Context: an optimization exercise on an open-source flow, tuned for a short achievable clock period and few clock cycles. The choices shown serve that exercise and are no tape-out recipe.
Only simulation tests tie the RTL to the original design; equivalence was not proved.
The series may have gaps, and a smaller design here may also do less where the tests do not look.

Fig. 1: run 1, floorplan with the power grid
Pins as bars on the die edge.
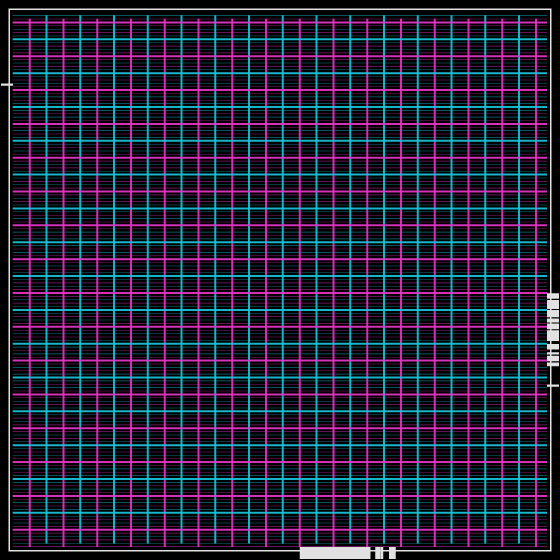
Fig. 2: run 1, placement by cell class
The bar under the picture is 100 um long.
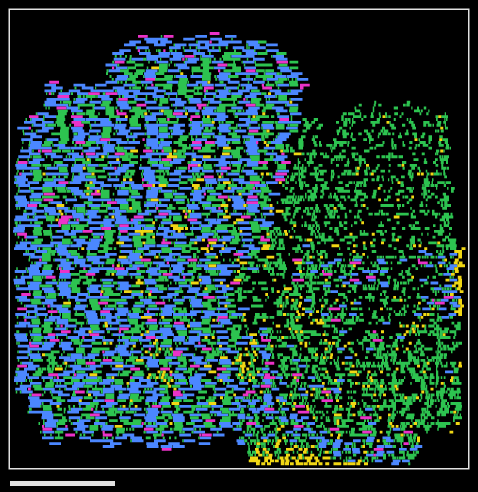
Fig. 3: run 1, clock network drawn from the DEF
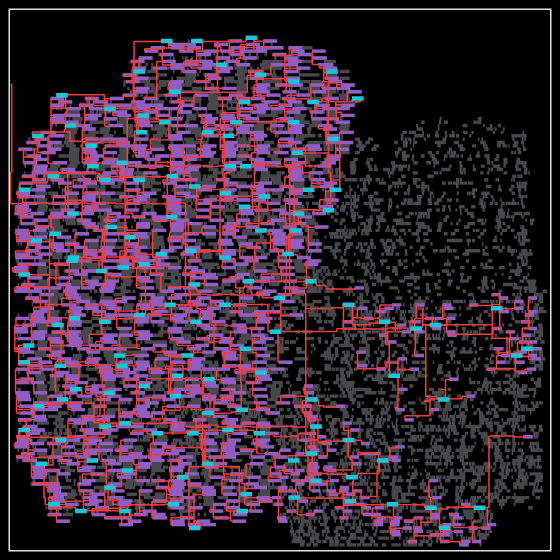
$ cat design/flow/design.v
package pcmux;
typedef enum bit [1:0] {
    pc_plus4  = 2'b00
    ,alu_out  = 2'b01
    ,alu_mod2 = 2'b10
} pcmux_sel_t;
endpackage
package marmux;
typedef enum bit {
    pc_out = 1'b0
    ,alu_out = 1'b1
} marmux_sel_t;
endpackage
package cmpmux;
typedef enum bit {
    rs2_out = 1'b0
    ,i_imm = 1'b1
} cmpmux_sel_t;
endpackage
package alumux;
typedef enum bit {
    rs1_out = 1'b0
    ,pc_out = 1'b1
} alumux1_sel_t;
typedef enum bit [2:0] {
    i_imm    = 3'b000
    ,u_imm   = 3'b001
    ,b_imm   = 3'b010
    ,s_imm   = 3'b011
    ,j_imm   = 3'b100
    ,rs2_out = 3'b101
} alumux2_sel_t;
endpackage
package regfilemux;
typedef enum bit [3:0] {
    alu_out   = 4'b0000
    ,br_en    = 4'b0001
    ,u_imm    = 4'b0010
    ,lw       = 4'b0011
    ,pc_plus4 = 4'b0100
    ,lb        = 4'b0101
    ,lbu       = 4'b0110   
    ,lh        = 4'b0111
    ,lhu       = 4'b1000   
} regfilemux_sel_t;
endpackage
package rv32i_types;
typedef logic [31:0] rv32i_word;
typedef logic [4:0] rv32i_reg;
typedef logic [3:0] rv32i_mem_wmask;
typedef enum bit [6:0] {
    op_lui   = 7'b0110111,  
    op_auipc = 7'b0010111,  
    op_jal   = 7'b1101111,  
    op_jalr  = 7'b1100111,  
    op_br    = 7'b1100011,  
    op_load  = 7'b0000011,  
    op_store = 7'b0100011,  
    op_imm   = 7'b0010011,  
    op_reg   = 7'b0110011,  
    op_csr   = 7'b1110011   
} rv32i_opcode;
typedef enum bit [2:0] {
    beq  = 3'b000,
    bne  = 3'b001,
    blt  = 3'b100,
    bge  = 3'b101,
    bltu = 3'b110,
    bgeu = 3'b111
} branch_funct3_t;
typedef enum bit [2:0] {
    lb  = 3'b000,
    lh  = 3'b001,
    lw  = 3'b010,
    lbu = 3'b100,
    lhu = 3'b101
} load_funct3_t;
typedef enum bit [2:0] {
    sb = 3'b000,
    sh = 3'b001,
    sw = 3'b010
} store_funct3_t;
typedef enum bit [2:0] {
    add  = 3'b000,  
    sll  = 3'b001,
    slt  = 3'b010,
    sltu = 3'b011,
    axor = 3'b100,
    sr   = 3'b101,  
    aor  = 3'b110,
    aand = 3'b111
} arith_funct3_t;
typedef enum bit [2:0] {
    alu_add = 3'b000,
    alu_sll = 3'b001,
    alu_sra = 3'b010,
    alu_sub = 3'b011,
    alu_xor = 3'b100,
    alu_srl = 3'b101,
    alu_or  = 3'b110,
    alu_and = 3'b111
} alu_ops;
endpackage : rv32i_types
module alu
(
    input rv32i_types::alu_ops aluop,
    input [31:0] a, b,
    output logic [31:0] f
);
always_comb
begin
    unique case (aluop)
        rv32i_types::alu_add:  f = a + b;
        rv32i_types::alu_sll:  f = a << b[4:0];
        rv32i_types::alu_sra:  f = $signed(a) >>> b[4:0];
        rv32i_types::alu_sub:  f = a - b;
        rv32i_types::alu_xor:  f = a ^ b;
        rv32i_types::alu_srl:  f = a >> b[4:0];
        rv32i_types::alu_or:   f = a | b;
        rv32i_types::alu_and:  f = a & b;
    endcase
end
endmodule
module cmp
(
    input rv32i_types::branch_funct3_t cmpop,  
    input [31:0] rs1_out,
    input [31:0] cmpmux_out,
    output logic br_en
);
always_comb
begin
    unique case (cmpop)
        rv32i_types::beq:  br_en = (rs1_out == cmpmux_out);  
        rv32i_types::bne:  br_en = (rs1_out != cmpmux_out);  
        rv32i_types::blt:  br_en = ($signed(rs1_out) < $signed(cmpmux_out));  
        rv32i_types::bge:  br_en = ($signed(rs1_out) >= $signed(cmpmux_out));  
        rv32i_types::bltu: br_en = (rs1_out < cmpmux_out);  
        rv32i_types::bgeu: br_en = (rs1_out >= cmpmux_out);  
    endcase
end
endmodule
module regfile
(
    input clk,
    input rst,
    input load,
    input [31:0] in,
    input [4:0] src_a, src_b, dest,
    output logic [31:0] reg_a, reg_b
);
logic [31:0] data [32];
always_ff @(posedge clk)
begin
    if (rst)
    begin
        for (int i=0; i<32; i=i+1) begin
            data[i] <= '0;
        end
    end
    else if (load && dest)
    begin
        data[dest] <= in;
    end
end
always_comb
begin
    reg_a = src_a ? data[src_a] : 0;
    reg_b = src_b ? data[src_b] : 0;
end
endmodule
module ir
(
    input clk,
    input rst,
    input load,
    input [31:0] in,
    output [2:0] funct3,
    output [6:0] funct7,
    output rv32i_types::rv32i_opcode opcode,
    output [31:0] i_imm,
    output [31:0] s_imm,
    output [31:0] b_imm,
    output [31:0] u_imm,
    output [31:0] j_imm,
    output [4:0] rs1,
    output [4:0] rs2,
    output [4:0] rd
);
logic [31:0] data;
assign funct3 = data[14:12];
assign funct7 = data[31:25];
assign opcode = rv32i_types::rv32i_opcode'(data[6:0]);
assign i_imm = {{21{data[31]}}, data[30:20]};
assign s_imm = {{21{data[31]}}, data[30:25], data[11:7]};
assign b_imm = {{20{data[31]}}, data[7], data[30:25], data[11:8], 1'b0};
assign u_imm = {data[31:12], 12'h000};
assign j_imm = {{12{data[31]}}, data[19:12], data[20], data[30:21], 1'b0};
assign rs1 = data[19:15];
assign rs2 = data[24:20];
assign rd = data[11:7];
always_ff @(posedge clk)
begin
    if (rst)
    begin
        data <= '0;
    end
    else if (load == 1)
    begin
        data <= in;
    end
    else
    begin
        data <= data;
    end
end
endmodule
module control
(
    input clk,
    input rst,
    input mem_resp,
    input rv32i_types::rv32i_opcode opcode,
    input logic [2:0] funct3,
    input logic [6:0] funct7,
    input logic br_en,
    input logic [4:0] rs1,
    input logic [4:0] rs2,
    input rv32i_types::rv32i_word mem_address,
    output pcmux::pcmux_sel_t pcmux_sel,
    output alumux::alumux1_sel_t alumux1_sel,
    output alumux::alumux2_sel_t alumux2_sel,
    output regfilemux::regfilemux_sel_t regfilemux_sel,
    output marmux::marmux_sel_t marmux_sel,
    output cmpmux::cmpmux_sel_t cmpmux_sel,
    output rv32i_types::alu_ops aluop,
    output rv32i_types::branch_funct3_t cmpop,                    
    output logic load_pc,
    output logic load_ir,
    output logic load_regfile,
    output logic load_mar,
    output logic load_mdr,
    output logic load_data_out,
    output logic mem_read,
    output logic mem_write,
    output logic [3:0] mem_byte_enable
);
logic trap;
logic [4:0] rs1_addr, rs2_addr;
logic [3:0] rmask, wmask;
rv32i_types::branch_funct3_t branch_funct3;
rv32i_types::store_funct3_t store_funct3;
rv32i_types::load_funct3_t load_funct3;
rv32i_types::arith_funct3_t arith_funct3;
assign arith_funct3 = rv32i_types::arith_funct3_t'(funct3);
assign branch_funct3 = rv32i_types::branch_funct3_t'(funct3);
assign load_funct3 = rv32i_types::load_funct3_t'(funct3);
assign store_funct3 = rv32i_types::store_funct3_t'(funct3);
assign rs1_addr = rs1;
assign rs2_addr = rs2;
always_comb
begin : trap_check
    trap = '0;
    rmask = '0;
    wmask = '0;
    case (opcode)
        rv32i_types::op_lui, rv32i_types::op_auipc, rv32i_types::op_imm, rv32i_types::op_reg, rv32i_types::op_jal, rv32i_types::op_jalr:;
        rv32i_types::op_br: begin
            case (branch_funct3)
                rv32i_types::beq, rv32i_types::bne, rv32i_types::blt, rv32i_types::bge, rv32i_types::bltu, rv32i_types::bgeu:;
                default: trap = '1;
            endcase
        end
        rv32i_types::op_load: begin
            case (load_funct3)
                rv32i_types::lw: rmask = 4'b1111;
                rv32i_types::lh, rv32i_types::lhu: rmask = 4'b0011 << mem_address[1:0];
                rv32i_types::lb, rv32i_types::lbu: rmask = 4'b0001 << mem_address[1:0];
                default: trap = '1;
            endcase
        end
        rv32i_types::op_store: begin
            case (store_funct3)
                rv32i_types::sw: wmask = 4'b1111;
                rv32i_types::sh: wmask = 4'b0011 << mem_address[1:0];
                rv32i_types::sb: wmask = 4'b0001 << mem_address[1:0];
                default: trap = '1;
            endcase
        end
        default: trap = '1;
    endcase
end
enum int unsigned {
    FETCH1,
    FETCH2,
    FETCH3,
    DECODE,
    IMM,
    LUI,
    BR,
    AUIPC,
    CALC_ADDR,
    LD1,
    LD2,
    ST1,
    ST2,
    JAL,
    JALR,
    REGREG
} state, next_states;
function void set_defaults();
    load_pc = 1'b0;
    load_ir = 1'b0;
    load_regfile = 1'b0;
    load_mar = 1'b0;
    load_mdr = 1'b0;
    load_data_out = 1'b0;
    aluop = rv32i_types::alu_add;
    cmpop = rv32i_types::beq;
    pcmux_sel = pcmux::pc_plus4;
    alumux1_sel = alumux::rs1_out;
    alumux2_sel = alumux::i_imm;
    regfilemux_sel = regfilemux::alu_out;
    marmux_sel = marmux::pc_out;
    cmpmux_sel = cmpmux::rs2_out;
    mem_read = 1'b0;
    mem_write = 1'b0;
    mem_byte_enable = 4'b0000;
endfunction
function void loadPC(pcmux::pcmux_sel_t sel);
    load_pc = 1'b1;
    pcmux_sel = sel;
endfunction
function void loadRegfile(regfilemux::regfilemux_sel_t sel);
    load_regfile = 1'b1;
    regfilemux_sel = sel;
endfunction
function void loadMAR(marmux::marmux_sel_t sel);
    load_mar = 1'b1;
    marmux_sel = sel;
endfunction
function void loadMDR();
    load_mdr = 1'b1;
endfunction
function void setALU(alumux::alumux1_sel_t sel1, alumux::alumux2_sel_t sel2, logic setop, rv32i_types::alu_ops op);
    if (setop) begin
        aluop = op;  
        alumux1_sel = sel1;
        alumux2_sel = sel2;
    end
endfunction
function automatic void setCMP(cmpmux::cmpmux_sel_t sel, logic setop, rv32i_types::branch_funct3_t op);
    if (setop) begin
        cmpmux_sel = sel;
        cmpop = op;
    end
endfunction
always_comb
begin : state_actions
    set_defaults();
    case(state)
        FETCH1 : begin
            loadMAR(marmux::pc_out);
        end
        FETCH2 : begin
            load_mdr = 1'b1;
            mem_read = 1'b1;
        end
        FETCH3  : begin
            load_ir = 1'b1;
        end
        DECODE : begin
        end
        IMM : begin
            loadPC(pcmux::pc_plus4);
            case(arith_funct3)
            rv32i_types::add : begin
                loadRegfile(regfilemux::alu_out);
                setALU(alumux::rs1_out, alumux::i_imm, 1'b1, rv32i_types::alu_ops'(funct3));
            end
            rv32i_types::slt : begin
                loadRegfile(regfilemux::br_en);
                setCMP(cmpmux::i_imm,1'b1,rv32i_types::blt);
            end
            rv32i_types::sltu : begin
                loadRegfile(regfilemux::br_en);
                setCMP(cmpmux::i_imm,1'b1,rv32i_types::bltu);
            end
            rv32i_types::axor : begin
                loadRegfile(regfilemux::alu_out);
                setALU(alumux::rs1_out, alumux::i_imm, 1'b1, rv32i_types::alu_ops'(funct3));
            end
            rv32i_types::aor : begin
                loadRegfile(regfilemux::alu_out);
                setALU(alumux::rs1_out, alumux::i_imm, 1'b1, rv32i_types::alu_ops'(funct3));
            end
            rv32i_types::aand : begin
                loadRegfile(regfilemux::alu_out);
                setALU(alumux::rs1_out, alumux::i_imm, 1'b1, rv32i_types::alu_ops'(funct3));
            end
            rv32i_types::sll : begin
                loadRegfile(regfilemux::alu_out);
                setALU(alumux::rs1_out, alumux::i_imm, 1'b1, rv32i_types::alu_ops'(funct3));
            end
            rv32i_types::sr : begin
                loadRegfile(regfilemux::alu_out);
                if(funct7[5] == 0) begin
                    setALU(alumux::rs1_out, alumux::i_imm, 1'b1, rv32i_types::alu_srl);
                end
                else begin
                    setALU(alumux::rs1_out, alumux::i_imm, 1'b1, rv32i_types::alu_sra);
                end
            end
            endcase
        end
        LUI : begin
            loadPC(pcmux::pc_plus4);
            loadRegfile(regfilemux::u_imm);
        end
        BR : begin
            setCMP(cmpmux::rs2_out, 1'b1, branch_funct3);
            case(br_en)
                1'b0 : begin
                    loadPC(pcmux::pc_plus4);
                end
                1'b1 : begin
                    setALU(alumux::pc_out, alumux::b_imm, 1'b1, rv32i_types::alu_add);
                    loadPC(pcmux::alu_out);
                end
            endcase
        end
        AUIPC : begin
            loadRegfile(regfilemux::alu_out);
            setALU(alumux::pc_out, alumux::u_imm, 1'b1, rv32i_types::alu_add);
            loadPC(pcmux::pc_plus4);
        end
        CALC_ADDR : begin
            loadMAR(marmux::alu_out);
            case(opcode)
                rv32i_types::op_load : begin
					setALU(alumux::rs1_out, alumux::i_imm, 1'b1, rv32i_types::alu_add);
                end
                rv32i_types::op_store : begin
                    setALU(alumux::rs1_out, alumux::s_imm, 1'b1, rv32i_types::alu_add);
                    load_data_out = 1'b1;
                end
            endcase
        end
        LD1 : begin
            loadMDR();
            mem_read = 1'b1;
        end
        LD2 : begin
            case(load_funct3)
                rv32i_types::lb : begin
                    loadRegfile(regfilemux::lb);
                end
                rv32i_types::lh : begin
                    loadRegfile(regfilemux::lh);
                end
                rv32i_types::lw : begin
                    loadRegfile(regfilemux::lw);
                end
                rv32i_types::lbu : begin
                    loadRegfile(regfilemux::lbu);
                end
                rv32i_types::lhu : begin
                    loadRegfile(regfilemux::lhu);
                end
            endcase  
            loadPC(pcmux::pc_plus4);
        end
        ST1 : begin
            mem_write = 1'b1;
            mem_byte_enable = wmask;
            setALU(alumux::rs1_out, alumux::s_imm, 1'b1, rv32i_types::alu_ops'(rv32i_types::alu_add));
        end
        ST2 : begin
            setALU(alumux::rs1_out, alumux::s_imm, 1'b1, rv32i_types::alu_ops'(rv32i_types::alu_add));
            loadPC(pcmux::pc_plus4);
        end
        JAL : begin
            loadRegfile(regfilemux::pc_plus4);
            setALU(alumux::pc_out, alumux::j_imm, 1'b1, rv32i_types::alu_ops'(rv32i_types::alu_add));
            loadPC(pcmux::alu_out);
        end
        JALR : begin
            loadRegfile(regfilemux::pc_plus4);
            setALU(alumux::rs1_out, alumux::i_imm, 1'b1, rv32i_types::alu_ops'(rv32i_types::alu_add));
            loadPC(pcmux::alu_mod2);
        end
        REGREG : begin
            loadPC(pcmux::pc_plus4);
            case(arith_funct3)
            rv32i_types::add : begin
                loadRegfile(regfilemux::alu_out);
                if(funct7[5] == 0) begin
                    setALU(alumux::rs1_out, alumux::rs2_out, 1'b1, rv32i_types::alu_ops'(funct3));
                end
                else begin
                    setALU(alumux::rs1_out, alumux::rs2_out, 1'b1, rv32i_types::alu_ops'(rv32i_types::alu_sub));
                end
            end
            rv32i_types::sll : begin
                loadRegfile(regfilemux::alu_out);
                setALU(alumux::rs1_out, alumux::rs2_out, 1'b1, rv32i_types::alu_ops'(funct3));
            end
            rv32i_types::slt : begin
                loadRegfile(regfilemux::br_en);
                setCMP(cmpmux::rs2_out,1'b1,rv32i_types::blt);            
            end
            rv32i_types::sltu : begin
                loadRegfile(regfilemux::br_en);
                setCMP(cmpmux::rs2_out,1'b1,rv32i_types::bltu);            
            end
            rv32i_types::axor : begin
                loadRegfile(regfilemux::alu_out);
                setALU(alumux::rs1_out, alumux::rs2_out, 1'b1, rv32i_types::alu_ops'(funct3));
            end
            rv32i_types::sr : begin
                loadRegfile(regfilemux::alu_out);
                if(funct7[5] == 0) begin
                    setALU(alumux::rs1_out, alumux::rs2_out, 1'b1, rv32i_types::alu_srl);
                end
                else begin
                    setALU(alumux::rs1_out, alumux::rs2_out, 1'b1, rv32i_types::alu_sra);
                end
            end
            rv32i_types::aor : begin
                loadRegfile(regfilemux::alu_out);
                setALU(alumux::rs1_out, alumux::rs2_out, 1'b1, rv32i_types::alu_ops'(funct3));
            end
            rv32i_types::aand : begin
                loadRegfile(regfilemux::alu_out);
                setALU(alumux::rs1_out, alumux::rs2_out, 1'b1, rv32i_types::alu_ops'(funct3));
            end
            endcase
        end
    endcase
end
always_comb
begin : next_state_logic
    next_states = FETCH1;
    unique case(state)
        FETCH1 : begin
            next_states = FETCH2;
        end
        FETCH2 : begin
            if(mem_resp == 0) begin
                next_states = FETCH2;
            end
            else begin
                next_states = FETCH3;
            end
        end
        FETCH3  : begin
            next_states = DECODE;
        end
        DECODE : begin
            case(opcode)
                rv32i_types::op_lui : begin
                    next_states = LUI;
                end
                rv32i_types::op_auipc : begin
                    next_states = AUIPC;
                end
                rv32i_types::op_jal : begin
                    next_states = JAL;
                end
                rv32i_types::op_jalr : begin
                    next_states = JALR;
                end
                rv32i_types::op_br : begin
                    next_states = BR;
                end
                rv32i_types::op_load : begin
                    next_states = CALC_ADDR;
                end
                rv32i_types::op_store : begin
                    next_states = CALC_ADDR;
                end
                rv32i_types::op_imm : begin
                    next_states = IMM;
                end
                rv32i_types::op_reg : begin
                    next_states = REGREG;
                end
                rv32i_types::op_csr : begin
                end
            endcase
        end
        IMM : begin
            next_states = FETCH1;
        end
        LUI : begin
            next_states = FETCH1;
        end
        BR : begin
            next_states = FETCH1;
        end
        AUIPC : begin
            next_states = FETCH1;
        end
        CALC_ADDR : begin
            case(opcode)
                rv32i_types::op_load : begin
                    next_states = LD1;
                end
                rv32i_types::op_store : begin
                    next_states = ST1;
                end
            endcase
        end
        LD1 : begin
            if(mem_resp == 0) begin
                next_states = LD1;
            end
            else begin
                next_states = LD2;
            end
        end
        LD2 : begin
            next_states = FETCH1;
        end
        ST1 : begin
            if(mem_resp == 0) begin
                next_states = ST1;
            end
            else begin
                next_states = ST2;
            end
        end
        ST2 : begin
            next_states = FETCH1;
        end
        JAL : begin
            next_states = FETCH1;
        end
        JALR : begin
            next_states = FETCH1;
        end
        REGREG : begin
            next_states = FETCH1;
        end
    endcase
end
always_ff @(posedge clk)
begin: next_state_assignment;
    if(rst) begin
        state <= FETCH1;
    end
    else begin
        state <= next_states;
    end
end
endmodule
module datapath
(
    input clk,                  
    input rst,
    output logic br_en,                                      
    output rv32i_types::rv32i_opcode opcode,                              
    output logic [2:0] funct3,                               
    output logic [6:0] funct7,                               
    output logic [4:0] rs2,             
    output logic [4:0] rs1,
    input pcmux::pcmux_sel_t pcmux_sel,                      
    input alumux::alumux1_sel_t alumux1_sel,                 
    input alumux::alumux2_sel_t alumux2_sel,                 
    input regfilemux::regfilemux_sel_t regfilemux_sel,       
    input marmux::marmux_sel_t marmux_sel,                   
    input cmpmux::cmpmux_sel_t cmpmux_sel,                   
    input rv32i_types::alu_ops aluop,                                     
    input rv32i_types::branch_funct3_t cmpop,                             
    input load_ir,                                           
    input load_mdr,
    input load_mar,                                          
    input load_pc,                                           
    input load_data_out,                                     
    input load_regfile,                                      
    input rv32i_types::rv32i_word mem_rdata,
    output rv32i_types::rv32i_word mem_wdata,  
    output rv32i_types::rv32i_word mem_address                           
);
rv32i_types::rv32i_word pcmux_out;
rv32i_types::rv32i_word mdrreg_out;
rv32i_types::rv32i_word alumux1_out;
rv32i_types::rv32i_word alumux2_out;
rv32i_types::rv32i_word marmux_out;
rv32i_types::rv32i_word cmpmux_out;
rv32i_types::rv32i_word i_imm;
rv32i_types::rv32i_word s_imm;
rv32i_types::rv32i_word b_imm;
rv32i_types::rv32i_word u_imm;
rv32i_types::rv32i_word j_imm;
rv32i_types::rv32i_word pc_out;
rv32i_types::rv32i_word alu_out;
rv32i_types::rv32i_word rs1_out;
rv32i_types::rv32i_word rs2_out;
rv32i_types::rv32i_word regfilemux_out;
logic [4:0] rd;
ir IR(
    .clk(clk),
    .rst(rst),
    .load(load_ir),
    .in(mdrreg_out),
    .funct3(funct3),
    .funct7(funct7),
    .opcode(opcode),
    .i_imm(i_imm),
    .s_imm(s_imm),
    .b_imm(b_imm),
    .u_imm(u_imm),
    .j_imm(j_imm),
    .rs1(rs1),
    .rs2(rs2),
    .rd(rd)
);
regfile RF(
    .clk(clk),
    .rst(rst),
    .load(load_regfile), 
    .in(regfilemux_out),
    .src_a(rs1),
    .src_b(rs2),
    .dest(rd),
    .reg_a(rs1_out),
    .reg_b(rs2_out)
);
always_ff @(posedge clk)
begin
    if(rst)
    begin
        mdrreg_out <= 32'b0;
    end
    else if(load_mdr)
    begin
        mdrreg_out <= mem_rdata;
    end
end
always_ff @(posedge clk)
begin
    if(rst)
    begin
        mem_address <= 32'b0;
    end
    else if(load_mar)
    begin
        mem_address <= marmux_out;
    end
end
always_ff @(posedge clk)
begin
    if(rst)
    begin
        pc_out <= 32'h40000000;
    end
    else if(load_pc)
    begin
        pc_out <= pcmux_out;
    end
end
rv32i_types::rv32i_word mem_temp;
always_ff @(posedge clk)
begin
    if(rst)
    begin
        mem_temp <= 32'b0;
    end
    else if(load_data_out)
    begin
        mem_temp <= rs2_out;
    end
end
assign mem_wdata = mem_temp << (8*mem_address[1:0]);
alu ALU(
    .aluop(aluop),
    .a(alumux1_out), 
    .b(alumux2_out),
    .f(alu_out)
);
cmp CMP(
    .cmpop(cmpop),
    .rs1_out(rs1_out),
    .cmpmux_out(cmpmux_out),
    .br_en(br_en)
);
always_comb begin : MUXES
    unique case (marmux_sel)
        marmux::pc_out : marmux_out = pc_out;
        marmux::alu_out : marmux_out = alu_out;
    endcase
    unique case (pcmux_sel)
        pcmux::pc_plus4: pcmux_out = pc_out + 4;
        pcmux::alu_out: pcmux_out  = alu_out;
        pcmux::alu_mod2: pcmux_out = {alu_out[31:1], 1'b0};
    endcase
    unique case (alumux1_sel)
        alumux::rs1_out : alumux1_out = rs1_out;
        alumux::pc_out : alumux1_out = pc_out;
    endcase
    unique case (cmpmux_sel)
        cmpmux::rs2_out : cmpmux_out = rs2_out;
        cmpmux::i_imm : cmpmux_out = i_imm;
    endcase
    unique case (alumux2_sel)
        alumux::i_imm : alumux2_out = i_imm;
        alumux::u_imm : alumux2_out = u_imm;
        alumux::b_imm : alumux2_out = b_imm;
        alumux::s_imm : alumux2_out = s_imm;
        alumux::j_imm : alumux2_out = j_imm;
        alumux::rs2_out : alumux2_out = rs2_out;
    endcase    
    unique case (regfilemux_sel)
        regfilemux::alu_out : regfilemux_out = alu_out;
        regfilemux::br_en : regfilemux_out = {31'b0, br_en};
        regfilemux::u_imm : regfilemux_out = u_imm;
        regfilemux::lw : regfilemux_out = mdrreg_out;
        regfilemux::pc_plus4 : regfilemux_out = pc_out + 4;
        regfilemux::lb : begin
            case(mem_address[1:0])
                2'b00: begin
                    regfilemux_out = {{24{mdrreg_out[7]}}, mdrreg_out[7:0]};
                end
                2'b01: begin
                    regfilemux_out = {{24{mdrreg_out[15]}}, mdrreg_out[15:8]};
                end
                2'b10: begin
                    regfilemux_out = {{24{mdrreg_out[23]}}, mdrreg_out[23:16]};
                end
                2'b11: begin
                    regfilemux_out = {{24{mdrreg_out[31]}}, mdrreg_out[31:24]};
                end
            endcase
        end
        regfilemux::lbu : begin
            case(mem_address[1:0])
                2'b00: begin
                    regfilemux_out = {24'b0, mdrreg_out[7:0]};
                end
                2'b01: begin
                    regfilemux_out = {24'b0, mdrreg_out[15:8]};
                end
                2'b10: begin
                    regfilemux_out = {24'b0, mdrreg_out[23:16]};
                end
                2'b11: begin
                    regfilemux_out = {24'b0, mdrreg_out[31:24]};
                end
            endcase
        end
        regfilemux::lh : begin
            case(mem_address[1:0])
                2'b10: begin
                    regfilemux_out = {{16{mdrreg_out[31]}}, mdrreg_out[31:16]};
                end
                default: begin
                    regfilemux_out = {{16{mdrreg_out[15]}}, mdrreg_out[15:0]};
                end
            endcase
        end
        regfilemux::lhu : begin
            case(mem_address[1:0])
                2'b10: begin
                    regfilemux_out = {16'b0, mdrreg_out[31:16]};
                end
                default: begin
                    regfilemux_out = {16'b0, mdrreg_out[15:0]};
                end
            endcase
        end
    endcase
end
endmodule
module mp2
(
    input clk,
    input rst,
    input mem_resp,
    input rv32i_types::rv32i_word mem_rdata,
    output logic mem_read,
    output logic mem_write,
    output logic [3:0] mem_byte_enable,
    output rv32i_types::rv32i_word mem_address,
    output rv32i_types::rv32i_word mem_wdata
);
logic load_pc;
logic load_regfile;
logic load_mdr;
logic load_mar;
pcmux::pcmux_sel_t pcmux_sel;
alumux::alumux1_sel_t alumux1_sel;
alumux::alumux2_sel_t alumux2_sel;
regfilemux::regfilemux_sel_t regfilemux_sel;
marmux::marmux_sel_t marmux_sel;
cmpmux::cmpmux_sel_t cmpmux_sel;
logic br_en;
rv32i_types::rv32i_opcode opcode;
logic [2:0] funct3;
logic [6:0] funct7;
logic [4:0] rs2;
logic [4:0] rs1;
rv32i_types::alu_ops aluop;
rv32i_types::branch_funct3_t cmpop;
logic load_ir;
logic load_data_out;
control control( 
    .clk(clk), 
    .rst(rst), 
    .mem_resp(mem_resp), 
    .opcode(opcode),  
    .funct3(funct3),  
    .funct7(funct7),  
    .br_en(br_en),  
    .rs1(rs1),  
    .rs2(rs2),  
    .mem_address(mem_address),
    .pcmux_sel(pcmux_sel), 
    .alumux1_sel(alumux1_sel),
    .alumux2_sel(alumux2_sel),
    .regfilemux_sel(regfilemux_sel),
    .marmux_sel(marmux_sel),
    .cmpmux_sel(cmpmux_sel),
    .aluop(aluop),  
    .cmpop(cmpop),   
    .load_pc(load_pc),
    .load_ir(load_ir),  
    .load_regfile(load_regfile),
    .load_mar(load_mar),
    .load_mdr(load_mdr),
    .load_data_out(load_data_out),  
    .mem_read(mem_read),  
    .mem_write(mem_write),
    .mem_byte_enable(mem_byte_enable)
);
datapath datapath(
    .clk(clk),
    .rst(rst),
    .br_en(br_en),  
    .opcode(opcode),  
    .funct3(funct3),  
    .funct7(funct7),  
    .rs2(rs2),  
    .rs1(rs1),  
    .pcmux_sel(pcmux_sel),
    .alumux1_sel(alumux1_sel),
    .alumux2_sel(alumux2_sel),
    .regfilemux_sel(regfilemux_sel),
    .marmux_sel(marmux_sel),
    .cmpmux_sel(cmpmux_sel),
    .aluop(aluop),  
    .cmpop(cmpop),  
    .load_ir(load_ir),  
    .load_mdr(load_mdr),
    .load_mar(load_mar),
    .load_pc(load_pc),
    .load_data_out(load_data_out),  
    .load_regfile(load_regfile),
    .mem_rdata(mem_rdata),
    .mem_wdata(mem_wdata),
    .mem_address(mem_address)
);
endmodule
$ cat design/flow/run.sh
#!/bin/bash
# synth_recipe.tcl (not shown) runs the flow's synth.tcl, then flattens the netlist and writes it again
# the make line also repeats each setting of config.mk as NAME=value (left out here)
make -C /OpenROAD-flow-scripts/flow DESIGN_CONFIG=/design/flow/config.mk WORK_HOME=/design/flow/orfs CLKGATE_MAP_FILE= SYNTH_SCRIPT=/design/flow/synth_recipe.tcl finish
$ cat design/flow/config.mk
export PLATFORM = sky130hd
export DESIGN_NAME = mp2
export DESIGN_NICKNAME = mp2
export VERILOG_FILES = /design/flow/design.v
export SDC_FILE = /design/flow/constraint.sdc
export NUM_CORES = 4
export LEC_CHECK = 0
export CAP_MARGIN = 20
export CORE_MARGIN = 2
export CORE_UTILIZATION = 40
export PLACE_DENSITY = 0.6
export SLEW_MARGIN = 20
$ cat design/flow/constraint.sdc
create_clock -name core_clock -period 11.0 [get_ports {clk}]
set_input_delay 2.2000 -clock core_clock [delete_from_list [all_inputs] [get_ports {clk}]]
set_output_delay 2.2000 -clock core_clock [all_outputs]
set_load 0.01 [all_outputs]
==> flow_metrics.env, run 1 <==
export IMPL_min_path_cells=2
export IMPL_wl_per_cell_um=38.1
export IMPL_hold_path_startpoint="datapath.mem_address[26]$_SDFFE_PP0P_"
export IMPL_largest_buffer_count_on_any_clock_path=3
export IMPL_antenna_left=0
export IMPL_setup_tns_ns=0
export IMPL_slew_viol_final=0
export IMPL_report_final_hold_viol_count=0
export IMPL_worst_endpoint_arrival_ns=11.20
export IMPL_rr_worst_depth=36
export IMPL_synth_xor_area_share_pct=1.05
export IMPL_gp_routability_congestion=1.05
export IMPL_setup_violations_final=0
export IMPL_ys_async_sr_fraction_pct=0
export IMPL_final_common_cell="nor2_1"
export IMPL_synth_compound_area_share_pct=11.5
export IMPL_timing_hold_worst_class="flip-flop to flip-flop"
export IMPL_cpMostUsedCell="buf_4"
export IMPL_worstHoldEndpoint="datapath.mem_address[26]$_SDFFE_PP0P_"
export IMPL_postRouteWirelength_mm=345
export IMPL_numPortBuffers=104
export IMPL_chipHeight_um=434
export IMPL_dpl_instance_area_sq_um=79500
export IMPL_post_route_cells_drive_above_1_share_pct=22.8
export IMPL_ctsHtreeMaxLevel=4
export IMPL_cts_tree="done"
export IMPL_timing_critical_path_slowest_cell_delay_ns=0.59
export IMPL_chipWidth_um=434
export IMPL_synth_distinct_cells=106
export IMPL_number_of_enable_type_register_cells_in_the_synthesized_netlist=1024
export IMPL_dpl_hpwl_mm=232
export IMPL_grt_pass1_vias=59125
export IMPL_postSynth_topFlopCell="edfxtp_1"
export IMPL_critPathCaptureType="flip-flop"
export IMPL_critical_path_endpoint="datapath.RF.data[31][29]$_SDFFCE_PN0P_"
export IMPL_detailedRoute_firstIterationViolations=9770
export IMPL_clkSinkCount=1198
export IMPL_synth_cells=6455
export IMPL_synth_simple_gate_area_share_pct=13.0
export IMPL_critical_path_reg2reg_endpoint="datapath.RF.data[31][29]$_SDFFCE_PN0P_"
export IMPL_global_route_overflow_total=0
export IMPL_dp_worst_setup_slack_ns=0.331
export IMPL_dp_cells=8793
export IMPL_design_area_sq_um=84100
export IMPL_most_common_layout_cells="nor2_1, edfxtp_1, mux4_2"
export IMPL_fin_cells=9062
export IMPL_ioPinCount=105
export IMPL_synth_yosys_warnings=6
export IMPL_worst_path_dominant_cell_family="compound AO/OA/AOI/OAI gates"
export IMPL_worst_slew_pin_slew_ns=1.34
export IMPL_die_area_sq_um=189000
export IMPL_finish_utilization_pct=45.9
export IMPL_cp_startpoint_kind="flip-flop"
export IMPL_seq_area_frac_synth_pct=46.2
export IMPL_synth_area_sq_um=74100
export IMPL_holdWs_ns=0.450
export IMPL_maxClockFrequency_ghz=0.0935
export IMPL_muxShareOfSynthArea_pct=21.5
export IMPL_antenna_found_initial=13
export IMPL_synth_fa_ha_area_share_pct=2.26
export IMPL_post_route_worst_setup_slack_ns=0.309
export IMPL_critical_path_slowest_cell="mux4_2"
export IMPL_worstSetupPathDepth=36
export IMPL_syn_avg_cell_area_sq_um=11.5
export IMPL_fin_crit_ns=10.69
export IMPL_final_min_period_over_clock_period_pct=97.2
export IMPL_crit_fanout=33
export IMPL_worst_slew_margin_pct=10.4
export IMPL_row_count=157
export IMPL_track_usage_pct=36.2
export IMPL_start_util_pct=40.4
export IMPL_route_vias_total=62052
export IMPL_status="timing/DRC/antenna clean"
export IMPL_ys_ff_latch=1198
export IMPL_grt_first_pass_wirelength_mm=474
export IMPL_vias_per_cell=6.85
export IMPL_cts_clk_slew_worst_paths_ns=0.06
export IMPL_largest_family_of_logic_cells_by_synthesized_area="multiplexers"
export IMPL_post_route_drc_count=0
export IMPL_detailedRoute_firstPassIterationCount=7
export IMPL_design_core_area_sq_um=183000
export IMPL_clockRootBuffer="clkbuf_16"
export IMPL_layout_nets=6652
export IMPL_cts_buffers_inserted=135
export IMPL_grt_setup_unrepaired="no"
export IMPL_cap_viol_max_count=0
Testbench counts for the RTL of run 1, summed over its fixed seeds: cycles 62,908.
-- Fig. 1 (at the start) --
VSS: marked magenta. VDD: marked cyan.
105 signal pins sit on the boundary. 31 straps on met5. The core has 157 rows. 158 met1 rails follow the rows.

-- Fig. 2 (at the start) --
flops: marked blue, cells 1198. clock drivers and dummy loads: marked magenta, cells 243. other buffers and delay cells: marked yellow, cells 513. combinational and other logic: marked green, cells 4636.

-- Fig. 3 (at the start) --
clock drivers: marked cyan, count 135. flip-flops: marked purple, count 1198. clock wires: marked red, length 16000 um.
There are 136 routed clock nets.

==> run 1: kinds of logic (layout without fill, tap and decap cells) <==
group / count (synthesis) / in the layout
muxes: 802 / 802
buffers and inverters: 763 / 867
AOI/OAI and AO/OA: 1238 / 1238
and+or+nand+nor: 2231 / 2231
other: 1 / 40
DFF: 1198 / 1198
xor gates and xnor gates: 89 / 89
adders and majority gates: 133 / 133
==> run 1: layout make-up <==
class | instances | area [sq um]
Antenna cell | 8 | 20.0
Tap cell | 2464 | 3080
Timing Repair Buffer | 513 | 4800
Clock buffer | 169 | 3560
Multi-Input combinational cell | 4525 | 37200
Clock inverter | 74 | 781
Inverter | 111 | 419
Sequential cell | 1198 | 34300
Fill cell | 16728 | 99300
==> run 1: per-layer routing <==
metal	vias up	routed length (um)	track usage (%)	part of all wire [%]
li1	24724	-	-	-
met1	31103	120000	45.2	35
met2	4969	151000	54.5	44
met3	1250	44100	9.93	13
met4	6	30800	25.7	8.9
met5	-	40	0	0.012
==> run 1: Yosys cell counts, drive strengths merged, types with 44 or more instances <==
| cell | number | area, sq um |
|---|---|---|
| a22oi | 64 | 480 |
| nand3 | 88 | 440 |
| a21oi | 387 | 1940 |
| dfxtp | 174 | 3480 |
| edfxtp | 1024 | 30700 |
| mux2 | 44 | 495 |
| inv | 109 | 409 |
| nor3 | 262 | 1330 |
| nand2 | 487 | 1830 |
| mux2i | 133 | 1330 |
| nor2 | 1181 | 4580 |
| mux4 | 625 | 14100 |
| a31oi | 52 | 325 |
| ha | 132 | 1650 |
| a22o | 53 | 467 |
| a221oi | 70 | 668 |
| o21ai | 184 | 932 |
| buf | 264 | 1510 |
| clkbuf | 388 | 1460 |
| a211oi | 61 | 478 |
| xnor2 | 64 | 561 |
==> run 1: sequential cells by signal, summed over array words and instances (netlist names), named ones only <==
| register | cells |
|---|---|
| datapath.RF.data | 1024 |
| datapath.pc_out | 32 |
| control.state | 4 |
| datapath.IR.data | 32 |
| datapath.mem_temp | 32 |
| datapath.mdrreg_out | 32 |
| datapath.mem_address | 32 |
==> run 1: timing repair <==
item / 4_1_cts / 5_1_grt
resized for setup: 0 / 10
buffers inserted: 0 / 14
endpoints found under the setup margin: 0 / 215
hold buffers: 0 / 0
==> run 2: a larger rewrite; changed files in full <==
removed: design/flow/run.sh
==> design/flow/design.v <==
package pcmux;
typedef enum bit [1:0] {
    pc_plus4  = 2'b00
    ,alu_out  = 2'b01
    ,alu_mod2 = 2'b10
} pcmux_sel_t;
endpackage
package marmux;
typedef enum bit {
    pc_out = 1'b0
    ,alu_out = 1'b1
} marmux_sel_t;
endpackage
package cmpmux;
typedef enum bit {
    rs2_out = 1'b0
    ,i_imm = 1'b1
} cmpmux_sel_t;
endpackage
package alumux;
typedef enum bit {
    rs1_out = 1'b0
    ,pc_out = 1'b1
} alumux1_sel_t;
typedef enum bit [2:0] {
    i_imm    = 3'b000
    ,u_imm   = 3'b001
    ,b_imm   = 3'b010
    ,s_imm   = 3'b011
    ,j_imm   = 3'b100
    ,rs2_out = 3'b101
} alumux2_sel_t;
endpackage
package regfilemux;
typedef enum bit [3:0] {
    alu_out   = 4'b0000
    ,br_en    = 4'b0001
    ,u_imm    = 4'b0010
    ,lw       = 4'b0011
    ,pc_plus4 = 4'b0100
    ,lb        = 4'b0101
    ,lbu       = 4'b0110   
    ,lh        = 4'b0111
    ,lhu       = 4'b1000   
} regfilemux_sel_t;
endpackage
package rv32i_types;
typedef logic [31:0] rv32i_word;
typedef logic [4:0] rv32i_reg;
typedef logic [3:0] rv32i_mem_wmask;
typedef enum bit [6:0] {
    op_lui   = 7'b0110111,  
    op_auipc = 7'b0010111,  
    op_jal   = 7'b1101111,  
    op_jalr  = 7'b1100111,  
    op_br    = 7'b1100011,  
    op_load  = 7'b0000011,  
    op_store = 7'b0100011,  
    op_imm   = 7'b0010011,  
    op_reg   = 7'b0110011,  
    op_csr   = 7'b1110011   
} rv32i_opcode;
typedef enum bit [2:0] {
    beq  = 3'b000,
    bne  = 3'b001,
    blt  = 3'b100,
    bge  = 3'b101,
    bltu = 3'b110,
    bgeu = 3'b111
} branch_funct3_t;
typedef enum bit [2:0] {
    lb  = 3'b000,
    lh  = 3'b001,
    lw  = 3'b010,
    lbu = 3'b100,
    lhu = 3'b101
} load_funct3_t;
typedef enum bit [2:0] {
    sb = 3'b000,
    sh = 3'b001,
    sw = 3'b010
} store_funct3_t;
typedef enum bit [2:0] {
    add  = 3'b000,  
    sll  = 3'b001,
    slt  = 3'b010,
    sltu = 3'b011,
    axor = 3'b100,
    sr   = 3'b101,  
    aor  = 3'b110,
    aand = 3'b111
} arith_funct3_t;
typedef enum bit [2:0] {
    alu_add = 3'b000,
    alu_sll = 3'b001,
    alu_sra = 3'b010,
    alu_sub = 3'b011,
    alu_xor = 3'b100,
    alu_srl = 3'b101,
    alu_or  = 3'b110,
    alu_and = 3'b111
} alu_ops;
endpackage : rv32i_types
module mp2
(
    input clk,
    input rst,
    input mem_resp,
    input logic [31:0] mem_rdata,
    output logic mem_read,
    output logic mem_write,
    output logic [3:0] mem_byte_enable,
    output logic [31:0] mem_address,
    output logic [31:0] mem_wdata
);
localparam int IW = 6;                  
localparam int NL = 1 << IW;
localparam int TW = 30 - IW;            
localparam int DW = 5;                  
localparam int DN = 1 << DW;
localparam int DT = 30 - DW;
localparam int PD = 48;                 
localparam logic [2:0] S_W = 3'd0;      
localparam logic [2:0] S_X = 3'd1;      
localparam logic [2:0] S_M = 3'd2;      
localparam logic [2:0] S_D = 3'd3;      
localparam logic [2:0] S_J = 3'd4;      
localparam logic [2:0] S_S = 3'd5;      
logic [2:0]  state;
logic [31:0] pc;         
logic [31:0] la;         
logic [31:0] la4;        
logic        hl;         
logic [31:0] nw;         
logic [31:0] bt;         
logic [31:0] bt4;        
logic        dmh;        
logic [31:0] pf;         
logic        pf_ok;      
logic        pf_new;     
logic        pk;         
logic [31:0] ir;
logic [31:0] opa, opb;
logic [31:0] opbi;       
logic        a_sub;      
logic        a_sra;      
logic [7:0]  a_sel;      
logic [2:0]  w_sel;      
logic [31:0] rf [1:31];
logic [2:0]  ld_f3;
logic [4:0]  ld_rd;
logic [1:0]  ld_off;
logic [31:0] da;         
logic [31:0] sa;         
logic [3:0]  sbe;        
logic [31:0] swd;        
wire busy        = mem_read | mem_write;
wire free_next   = ~busy | mem_resp;
wire fetch_resp  = mem_resp & ~pk;
wire data_resp   = mem_resp & pk;
wire inflight_la = busy & ~pk & (mem_address[31:2] == la[31:2]);
logic [31:0]   cd [NL];
logic [TW-1:0] ct [NL];
logic [NL-1:0] cv;
wire [IW-1:0] fa_idx = mem_address[IW+1:2];
always_ff @(posedge clk) begin
    if (rst)
        cv <= '0;
    else if (fetch_resp)
        cv[fa_idx] <= 1'b1;
end
always_ff @(posedge clk) begin
    if (fetch_resp) begin
        cd[fa_idx] <= mem_rdata;
        ct[fa_idx] <= mem_address[31:IW+2];
    end
end
wire [IW-1:0] la4_i   = la4[IW+1:2];
wire          la4_f   = fetch_resp && fa_idx == la4_i;
wire          la4_hit = la4_f ? mem_address[31:IW+2] == la4[31:IW+2]
                            : cv[la4_i] && ct[la4_i] == la4[31:IW+2];
wire [31:0]   la4_w   = la4_f ? mem_rdata : cd[la4_i];
wire [IW-1:0] bt_i   = bt[IW+1:2];
wire          bt_f   = fetch_resp && fa_idx == bt_i;
wire          bt_hit = bt_f ? mem_address[31:IW+2] == bt[31:IW+2]
                            : cv[bt_i] && ct[bt_i] == bt[31:IW+2];
wire [31:0]   bt_w   = bt_f ? mem_rdata : cd[bt_i];
wire          la_f   = fetch_resp && fa_idx == la[IW+1:2];
logic [31:0]   dd [DN];
logic [DT-1:0] dt [DN];
logic [DN-1:0] dv;
wire [DW-1:0] dm_idx = mem_address[DW+1:2];
wire [DW-1:0] da_idx = da[DW+1:2];
wire [31:0]   ddat   = dd[da_idx];
wire          dhit   = dv[da_idx] && (dt[da_idx] == da[31:DW+2]) && ~mem_write;
always_ff @(posedge clk)
    dmh <= dv[dm_idx] && (dt[dm_idx] == mem_address[31:DW+2]);
always_ff @(posedge clk) begin
    if (rst)
        dv <= '0;
    else if (data_resp && mem_read)
        dv[dm_idx] <= 1'b1;
end
always_ff @(posedge clk) begin
    if (data_resp && mem_read) begin
        dd[dm_idx] <= mem_rdata;
        dt[dm_idx] <= mem_address[31:DW+2];
    end else if (data_resp && mem_write && dmh) begin
        for (int i = 0; i < 4; i++)
            if (mem_byte_enable[i]) dd[dm_idx][8*i +: 8] <= mem_wdata[8*i +: 8];
    end
end
wire [6:0] opc = ir[6:0];
wire [2:0] f3  = ir[14:12];
wire [4:0] rd  = ir[11:7];
wire op_lui   = (opc == 7'b0110111);
wire op_auipc = (opc == 7'b0010111);
wire op_jal   = (opc == 7'b1101111);
wire op_jalr  = (opc == 7'b1100111);
wire op_br    = (opc == 7'b1100011);
wire op_load  = (opc == 7'b0000011);
wire op_store = (opc == 7'b0100011);
wire op_imm   = (opc == 7'b0010011);
wire op_reg   = (opc == 7'b0110011);
wire [31:0] i_imm = {{21{ir[31]}}, ir[30:20]};
wire [31:0] s_imm = {{21{ir[31]}}, ir[30:25], ir[11:7]};
wire [31:0] u_imm = {ir[31:12], 12'h000};
wire [31:0] agen  = opa + (op_store ? s_imm : i_imm);
wire [31:0] jr    = {agen[31:1], 1'b0};
wire [31:0] jr4s  = opa + (i_imm + 32'd4);
wire [31:0] jr4   = {jr4s[31:1], 1'b0};
wire [31:0] alu_b = opbi;
wire [31:0] alu_sum = opa + (a_sub ? ~alu_b : alu_b) + {31'b0, a_sub};
wire [31:0] alu_r = ({32{a_sel[0]}} & alu_sum)
                  | ({32{a_sel[1]}} & (opa << alu_b[4:0]))
                  | ({32{a_sel[2]}} & {31'b0, $signed(opa) < $signed(alu_b)})
                  | ({32{a_sel[3]}} & {31'b0, opa < alu_b})
                  | ({32{a_sel[4]}} & (opa ^ alu_b))
                  | ({32{a_sel[5]}} & (a_sra ? 32'($signed(opa) >>> alu_b[4:0]) : opa >> alu_b[4:0]))
                  | ({32{a_sel[6]}} & (opa | alu_b))
                  | ({32{a_sel[7]}} & (opa & alu_b))
                  | ({32{w_sel[0]}} & u_imm)
                  | ({32{w_sel[1]}} & (pc + u_imm))
                  | ({32{w_sel[2]}} & la);
logic taken;
always_comb begin
    unique case (f3)
        3'b000:  taken = (opa == opb);
        3'b001:  taken = (opa != opb);
        3'b100:  taken = ($signed(opa) < $signed(opb));
        3'b101:  taken = ($signed(opa) >= $signed(opb));
        3'b110:  taken = (opa < opb);
        3'b111:  taken = (opa >= opb);
        default: taken = 1'b0;
    endcase
end
logic [31:0] ld_data;
always_comb begin
    logic [31:0] w;
    logic [7:0]  b;
    logic [15:0] h;
    w = (state == S_D) ? ddat : mem_rdata;
    b = w[8*ld_off +: 8];
    h = ld_off[1] ? w[31:16] : w[15:0];
    unique case (ld_f3)
        3'b000:  ld_data = {{24{b[7]}}, b};
        3'b001:  ld_data = {{16{h[15]}}, h};
        3'b100:  ld_data = {24'b0, b};
        3'b101:  ld_data = {16'b0, h};
        default: ld_data = w;
    endcase
end
logic        rf_we;
logic [4:0]  rf_wa;
logic [31:0] rf_wd;
always_comb begin
    rf_we = 1'b0;
    rf_wa = rd;
    rf_wd = alu_r;
    if (state == S_M || state == S_D) begin
        rf_we = (state == S_D) ? 1'b1 : data_resp & mem_read;
        rf_wa = ld_rd;
        rf_wd = ld_data;
    end else if (state == S_X) begin
        rf_we = op_reg | op_imm | op_lui | op_auipc | op_jal | op_jalr;
    end
end
always_ff @(posedge clk) begin
    if (rf_we && rf_wa != 5'd0) rf[rf_wa] <= rf_wd;
end
wire x_redir = op_br & taken;
wire x_seq   = ~op_load & ~op_jal & ~op_jalr & ~x_redir & (~op_store | free_next);
wire wants_la = (state == S_W) | (state == S_X & x_seq) | (state == S_M & data_resp)
              | (state == S_D & dhit) | (state == S_S & free_next);
wire take_c   = wants_la & hl;
wire take_p   = wants_la & ~hl & inflight_la & mem_resp;
wire consume  = take_c | take_p;
wire demand   = wants_la & ~hl & ~inflight_la;
wire st_go_x  = (state == S_X) & op_store & free_next;
wire st_go_s  = (state == S_S) & free_next;
wire st_go    = st_go_x | st_go_s;
wire ld_go    = (state == S_D) & ~dhit & free_next;
wire data_go  = st_go | ld_go;
wire        rd_jal = fetch_resp & (mem_rdata[6:0] == 7'b1101111);
wire [11:0] rd_jlo = mem_address[11:0] + {mem_rdata[20], mem_rdata[30:21], 1'b0};
wire [11:0] rd_jlo4 = mem_address[11:0] + {mem_rdata[20], mem_rdata[30:21], 1'b0} + 12'd4;
wire        pf_go  = free_next & ~data_go & ~demand & ~rd_jal & ~pf_new & pf_ok;
wire [29:0] pf_dist = pf[31:2] - la[31:2];
wire        pf_win  = pf_dist < 30'(PD);
logic [31:0] rfv [32];
always_comb begin
    rfv[0] = 32'h0;
    for (int i = 1; i < 32; i++) rfv[i] = rf[i];
end
wire [31:0] w_in  = hl ? nw : mem_rdata;
wire [4:0] rs1 = w_in[19:15];
wire [4:0] rs2 = w_in[24:20];
wire wr_any = rf_we && rf_wa != 5'd0;
wire [31:0] rd_a = (wr_any && rf_wa == rs1) ? rf_wd : rfv[rs1];
wire [31:0] rd_b = (wr_any && rf_wa == rs2) ? rf_wd : rfv[rs2];
wire [12:0] w_bimm = {w_in[31], w_in[7], w_in[30:25], w_in[11:8], 1'b0};
wire [13:0] bt_lo  = {1'b0, la[12:0]}  + {1'b0, w_bimm};
wire [13:0] bt4_lo = {1'b0, la4[12:0]} + {1'b0, w_bimm};
wire [18:0] la_hi  = la[31:13];
wire [18:0] la4_hi = la4[31:13];
wire [18:0] bt_hi  = (w_in[31] == bt_lo[13])  ? la_hi  : w_in[31] ? la_hi - 19'd1  : la_hi + 19'd1;
wire [18:0] bt4_hi = (w_in[31] == bt4_lo[13]) ? la4_hi : w_in[31] ? la4_hi - 19'd1 : la4_hi + 19'd1;
wire [31:0] j_imm = {{12{ir[31]}}, ir[19:12], ir[20], ir[30:21], 1'b0};
wire [31:0] jt    = pc + j_imm;
wire [31:0] jt4   = la + j_imm;
always_ff @(posedge clk) begin
    ir  <= w_in;
    opa <= rd_a;
    opb <= rd_b;
    opbi  <= w_in[5] ? rd_b : {{21{w_in[31]}}, w_in[30:20]};
    a_sub <= w_in[5] & w_in[30];
    a_sra <= w_in[30];
    a_sel <= (w_in[4] & ~w_in[6] & ~w_in[2]) ? 8'b1 << w_in[14:12] : 8'b0;
    w_sel <= {w_in[6] & w_in[2], ~w_in[6] & w_in[4] & w_in[2] & ~w_in[5], ~w_in[6] & w_in[4] & w_in[2] & w_in[5]};
    bt4 <= {bt4_hi, bt4_lo[12:0]};
    if (state == S_X && op_jalr)
        bt <= jr;            
    else if (state == S_X && op_jal)
        bt <= jt;
    else
        bt <= {bt_hi, bt_lo[12:0]};
end
always_ff @(posedge clk) begin
    if (rst) begin
        state <= S_W;
        pc    <= 32'h40000000;
        la    <= 32'h40000000;
        la4   <= 32'h40000004;
        hl    <= 1'b0;
    end else begin
        if (consume) begin
            state <= S_X;
            pc    <= la;
            la    <= la4;
            la4   <= la4 + 32'd4;
            hl    <= la4_hit;
            nw    <= la4_w;
        end else begin
            if (la_f) begin
                hl <= inflight_la;
                nw <= mem_rdata;
            end
            unique case (state)
                S_W: ;
                S_X: begin
                    if (op_load) begin
                        state <= S_D;
                    end else if (op_store) begin
                        state <= free_next ? S_W : S_S;
                    end else if (op_jalr) begin
                        state <= S_J;
                        la    <= jr;
                        la4   <= jr4;
                    end else if (op_jal) begin
                        state <= S_J;
                        la    <= jt;
                        la4   <= jt4;
                    end else begin
                        state <= S_W;
                        if (x_redir) begin
                            la  <= bt;
                            la4 <= bt4;
                            hl  <= bt_hit;
                            nw  <= bt_w;
                        end
                    end
                end
                S_M: if (data_resp) state <= S_W;
                S_D: if (dhit) state <= S_W; else if (free_next) state <= S_M;
                S_S: if (free_next) state <= S_W;
                S_J: begin
                    state <= S_W;
                    hl    <= bt_hit;
                    nw    <= bt_w;
                end
                default: state <= S_W;
            endcase
        end
    end
end
always_ff @(posedge clk) begin
    if (rst) begin
        mem_read    <= 1'b1;
        mem_write   <= 1'b0;
        mem_address <= 32'h40000000;
        pk          <= 1'b0;
        pf          <= 32'h40000004;
        pf_new      <= 1'b1;
    end else begin
        pf_new <= 1'b0;
        if (mem_resp) begin
            mem_read  <= 1'b0;
            mem_write <= 1'b0;
        end
        if (data_go) begin
            mem_read    <= ld_go;
            mem_write   <= st_go;
            mem_address <= ld_go ? da : st_go_s ? sa : agen;
            pk          <= 1'b1;
        end else if (free_next && demand) begin
            mem_read    <= 1'b1;
            mem_address <= la;
            pk          <= 1'b0;
            pf          <= la4;
            pf_new      <= 1'b1;
        end else if (rd_jal) begin
            mem_read    <= 1'b1;
            mem_address <= {mem_address[31:12], rd_jlo};
            pk          <= 1'b0;
            pf          <= {mem_address[31:12], rd_jlo4};
            pf_new      <= 1'b1;
        end else if (pf_go) begin
            mem_read    <= 1'b1;
            mem_address <= pf;
            pk          <= 1'b0;
            pf          <= pf + 32'd4;
            pf_new      <= 1'b1;
        end
    end
end
always_ff @(posedge clk) begin
    pf_ok <= pf_win;
end
logic [3:0]  x_be;
logic [31:0] x_wd;
always_comb begin
    unique case (f3[1:0])
        2'b00:   x_be = 4'b0001 << agen[1:0];
        2'b01:   x_be = agen[1] ? 4'b1100 : 4'b0011;
        default: x_be = 4'b1111;
    endcase
    unique case (f3[1:0])
        2'b00:   x_wd = {4{opb[7:0]}};
        2'b01:   x_wd = {2{opb[15:0]}};
        default: x_wd = opb;
    endcase
end
always_ff @(posedge clk) begin
    if (state == S_X) begin
        ld_f3  <= f3;
        ld_rd  <= rd;
        ld_off <= agen[1:0];
        da     <= agen;
        sa     <= agen;
        sbe    <= x_be;
        swd    <= x_wd;
    end
    if (rst)
        mem_byte_enable <= 4'b0000;
    else if (st_go)
        mem_byte_enable <= st_go_s ? sbe : x_be;
    if (st_go)
        mem_wdata <= st_go_s ? swd : x_wd;
end
endmodule
==> design/flow/flow/run.sh <==
#!/bin/bash
# The standard layout (standard.sh: the standard synthesis and ORFS steps,
# with the design's SDC unchanged), except that timing repair aims for
# SETUP_SLACK_MARGIN ns of setup slack, more than config.mk may ask for.
# make's output goes to flow.log; each ORFS step logs under orfs/logs/.
set -euo pipefail
bash standard.sh SETUP_SLACK_MARGIN=7 finish > flow.log 2>&1
==> design/flow/standard.sh <==
#!/bin/bash
# synth_recipe.tcl (not shown) runs the flow's synth.tcl, then flattens the netlist and writes it again
# the make line also repeats each setting of config.mk as NAME=value (left out here)
make -C /OpenROAD-flow-scripts/flow DESIGN_CONFIG=/design/flow/config.mk WORK_HOME=/design/flow/orfs CLKGATE_MAP_FILE= SYNTH_SCRIPT=/design/flow/synth_recipe.tcl "${@:-finish}"
==> design/flow/config.mk <==
export PLATFORM = sky130hd
export DESIGN_NAME = mp2
export DESIGN_NICKNAME = mp2
export VERILOG_FILES = /design/flow/design.v
export SDC_FILE = /design/flow/constraint.sdc
export NUM_CORES = 4
export LEC_CHECK = 0
export ABC_CLOCK_PERIOD_IN_PS = 3000
export CAP_MARGIN = 20
export CELL_PAD_IN_SITES_DETAIL_PLACEMENT = 1
export CELL_PAD_IN_SITES_GLOBAL_PLACEMENT = 2
export CORE_MARGIN = 2
export CORE_UTILIZATION = 30
export PLACE_DENSITY = 0.45
export SLEW_MARGIN = 20
export TNS_END_PERCENT = 10
Fig. 4: run 2, wiring by layer
Two of the layers only.
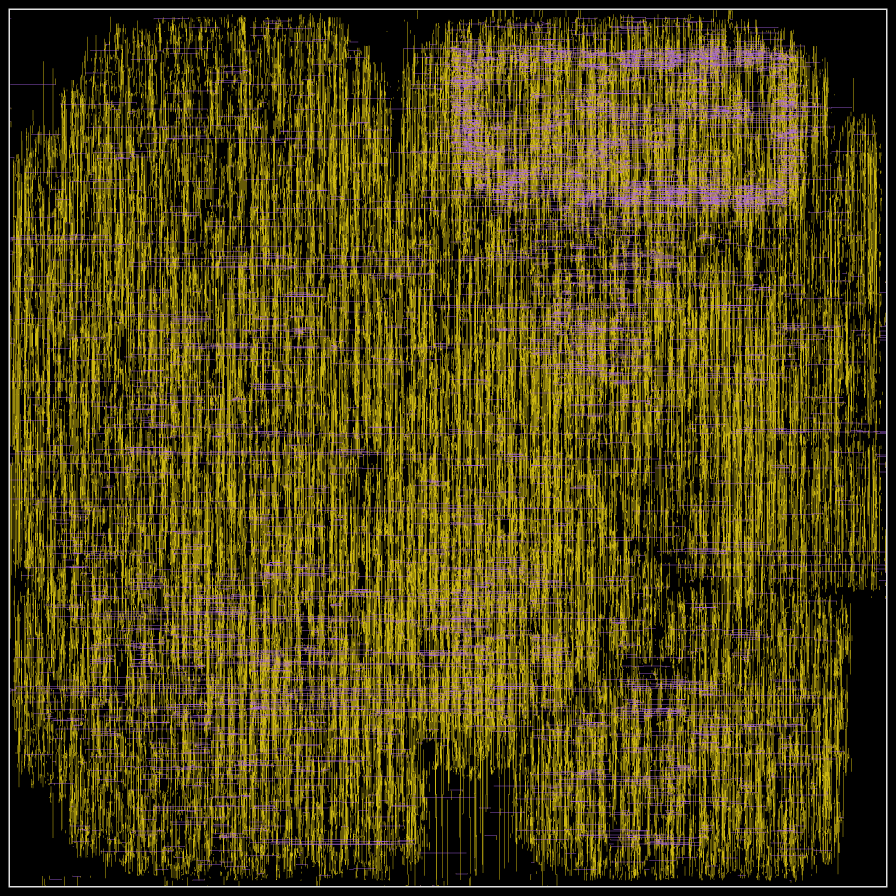
metal 3: marked purple, wire length 109 mm. metal 2: marked yellow, wire length 811 mm.

Fig. 5: run 2, placement view
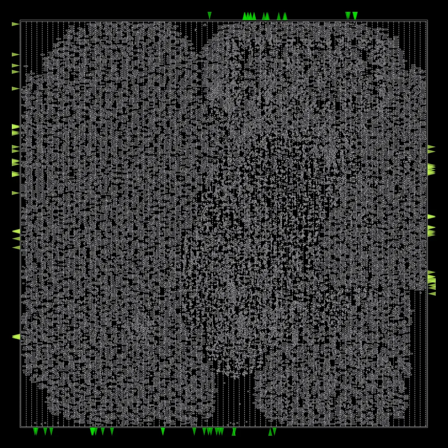
number of filler instances in the final layout: 108553
final core area utilization: 36.9%
layout sequential cell count: 7030

==> run 2 against run 1 <==
  * Core utilization is 9.0 points lower
  * Hold slack improved by 0.014 ns
  * Count of clock-buffer cells in the layout rose by 872
  * Maximum frequency is 120% higher
  * Largest cell class is now sequential cells
  * Wire length rose to 5.0 times the previous value
  * Critical endpoint is now la4[16]$_SDFFE_PP0P_
==> flow_metrics.env, run 2 <==
export IMPL_status="timing/DRC/antenna clean"
export IMPL_start_util_pct=30.1
export IMPL_wl_per_cell_um=47.6
export IMPL_worst_slew_margin_pct=13.5
export IMPL_vias_per_cell=6.04
export IMPL_setup_tns_ns=0
export IMPL_synth_distinct_cells=103
export IMPL_cp_startpoint_kind="flip-flop"
export IMPL_dpl_hpwl_mm=1030
export IMPL_antenna_found_initial=149
export IMPL_synth_area_sq_um=333000
export IMPL_final_min_period_over_clock_period_pct=43.4
export IMPL_fin_cells=36205
export IMPL_report_final_hold_viol_count=0
export IMPL_cts_tree="done"
export IMPL_netlist_top_cell_by_area="edfxtp_1"
export IMPL_timing_hold_worst_class="flip-flop to flip-flop"
export IMPL_post_route_drc_count=0
export IMPL_track_usage_pct=29.8
export IMPL_detailedRoute_firstPassIterationCount=8
export IMPL_synth_simple_gate_area_share_pct=3.87
export IMPL_synth_fa_ha_area_share_pct=1.55
export IMPL_final_common_cell="edfxtp_1"
export IMPL_setup_violations_final=0
export IMPL_largest_buffer_count_on_any_clock_path=5
export IMPL_worst_slew_pin_slew_ns=1.30
export IMPL_chipWidth_mm=1.06
export IMPL_worst_endpoint_arrival_ns=5.89
export IMPL_grt_first_pass_wirelength_mm=2240
export IMPL_synth_top_cell_area_share_pct=59.1
export IMPL_grt_setup_unrepaired="yes"
export IMPL_crit_fanout=28
export IMPL_top_register="cd"
export IMPL_critical_path_slowest_cell="or3_4"
export IMPL_layout_nets=21166
export IMPL_fin_crit_ns=4.77
export IMPL_timing_critical_path_slowest_cell_delay_ns=0.49
export IMPL_cap_viol_max_count=0
export IMPL_postRouteWirelength_mm=1720
Testbench counts for the RTL of run 2, summed over its fixed seeds: cycles 16,013.
==> run 2: cell types whose count changed after synthesis, sizes merged, moves of 316 or more <==
cell and change:
nand2 +342, clkbuf +550, a22oi +469, edfxtp +5516, mux4 +2450, dfxtp +316
==> run 2: per-stage QoR <==
stage,worst slack [ns],area (sq um)
floorplan,6.07,333000
global placement,3.11,357000
detailed placement,3.56,358000
CTS,6.21,402000
global route,6.12,407000
finish,6.23,407000
==> run 2: per-layer routing <==
metal | global-route usage (%) | up-vias | part of all wire [%]
li1 | - | 84379 | -
met1 | 41.3 | 122444 | 43
met2 | 48.6 | 9521 | 47
met3 | 4.58 | 2379 | 6.3
met4 | 9.05 | 32 | 3.9
met5 | 0 | - | 0.013
==> run 2: area by class of cell <==
class,instances,area [sq um]
Multi-Input combinational cell,10538,128000
Clock inverter,511,5360
Tap cell,14744,18400
Timing Repair inverter,15,113
Clock buffer,1041,22300
Fill cell,108553,698000
Sequential cell,7030,206000
Timing Repair Buffer,1953,25600
Inverter,346,1520
Antenna cell,27,67.6
==> run 2: worst paths after layout <==
path,to,slack (ns),cells past startpoint
min reg2reg,pc[16]$_SDFFE_PP0N_,0.46,2
max,la4[16]$_SDFFE_PP0P_,6.23,19
min,pc[16]$_SDFFE_PP0N_,0.46,2
max reg2reg,la4[16]$_SDFFE_PP0P_,6.23,19
==> run 2: worst register-to-register path: cells and delay by family, from the launching register on <==
| kind | cells | cell delay (ns) |
|---|---|---|
| compound gates | 4 | 0.92 |
| xor+xnor | 1 | 0.18 |
| buf+inv | 8 | 1.34 |
| flops | 1 | 0.39 |
| simple gates | 6 | 1.90 |
==> run 2: cells by family (layout without fill, tap and decap cells) <==
logic type      count (synthesis)  in the layout
xor+xnor                      484            484
mux                          3526           3529
simple gates                 2817           2825
fa+ha+maj                     406            406
flops                        7030           7030
other cells                     0             27
buf+inv                      1741           3866
compound gates               3290           3294
==> run 2: timing repair <==
| action | 4_1_cts | 5_1_grt |
|---|---|---|
| hold endpoints to repair | 0 | 0 |
| setup buffers | 571 | 158 |
| resized for setup | 1561 | 610 |
| pin swaps | 361 | 208 |
| gates cloned | 156 | 57 |
| setup endpoints to repair | 7766 | 4908 |
==> inputs of run 3 (changes only) <==
--- a/design/flow/design.v
+++ b/design/flow/design.v
@@ -136,3 +136,6 @@
 logic [31:0] bt4;        
-logic        dmh;        
+logic [31:0] ddat;       
+logic [DT-1:0] dtag;     
+logic        dval;       
+logic        dbad;       
 logic [31:0] pf;         
@@ -192,7 +195,8 @@
 wire [DW-1:0] dm_idx = mem_address[DW+1:2];
-wire [DW-1:0] da_idx = da[DW+1:2];
-wire [31:0]   ddat   = dd[da_idx];
-wire          dhit   = dv[da_idx] && (dt[da_idx] == da[31:DW+2]) && ~mem_write;
+wire          dhit   = dval && (dtag == da[31:DW+2]) && ~mem_write && ~dbad;
 always_ff @(posedge clk)
-    dmh <= dv[dm_idx] && (dt[dm_idx] == mem_address[31:DW+2]);
+    if (state == S_X)
+        dbad <= data_resp & mem_write;
+    else if (data_resp & mem_write)
+        dbad <= 1'b1;
 always_ff @(posedge clk) begin
@@ -200,12 +204,9 @@
         dv <= '0;
-    else if (data_resp && mem_read)
-        dv[dm_idx] <= 1'b1;
+    else if (data_resp)
+        dv[dm_idx] <= mem_read | (mem_byte_enable == 4'b1111);
 end
 always_ff @(posedge clk) begin
-    if (data_resp && mem_read) begin
-        dd[dm_idx] <= mem_rdata;
+    if (data_resp) begin
+        dd[dm_idx] <= mem_read ? mem_rdata : mem_wdata;
         dt[dm_idx] <= mem_address[31:DW+2];
-    end else if (data_resp && mem_write && dmh) begin
-        for (int i = 0; i < 4; i++)
-            if (mem_byte_enable[i]) dd[dm_idx][8*i +: 8] <= mem_wdata[8*i +: 8];
     end
@@ -227,6 +228,11 @@
 wire [31:0] u_imm = {ir[31:12], 12'h000};
+wire [DW+1:0] x_lo = opa[DW+1:0] + i_imm[DW+1:0];
+always_ff @(posedge clk)
+    if (state == S_X) begin
+        ddat <= dd[x_lo[DW+1:2]];
+        dtag <= dt[x_lo[DW+1:2]];
+        dval <= dv[x_lo[DW+1:2]];
+    end
 wire [31:0] agen  = opa + (op_store ? s_imm : i_imm);
 wire [31:0] jr    = {agen[31:1], 1'b0};
-wire [31:0] jr4s  = opa + (i_imm + 32'd4);
-wire [31:0] jr4   = {jr4s[31:1], 1'b0};
 wire [31:0] alu_b = opbi;
@@ -329,3 +335,2 @@
 wire [31:0] jt    = pc + j_imm;
-wire [31:0] jt4   = la + j_imm;
 always_ff @(posedge clk) begin
@@ -374,10 +379,4 @@
                         state <= free_next ? S_W : S_S;
-                    end else if (op_jalr) begin
-                        state <= S_J;
-                        la    <= jr;
-                        la4   <= jr4;
-                    end else if (op_jal) begin
-                        state <= S_J;
-                        la    <= jt;
-                        la4   <= jt4;
+                    end else if (op_jalr | op_jal) begin
+                        state <= S_J;      
                     end else begin
@@ -397,2 +396,4 @@
                     state <= S_W;
+                    la    <= bt;
+                    la4   <= bt + 32'd4;
                     hl    <= bt_hit;
Fig. 6: run 3, placement by cell class
The bar under the picture is 200 um long.
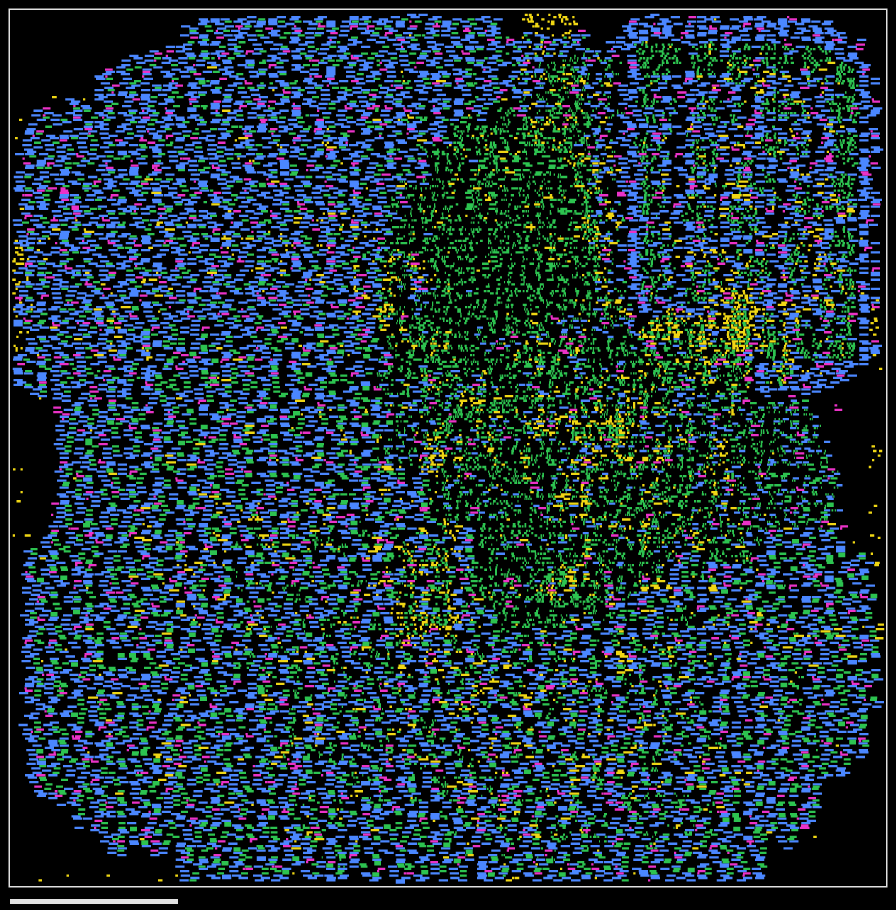
combinational and other logic: marked green, cells 10043. clock drivers and dummy loads: marked magenta, cells 1541. other buffers and delay cells: marked yellow, cells 2106. flops: marked blue, cells 7078.

Fig. 7: run 3, placement view
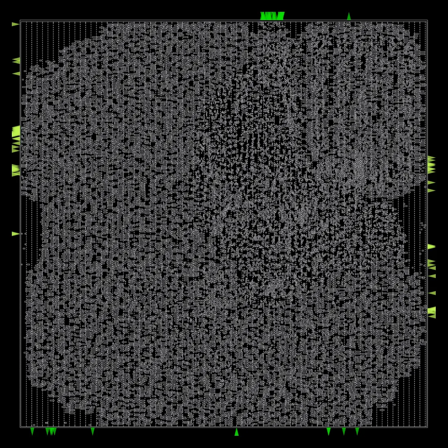
final core area utilization: 37.0%
Cell Rows: 381
sequential share of cell area: 52.2%

==> run 3 against run 2 <==
  * Die area is 2.5% lower
  * Synthesized area down 2.5%
  * Global-route usage grew 1.3 points
  * Via count is 0.84% lower
  * Final area decreased by 2.2%
  * First-iteration DRC count grew 17%
==> flow_metrics.env, run 3 <==
export IMPL_largest_buffer_count_on_any_clock_path=5
export IMPL_largest_family_of_logic_cells_by_synthesized_area="multiplexers"
export IMPL_detailedRoute_firstIterationViolations=32198
export IMPL_track_usage_pct=31.1
export IMPL_status="timing/DRC/antenna clean"
export IMPL_fillCellCount=105069
export IMPL_cts_buffers_inserted=843
export IMPL_crit_fanout=5
export IMPL_most_common_layout_cells="edfxtp_1, mux4_2, buf_4"
export IMPL_hold_path_startpoint="bt4[1]$_DFF_P_"
export IMPL_synth_fa_ha_area_share_pct=1.36
export IMPL_post_route_cells_drive_above_1_share_pct=35.3
export IMPL_setup_tns_ns=0
export IMPL_fin_crit_ns=4.44
export IMPL_critical_path_reg2reg_endpoint="mem_address[24]$_SDFFE_PP0P_"
export IMPL_postSynth_topFlopCell="edfxtp_1"
export IMPL_critical_path_slowest_cell="dfxtp_2"
export IMPL_die_area_sq_um=1090000
export IMPL_dp_worst_setup_slack_ns=3.44
export IMPL_pin_count_of_the_biggest_net_entering_global_routing=98
export IMPL_grt_pass1_vias=214215
export IMPL_top_register="cd"
export IMPL_vias_per_cell=6.16
export IMPL_antenna_left=0
export IMPL_design_core_area_sq_um=1080000
export IMPL_start_util_pct=30.1
export IMPL_numPortBuffers=104
export IMPL_postRouteWirelength_mm=1750
export IMPL_chipWidth_mm=1.04
export IMPL_cpMostUsedCell="buf_4"
export IMPL_syn_avg_cell_area_sq_um=17.6
export IMPL_final_common_cell="edfxtp_1"
export IMPL_synth_xor_area_share_pct=1.19
export IMPL_ctsHtreeMaxLevel=6
export IMPL_design_area_sq_um=398000
export IMPL_detailedRoute_firstPassIterationCount=8
export IMPL_synth_distinct_cells=94
export IMPL_clockRootBuffer="clkbuf_16"
export IMPL_ys_async_sr_fraction_pct=0
export IMPL_antenna_found_initial=204
export IMPL_layout_nets=20455
export IMPL_final_min_period_over_clock_period_pct=40.4
export IMPL_ioPinCount=105
export IMPL_post_route_drc_count=0
export IMPL_worstHoldEndpoint="la4[1]$_SDFFE_PP0P_"
export IMPL_number_of_enable_type_register_cells_in_the_synthesized_netlist=6599
export IMPL_seq_area_frac_synth_pct=64.1
export IMPL_critPathCaptureType="flip-flop"
export IMPL_netlist_top_cell_by_area="edfxtp_1"
export IMPL_clkSinkCount=7078
export IMPL_timing_critical_path_slowest_cell_delay_ns=0.46
export IMPL_grt_setup_unrepaired="yes"
export IMPL_worst_slew_pin_slew_ns=1.25
export IMPL_synth_simple_gate_area_share_pct=3.69
export IMPL_yosysMostFrequentCell="edfxtp_1"
export IMPL_rr_worst_depth=22
export IMPL_synthTopCellsByArea="edfxtp_1, mux4_2, dfxtp_1"
export IMPL_required_ns=12.08
export IMPL_worst_endpoint_arrival_ns=5.53
export IMPL_reg_top3="cd: 2048 flops, ct: 1536 flops, dd: 1024 flops"
export IMPL_holdWs_ns=0.439
export IMPL_synth_area_sq_um=324000
export IMPL_sequential_cell_area_sq_um=208000
export IMPL_cts_clk_slew_worst_paths_ns=0.06
export IMPL_synth_yosys_warnings=2
export IMPL_maxClockFrequency_ghz=0.225
export IMPL_multi_input_comb_area_sq_um=117000
export IMPL_wl_per_cell_um=49.8
export IMPL_synth_compound_area_share_pct=6.76
export IMPL_cts_tree="done"
export IMPL_route_vias_total=216924
export IMPL_dp_cells=32535
export IMPL_dpl_hpwl_mm=1030
export IMPL_synthTopCellsByCount="edfxtp_1, mux4_2, nor2_1"
export IMPL_ys_ff_latch=7078
export IMPL_chipHeight_mm=1.04
export IMPL_worst_path_dominant_cell_family="compound AO/OA/AOI/OAI gates"
export IMPL_worst_slew_margin_pct=16.7
export IMPL_setup_violations_final=0
export IMPL_slew_viol_final=0
export IMPL_gp_routability_congestion=0.853
export IMPL_report_final_hold_viol_count=0
export IMPL_timing_hold_worst_class="flip-flop to flip-flop"
export IMPL_dpl_instance_area_sq_um=348000
export IMPL_cap_viol_max_count=0
export IMPL_largest_reg_flops=2048
export IMPL_cts_hold_buffers_added=0
export IMPL_fin_cells=35199
export IMPL_synth_cells=18391
export IMPL_grt_first_pass_wirelength_mm=2250
export IMPL_ff2ff_setup_slack_ns=6.56
export IMPL_global_route_overflow_total=0
export IMPL_cp_startpoint_kind="flip-flop"
export IMPL_min_path_cells=2
export IMPL_muxShareOfSynthArea_pct=20.9
export IMPL_synth_top_cell_area_share_pct=61.1
Testbench counts for the RTL of run 3, summed over its fixed seeds: cycles 16,076.
[run 3: cell count changes in the layout (fill, tap and decap cells not counted), sizes merged, moves of 50 or more]
cell    before   now
a21oi      648   516
buf       1777  1942
bufbuf      54   106
edfxtp    6540  6599
ha         395   339
mux2        73   190
mux4      3075  2752
nand2      829   725
nor2       892   792
o21ai      498   448
[run 3: final cells by class]
type                            count  area share, %
Multi-Input combinational cell   9750           29.3
Inverter                          288          0.313
Timing Repair inverter              5         0.0100
Clock buffer                     1044           5.56
Sequential cell                  7078           52.2
Antenna cell                       69         0.0433
Timing Repair Buffer             2106           6.85
Clock inverter                    497           1.16
Tap cell                        14362           4.51
[run 3: worst register-to-register path, stage by stage, from the launching register on]
cell      delay [ns]
dfxtp_2         0.46
nand3b_1        0.21
nor4_4          0.17
buf_4           0.19
nand2_8         0.08
mux2_4          0.34
ha_4            0.16
inv_2           0.05
fa_2            0.23
nor2b_4         0.06
o31ai_4         0.27
a211oi_4        0.12
buf_12          0.17
nor4b_4         0.32
o31ai_2         0.10
buf_4           0.16
a31oi_4         0.31
buf_6           0.16
o21bai_4        0.07
xor2_4          0.19
mux2i_4         0.22
nand2_1         0.09
a32o_1          0.22
[run 3: repair_timing]
item                       in CTS  in global routing
setup endpoints to repair    7832               3149
gates resized for setup      1713                772
gates cloned                  161                 31
pin swaps                     272                229
setup buffers                 639                223
[run 3: routing by layer]
layer	wire, um	up-vias	track usage, %
met2	782000	11190	48.1
met1	764000	121991	44.9
met5	364	-	0
met3	134000	2597	5.16
li1	-	81094	-
met4	71400	52	9.99
[run 3: worst max-delay path by stage]
stage | to | slack (ns) | cells after the start | from
6_report | mem_address[24]$_SDFFE_PP0P_ | 6.56 | 22 | ir[1]$_DFF_P_
5_1_grt | mem_address[28]$_SDFFE_PP0P_ | 6.48 | 23 | ir[3]$_DFF_P_
4_1_cts | mem_wdata[3] | 6.33 | 2 | mem_wdata[3]$_DFFE_PP_
3_5_place_dp | rf[8][20]$_DFFE_PP_ | 3.44 | 10 | mem_resp
3_3_place_gp | rf[8][15]$_DFFE_PP_ | 3.50 | 10 | mem_resp
2_1_floorplan | bt4[31]$_DFF_P_ | 5.51 | 14 | mem_rdata[31]
==> inputs of run 4 (changes only) <==
--- a/design/flow/design.v
+++ b/design/flow/design.v
@@ -205,7 +205,7 @@
     else if (data_resp)
-        dv[dm_idx] <= mem_read | (mem_byte_enable == 4'b1111);
+        dv[dm_idx] <= mem_read;
 end
 always_ff @(posedge clk) begin
-    if (data_resp) begin
-        dd[dm_idx] <= mem_read ? mem_rdata : mem_wdata;
+    if (data_resp && mem_read) begin
+        dd[dm_idx] <= mem_rdata;
         dt[dm_idx] <= mem_address[31:DW+2];
Fig. 8: run 4, placement by cell class
The bar under the picture is 200 um long.
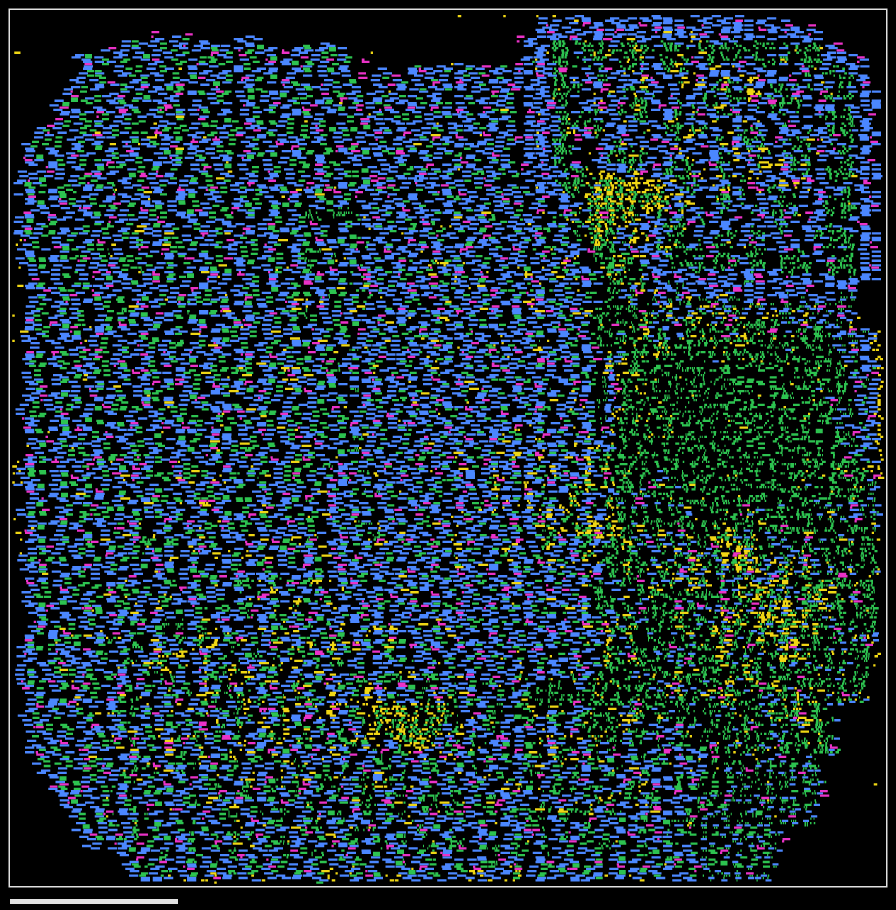
flops: marked blue, cells 7078. clock drivers and dummy loads: marked magenta, cells 1555. combinational and other logic: marked green, cells 10002. other buffers and delay cells: marked yellow, cells 1979.

==> run 4 against run 3 <==
  * Still clean
  * Global-route usage down 1.0 points
  * Critical path depth decreased by 8
  * Clock skew is 0.051 ns lower
  * Final area down 0.50%
  * Hold slack worse by 0.065 ns
  * Critical endpoint is now hl$_SDFF_PP0_
==> flow_metrics.env, run 4 <==
export IMPL_worst_endpoint_arrival_ns=5.73
export IMPL_post_route_worst_setup_slack_ns=6.33
export IMPL_gp_routability_congestion=0.838
export IMPL_ctsHtreeMaxLevel=6
export IMPL_synth_top_cell_area_share_pct=61.3
export IMPL_vias_per_cell=6.04
export IMPL_route_vias_total=211957
export IMPL_design_area_sq_um=396000
export IMPL_ff2ff_setup_slack_ns=6.33
export IMPL_setup_violations_final=0
export IMPL_synth_distinct_cells=96
export IMPL_grt_first_pass_wirelength_mm=2190
export IMPL_top_register="cd"
export IMPL_postRouteWirelength_mm=1680
export IMPL_yosysMostFrequentCell="edfxtp_1"
export IMPL_most_common_layout_cells="edfxtp_1, mux4_2, buf_4"
export IMPL_dpl_instance_area_sq_um=348000
export IMPL_slew_viol_final=0
export IMPL_wl_per_cell_um=48.0
export IMPL_status="timing/DRC/antenna clean"
export IMPL_ys_async_sr_fraction_pct=0
export IMPL_hold_path_startpoint="la4[0]$_SDFFE_PP0P_"
export IMPL_clockRootBuffer="clkbuf_16"
export IMPL_grt_pass1_vias=212256
export IMPL_synth_yosys_warnings=2
export IMPL_reg_top3="cd: 2048 flops, ct: 1536 flops, dd: 1024 flops"
export IMPL_design_core_area_sq_um=1080000
export IMPL_pin_count_of_the_biggest_net_entering_global_routing=157
export IMPL_worst_slew_margin_pct=10.5
export IMPL_largest_reg_flops=2048
export IMPL_syn_avg_cell_area_sq_um=17.6
export IMPL_final_common_cell="edfxtp_1"
export IMPL_cp_buffers_inverters=4
export IMPL_report_final_hold_viol_count=0
export IMPL_dp_cells=32506
export IMPL_dp_worst_setup_slack_ns=3.40
export IMPL_start_util_pct=30.1
export IMPL_detailedRoute_firstIterationViolations=28391
export IMPL_detailedRoute_firstPassIterationCount=10
export IMPL_dpl_hpwl_mm=974
export IMPL_chipHeight_mm=1.04
export IMPL_antenna_found_initial=158
export IMPL_critPathCaptureType="flip-flop"
export IMPL_antenna_left=0
export IMPL_cts_buffers_inserted=845
export IMPL_setup_tns_ns=0
export IMPL_chipWidth_mm=1.04
export IMPL_timing_hold_worst_class="flip-flop to flip-flop"
export IMPL_rr_worst_depth=14
export IMPL_fin_crit_ns=4.67
export IMPL_clkSinkCount=7078
export IMPL_ioPinCount=105
export IMPL_worst_path_dominant_cell_family="compound AO/OA/AOI/OAI gates"
export IMPL_crit_fanout=46
export IMPL_maxClockFrequency_ghz=0.214
export IMPL_seq_area_frac_synth_pct=64.2
export IMPL_cts_clk_slew_worst_paths_ns=0.07
export IMPL_cts_tree="done"
export IMPL_post_route_drc_count=0
export IMPL_synthTopCellsByArea="edfxtp_1, mux4_2, dfxtp_1"
export IMPL_worstHoldEndpoint="bt4[0]$_DFF_P_"
export IMPL_track_usage_pct=30.1
export IMPL_required_ns=12.06
export IMPL_min_path_cells=0
export IMPL_global_route_overflow_total=0
export IMPL_critical_path_reg2reg_endpoint="hl$_SDFF_PP0_"
export IMPL_row_count=381
export IMPL_netlist_top_cell_by_area="edfxtp_1"
export IMPL_post_route_cells_drive_above_1_share_pct=34.9
export IMPL_die_area_sq_um=1090000
export IMPL_fin_cells=35066
export IMPL_largest_buffer_count_on_any_clock_path=5
export IMPL_timing_critical_path_slowest_cell_delay_ns=0.75
export IMPL_number_of_enable_type_register_cells_in_the_synthesized_netlist=6599
export IMPL_synthTopCellsByCount="edfxtp_1, mux4_2, clkbuf_1"
Testbench counts for the RTL of run 4, summed over its fixed seeds: cycles 16,077.
Fig. 9: run 4, clock network drawn from the DEF
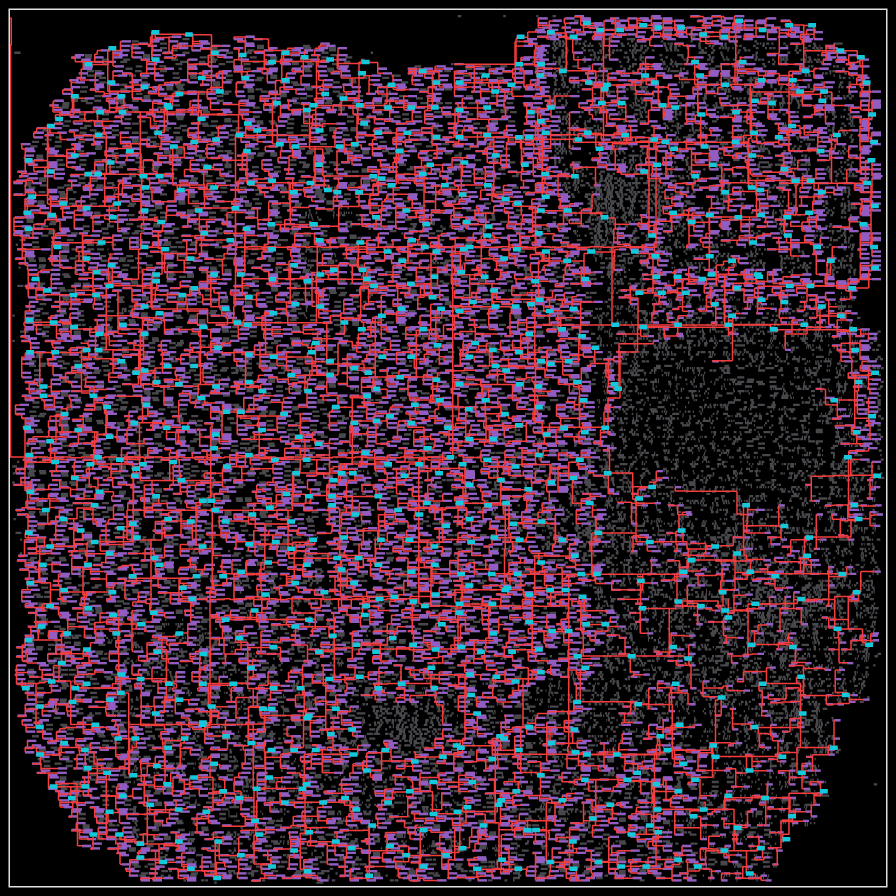
clock drivers: marked cyan, count 845. flip-flops: marked purple, count 7078. clock wires: marked red, length 108 mm.
There are 846 routed clock nets.

run 4: through the flow:
stage | hold WS (ns)
floorplan | 0.364
global placement | 0.385
detailed placement | 0.387
CTS | 0.353
global route | 0.383
finish | 0.375
run 4: timing repair:
item / in CTS / in global routing
cloned: 172 / 23
buffers inserted: 572 / 147
gates resized for setup: 1802 / 516
endpoints found under the setup margin: 6778 / 2845
pin swaps: 324 / 189
run 4: worst max path at each step:
stage,cells after the start,endpoint,slack [ns],from
2_1_floorplan,15,bt[30]$_DFF_P_,5.35,mem_rdata[31]
3_3_place_gp,14,nw[21]$_DFFE_PN_,3.21,opa[25]$_DFF_P_
3_5_place_dp,11,opbi[4]$_DFF_P_,3.40,mem_rdata[24]
4_1_cts,1,mem_address[30],6.32,mem_address[30]$_SDFFE_PP1P_
5_1_grt,21,bt[15]$_DFF_P_,6.27,mem_rdata[8]
6_report,14,hl$_SDFF_PP0_,6.33,bt[3]$_DFF_P_
run 4: layout make-up:
cell class | count | area, sq um
tap | 14362 | 18000
multi-input combinational | 9701 | 116000
inverter | 293 | 1220
sequential | 7078 | 208000
clock buffer | 1081 | 22600
fill | 105322 | 679000
timing repair inverter | 8 | 57.6
antenna | 90 | 225
timing repair buffer | 1979 | 26100
clock inverter | 474 | 4070
run 4: logic make-up after synthesis:
kind of cell    after synthesis  share of synthesized area (%)
compound gates             2981                           6.52
fa+ha+maj                   348                           1.37
buf+inv                    1583                           1.98
simple gates               2628                           3.70
xor+xnor                    433                           1.17
flops                      7078                           64.2
mux                        3306                           21.0
run 4: metal layers:
layer	vias up	GRT usage [%]	share of wire [%]
met2	9567	47.6	46
met1	119690	42.6	43
li1	80481	-	-
met5	-	0	0.0099
met4	24	8.78	3.5
met3	2195	5.39	7.3
==> inputs of run 5 (changes only) <==
==> design/flow/flow/run.sh (replaced) <==
#!/bin/bash
# The standard layout (standard.sh: the standard synthesis and ORFS steps,
# with the design's SDC unchanged), with two settings changed: timing repair
# aims for SETUP_SLACK_MARGIN ns of setup slack, more than config.mk may ask
# for, and the port buffers are buf_4 cells (which the resizer may size)
# rather than the delay cell buffer_ports picks by default.
# make's output goes to flow.log; each ORFS step logs under orfs/logs/.
set -euo pipefail
bash standard.sh SETUP_SLACK_MARGIN=7 "BUFFER_PORTS_ARGS=-buffer_cell sky130_fd_sc_hd__buf_4" finish > flow.log 2>&1
Fig. 10: run 5, placement by cell class
The bar under the picture is 200 um long.
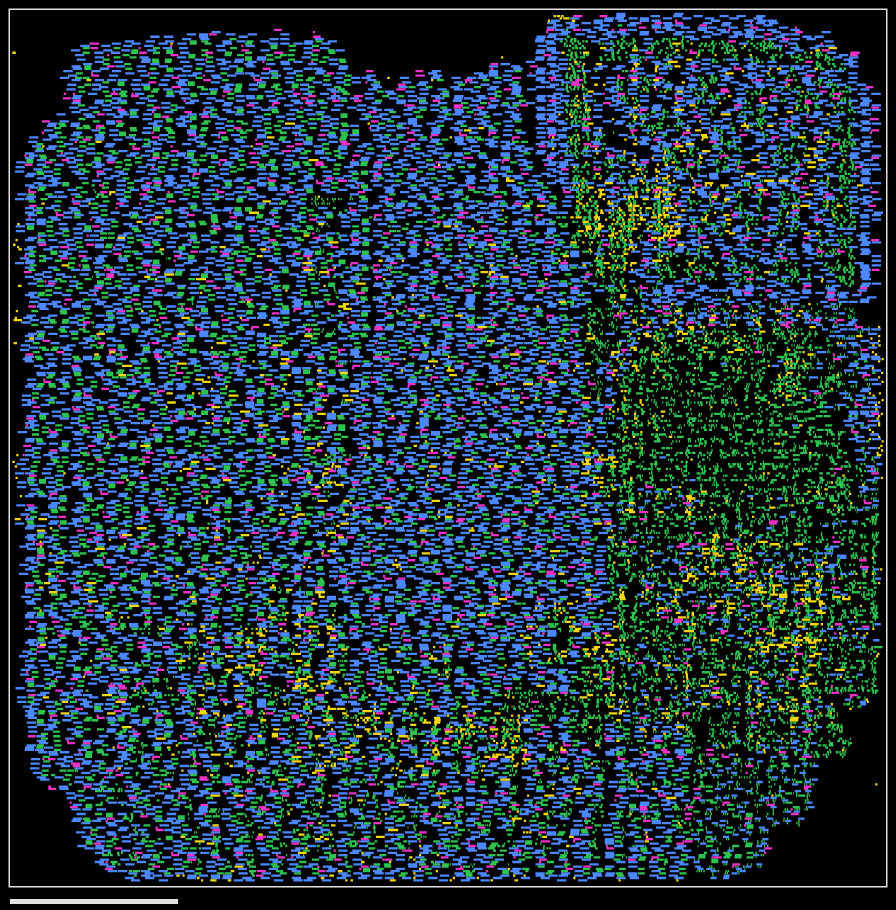
other buffers and delay cells: marked yellow, cells 1933. clock drivers and dummy loads: marked magenta, cells 1539. flops: marked blue, cells 7078. combinational and other logic: marked green, cells 10001.

Fig. 11: run 5, floorplan with the power grid
Pins as bars on the die edge.
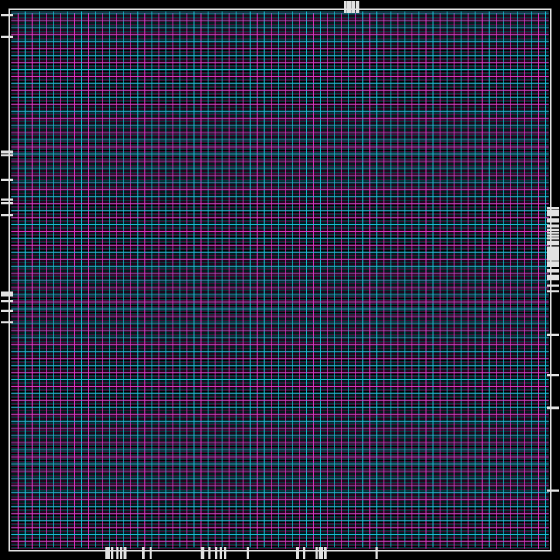
VSS: marked magenta. VDD: marked cyan.
76 straps on met5. The core has 381 rows. 382 met1 rails follow the rows. 105 signal pins sit on the boundary.

==> run 5 against run 4 <==
  * Non-clock buffer count decreased by 46
  * Critical path depth rose by 7
  * Still clean on timing, DRC and antenna
  * Final cell count shrank 0.33%
  * Global-route usage about the same
==> flow_metrics.env, run 5 <==
export IMPL_status="timing/DRC/antenna clean"
export IMPL_fin_cells=34950
export IMPL_post_route_cells_drive_above_1_share_pct=34.8
export IMPL_met2_usage_pct=47.0
export IMPL_antenna_found_initial=177
export IMPL_synth_yosys_warnings=2
export IMPL_sequential_cell_area_sq_um=208000
export IMPL_postSynth_topFlopCell="edfxtp_1"
export IMPL_post_route_drc_count=0
export IMPL_setup_violations_final=0
export IMPL_timing_critical_path_slowest_cell_delay_ns=0.35
export IMPL_required_ns=12.07
export IMPL_numPortBuffers=104
export IMPL_fin_crit_ns=4.77
export IMPL_most_common_layout_cells="edfxtp_1, mux4_2, buf_4"
export IMPL_design_area_sq_um=396000
export IMPL_cp_startpoint_kind="input pin"
export IMPL_cpMostUsedCell="buf_6"
export IMPL_synth_distinct_cells=96
export IMPL_worstSetupPathDepth=21
export IMPL_global_routing_usage_on_met1_pct=43.0
export IMPL_reg_top3="cd: 2048 flops, ct: 1536 flops, dd: 1024 flops"
export IMPL_ctsHtreeMaxLevel=6
export IMPL_pin_count_of_the_biggest_net_entering_global_routing=98
export IMPL_grt_pass1_vias=213156
export IMPL_worst_endpoint_arrival_ns=5.84
export IMPL_cts_tree="done"
export IMPL_global_route_peak_usage_layer="met2"
export IMPL_route_vias_total=212343
export IMPL_grt_setup_unrepaired="yes"
export IMPL_detailedRoute_firstPassIterationCount=9
export IMPL_final_min_period_over_clock_period_pct=43.4
export IMPL_holdWs_ns=0.416
export IMPL_ys_async_sr_fraction_pct=0
export IMPL_seq_area_frac_synth_pct=64.2
export IMPL_dpl_hpwl_mm=970
export IMPL_final_common_cell="edfxtp_1"
export IMPL_cts_buffers_inserted=846
export IMPL_critPathCaptureType="flip-flop"
export IMPL_post_route_worst_setup_slack_ns=6.23
export IMPL_dp_worst_setup_slack_ns=3.47
export IMPL_worst_slew_margin_pct=14.5
export IMPL_rr_worst_depth=6
export IMPL_start_util_pct=30.1
export IMPL_chipHeight_mm=1.04
export IMPL_grt_first_pass_wirelength_mm=2190
export IMPL_dp_cells=32493
export IMPL_grtUsageMet3_pct=5.21
export IMPL_ys_ff_latch=7078
export IMPL_track_usage_pct=30.1
export IMPL_largest_buffer_count_on_any_clock_path=5
export IMPL_cap_viol_max_count=0
export IMPL_report_final_hold_viol_count=0
export IMPL_wl_per_cell_um=48.3
export IMPL_design_core_area_sq_um=1080000
export IMPL_multi_input_comb_area_sq_um=116000
export IMPL_gp_routability_congestion=0.841
export IMPL_largest_reg_flops=2048
export IMPL_synth_cells=18357
export IMPL_critical_path_slowest_cell="fa_2"
export IMPL_cp_buffers_inverters=7
export IMPL_synthTopCellsByArea="edfxtp_1, mux4_2, dfxtp_1"
export IMPL_detailedRoute_firstIterationViolations=29388
==> run 5: cell types whose count changed in the layout (fill, tap and decap cells not counted), moves of 18 or more <==
| cell | before | now |
|---|---|---|
| buf_4 | 1047 | 1084 |
| buf_16 | 180 | 161 |
| nor2_1 | 554 | 579 |
| o21ai_0 | 283 | 301 |
| nor3_1 | 124 | 103 |
| a221oi_2 | 27 | 46 |
| buf_6 | 234 | 180 |
| clkdlybuf4s50_1 | 32 | 0 |
| o21ai_1 | 74 | 54 |
| clkbuf_8 | 30 | 9 |
| diode_2 | 90 | 37 |
==> run 5: worst paths after layout <==
path | from | endpoint | slack, ns
setup / recovery | mem_rdata[8] | bt4[20]$_DFF_P_ | 6.23
setup reg to reg | mem_address[6]$_SDFFE_PP0P_ | cd[22][30]$_DFFE_PP_ | 6.31
hold / removal | la4[0]$_SDFFE_PP0P_ | bt4[0]$_DFF_P_ | 0.42
hold reg to reg | la4[0]$_SDFFE_PP0P_ | bt4[0]$_DFF_P_ | 0.42
==> run 5: layer usage <==
layer / vias to the layer above / part of all wire (%)
met5: - / 0.0088
met2: 10090 / 45
met1: 119500 / 44
li1: 80357 / -
met3: 2374 / 7.5
met4: 22 / 3.7
==> run 5: cell type report <==
cell class                      instances  area share [%]
Antenna cell                           37          0.0234
Clock buffer                         1056            5.64
Clock inverter                        483            1.10
Inverter                              293           0.304
Multi-Input combinational cell       9702            29.4
Sequential cell                      7078            52.6
Tap cell                            14362            4.54
Timing Repair Buffer                 1933            6.45
Timing Repair inverter                  6          0.0107
==> run 5: cell families (layout without fill, tap and decap cells) <==
family | after synthesis | count (layout) | share of synthesized area, %
AOI/OAI and AO/OA | 2981 | 2986 | 6.52
xor gates and xnor gates | 433 | 433 | 1.17
adders and majority gates | 348 | 348 | 1.37
buffers and inverters | 1583 | 3771 | 1.98
DFF | 7078 | 7078 | 64.2
muxes | 3306 | 3306 | 21.0
other | 0 | 37 | 0
and+or+nand+nor | 2628 | 2629 | 3.70
==> run 5: timing repair <==
item | CTS | global route
hold buffers | 0 | 0
resized for setup | 1748 | 350
setup endpoints to repair | 4584 | 3267
pin swaps | 366 | 120
gates cloned | 154 | 35
setup buffers | 561 | 130
==> inputs of run 6 (changes only) <==
--- a/design/flow/design.v
+++ b/design/flow/design.v
@@ -205,7 +205,7 @@
     else if (data_resp)
-        dv[dm_idx] <= mem_read;
+        dv[dm_idx] <= mem_read | (mem_byte_enable == 4'b1111);
 end
 always_ff @(posedge clk) begin
-    if (data_resp && mem_read) begin
-        dd[dm_idx] <= mem_rdata;
+    if (data_resp) begin
+        dd[dm_idx] <= mem_read ? mem_rdata : mem_wdata;
         dt[dm_idx] <= mem_address[31:DW+2];
Fig. 12: run 6, placement by cell class
The bar under the picture is 200 um long.
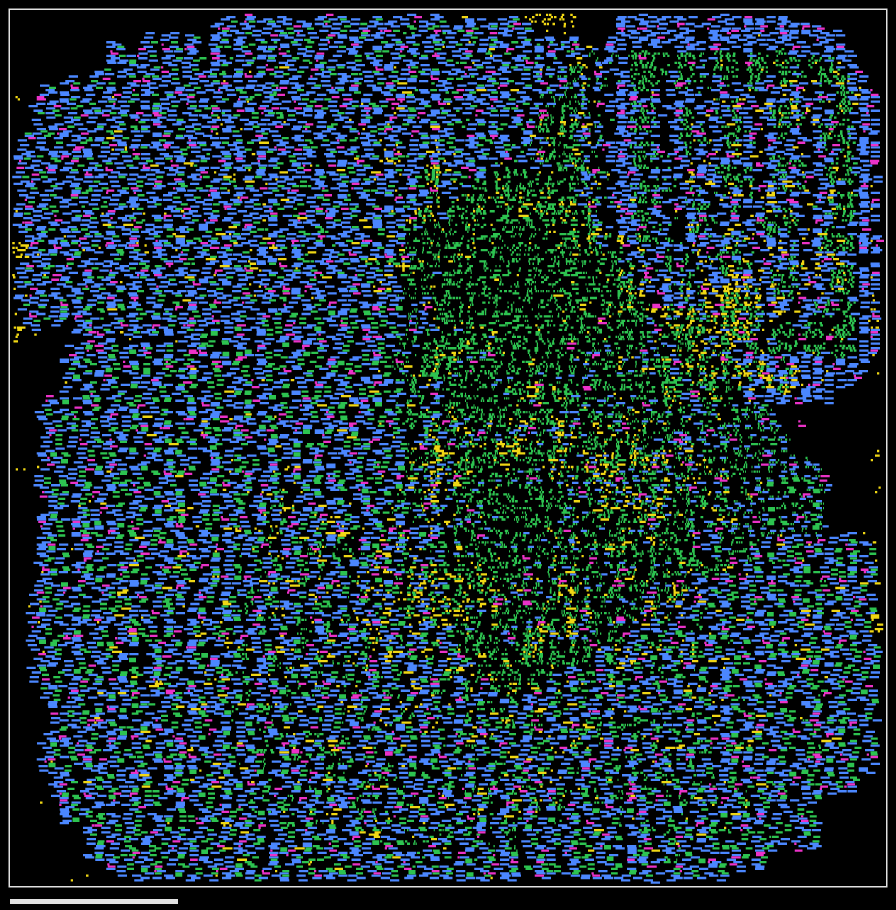
clock drivers and dummy loads: marked magenta, cells 1521. combinational and other logic: marked green, cells 10040. flops: marked blue, cells 7078. other buffers and delay cells: marked yellow, cells 1888.

==> run 6 against run 5 <==
  * Global-route usage up 1.3 points
  * Worst setup slack better by 0.12 ns
  * Maximum frequency up 2.6%
==> flow_metrics.env, run 6 <==
export IMPL_status="timing/DRC/antenna clean"
export IMPL_dp_cells=32506
export IMPL_ys_ff_latch=7078
export IMPL_required_ns=8.80
export IMPL_n_antenna_cell=59
export IMPL_signal_buffer_area_fraction_pct=6.19
export IMPL_setup_violations_final=0
export IMPL_netlist_top_cell_by_area="edfxtp_1"
export IMPL_postSynth_topFlopCell="edfxtp_1"
export IMPL_worst_path_dominant_cell_family="flip-flops"
export IMPL_routed_metal_1_wirelength_mm=757
export IMPL_cap_viol_max_count=0
export IMPL_critical_path_slowest_cell="edfxtp_1"
export IMPL_largest_buffer_count_on_any_clock_path=5
export IMPL_n_clock_buffer=1082
export IMPL_critPathCaptureType="output port"
export IMPL_detailedRoute_firstIterationViolations=31923
export IMPL_final_signal_buffer_count=1888
export IMPL_worst_endpoint_arrival_ns=2.45
export IMPL_route_met3_wl_mm=127
export IMPL_synth_compound_area_share_pct=6.76
export IMPL_cts_tree="done"
export IMPL_timing_hold_worst_class="flip-flop to flip-flop"
export IMPL_route_vias_total=215006
export IMPL_clkSinkCount=7078
export IMPL_yosysMostFrequentCell="edfxtp_1"
export IMPL_setup_tns_ns=0
export IMPL_most_common_layout_cells="edfxtp_1, mux4_2, buf_4"
export IMPL_layout_area_top_class="sequential cells"
export IMPL_postRouteWirelength_mm=1750
export IMPL_final_common_cell="edfxtp_1"
export IMPL_design_core_area_sq_um=1080000
export IMPL_synth_simple_gate_area_share_pct=3.69
export IMPL_sequential_cell_area_sq_um=208000
export IMPL_cp_buffers_inverters=1
export IMPL_post_route_drc_count=0
export IMPL_worst_slew_pin_slew_ns=1.27
export IMPL_fin_crit_ns=4.65
export IMPL_synth_top_cell_area_share_pct=61.1
export IMPL_synth_distinct_cells=94
export IMPL_cp_startpoint_kind="flip-flop"
export IMPL_maxClockFrequency_ghz=0.215
export IMPL_synth_area_sq_um=324000
export IMPL_gp_routability_congestion=0.866
export IMPL_synth_fa_ha_area_share_pct=1.36
export IMPL_seq_area_frac_synth_pct=64.1
export IMPL_grt_first_pass_wirelength_mm=2260
export IMPL_top_signal_layer_used="met5"
export IMPL_numPortBuffers=104
export IMPL_timing_critical_path_slowest_cell_delay_ns=1.04
export IMPL_ys_async_sr_fraction_pct=0
export IMPL_multi_input_comb_area_sq_um=116000
export IMPL_antenna_found_initial=202
export IMPL_multi_input_gate_share_of_the_layout_cell_area_pct=29.5
export IMPL_muxShareOfSynthArea_pct=20.9
export IMPL_largest_family_of_logic_cells_by_synthesized_area="multiplexers"
export IMPL_slew_viol_final=0
export IMPL_cts_hold_buffers_added=0
export IMPL_die_area_sq_um=1090000
export IMPL_cts_clk_slew_worst_paths_ns=0.06
export IMPL_grt_pass1_vias=213926
export IMPL_pin_count_of_the_biggest_net_entering_global_routing=119
export IMPL_report_final_hold_viol_count=0
export IMPL_post_route_cells_drive_above_1_share_pct=34.0
export IMPL_start_util_pct=30.1
export IMPL_synth_xor_area_share_pct=1.19
export IMPL_track_usage_pct=31.4
export IMPL_synthTopCellsByCount="edfxtp_1, mux4_2, nor2_1"
export IMPL_n_all_inverters=291
export IMPL_top_register="cd"
export IMPL_ioPinCount=105
Testbench counts for the RTL of run 6, summed over its fixed seeds: cycles 16,076.
Fig. 13: run 6, placement view
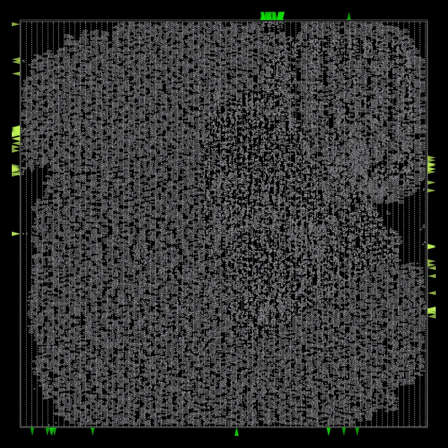
final std cells w/o fill: 34948
sequential share of cell area: 52.8%
number of filler instances in the final layout: 105256
final core area utilization: 36.6%
num tapcells: 14362

[run 6: cell types whose count changed after synthesis, moves of 20 or more]
cell,delta
nand2_1,-87
clkbuf_1,-78
a22oi_1,+75
a21oi_1,-68
a211oi_1,-63
buf_2,+50
mux2_2,+48
mux2i_1,-42
a31oi_1,+34
o21ai_0,+34
buf_6,+26
mux4_2,-21
o32ai_1,+21
nor3_1,+20
[run 6: stage by stage]
step	util [%]	setup WS (ns)	hold slack, ns	instance area (sq um)
5_1_grt	36.6	6.37	0.437	394000
2_1_floorplan	-	5.51	0.361	325000
4_1_cts	36.5	6.27	0.411	393000
6_report	36.6	6.35	0.409	394000
3_5_place_dp	32.3	3.90	0.394	348000
3_3_place_gp	32.3	3.66	0.402	347000
[run 6: kinds of logic after synthesis]
kind of cell	after synthesis
flip-flops	7078
AO/OA/AOI/OAI	3072
buffers and inverters	1572
XOR/XNOR	439
AND/OR/NAND/NOR	2592
multiplexers	3290
adder cells (fa/ha/maj)	348
[run 6: path summary, 6_finish.rpt]
kind                                              start                           end  slack [ns]  cells past startpoint
worst max-delay path            mem_wdata[22]$_DFFE_PP_                 mem_wdata[22]        6.35                      1
worst min-delay path                la4[0]$_SDFFE_PP0P_                bt4[0]$_DFF_P_        0.41                      0
worst max register to register            ir[3]$_DFF_P_  mem_address[24]$_SDFFE_PP0P_        6.47                     21
worst min register to register      la4[0]$_SDFFE_PP0P_                bt4[0]$_DFF_P_        0.41                      0
[run 6: routing by layer]
metal / vias up / track usage, %
met5: - / 0
met4: 47 / 10.3
met3: 2542 / 4.93
met2: 10899 / 49.2
met1: 120912 / 44.6
li1: 80606 / -
[run 6: timing repair]
item,4_1_cts,5_1_grt
gates cloned,164,0
endpoints found under the setup margin,5830,5116
gates resized for setup,1817,86
buffers inserted,645,52
pin swaps,321,28

-- port drivers added, routing unchanged --
How much do the figures lean on ideal ports? The routed layouts below were timed once more, with nothing changed but the port constraints. Step 1, drivers: a clkbuf_16 drives clk and a buf_2 each remaining input, both assumed. Step 2, shift: input delay + t, output delay - t, t = (earliest + latest rising clock arrival at the registers) / 2. This alone moves slack from input paths to output paths. Slacks: no drivers / after step 1 / after step 2; pairs: no drivers / after step 1.
| run | shift t [ns] | setup WS [ns] | hold slack, ns | worst data-port slew with drivers (ns) |
|---|---|---|---|---|
| run 1 | 0.884 | 0.309 / 0.309 / 0.309 | 0.450 / 0.450 / 0.450 | 0.10 |
| run 2 | 1.344 | 6.226 / 6.085 / 4.925 | 0.465 / 0.465 / 0.465 | 0.24 |
| run 3 | 1.335 | 6.556 / 6.433 / 5.231 | 0.439 / 0.439 / 0.439 | 0.31 |
| run 4 | 1.318 | 6.330 / 6.330 / 5.108 | 0.375 / 0.375 / 0.375 | 0.38 |
| run 5 | 1.309 | 6.229 / 6.176 / 4.867 | 0.416 / 0.416 / 0.416 | 0.59 |
| run 6 | 1.315 | 6.349 / 6.194 / 5.221 | 0.409 / 0.409 / 0.409 | 0.34 |
After both steps setup and hold are still met in every run listed. The setup slack of run 5, which loses most, moves by -0.053 ns with the drivers and by -1.362 ns with both steps.
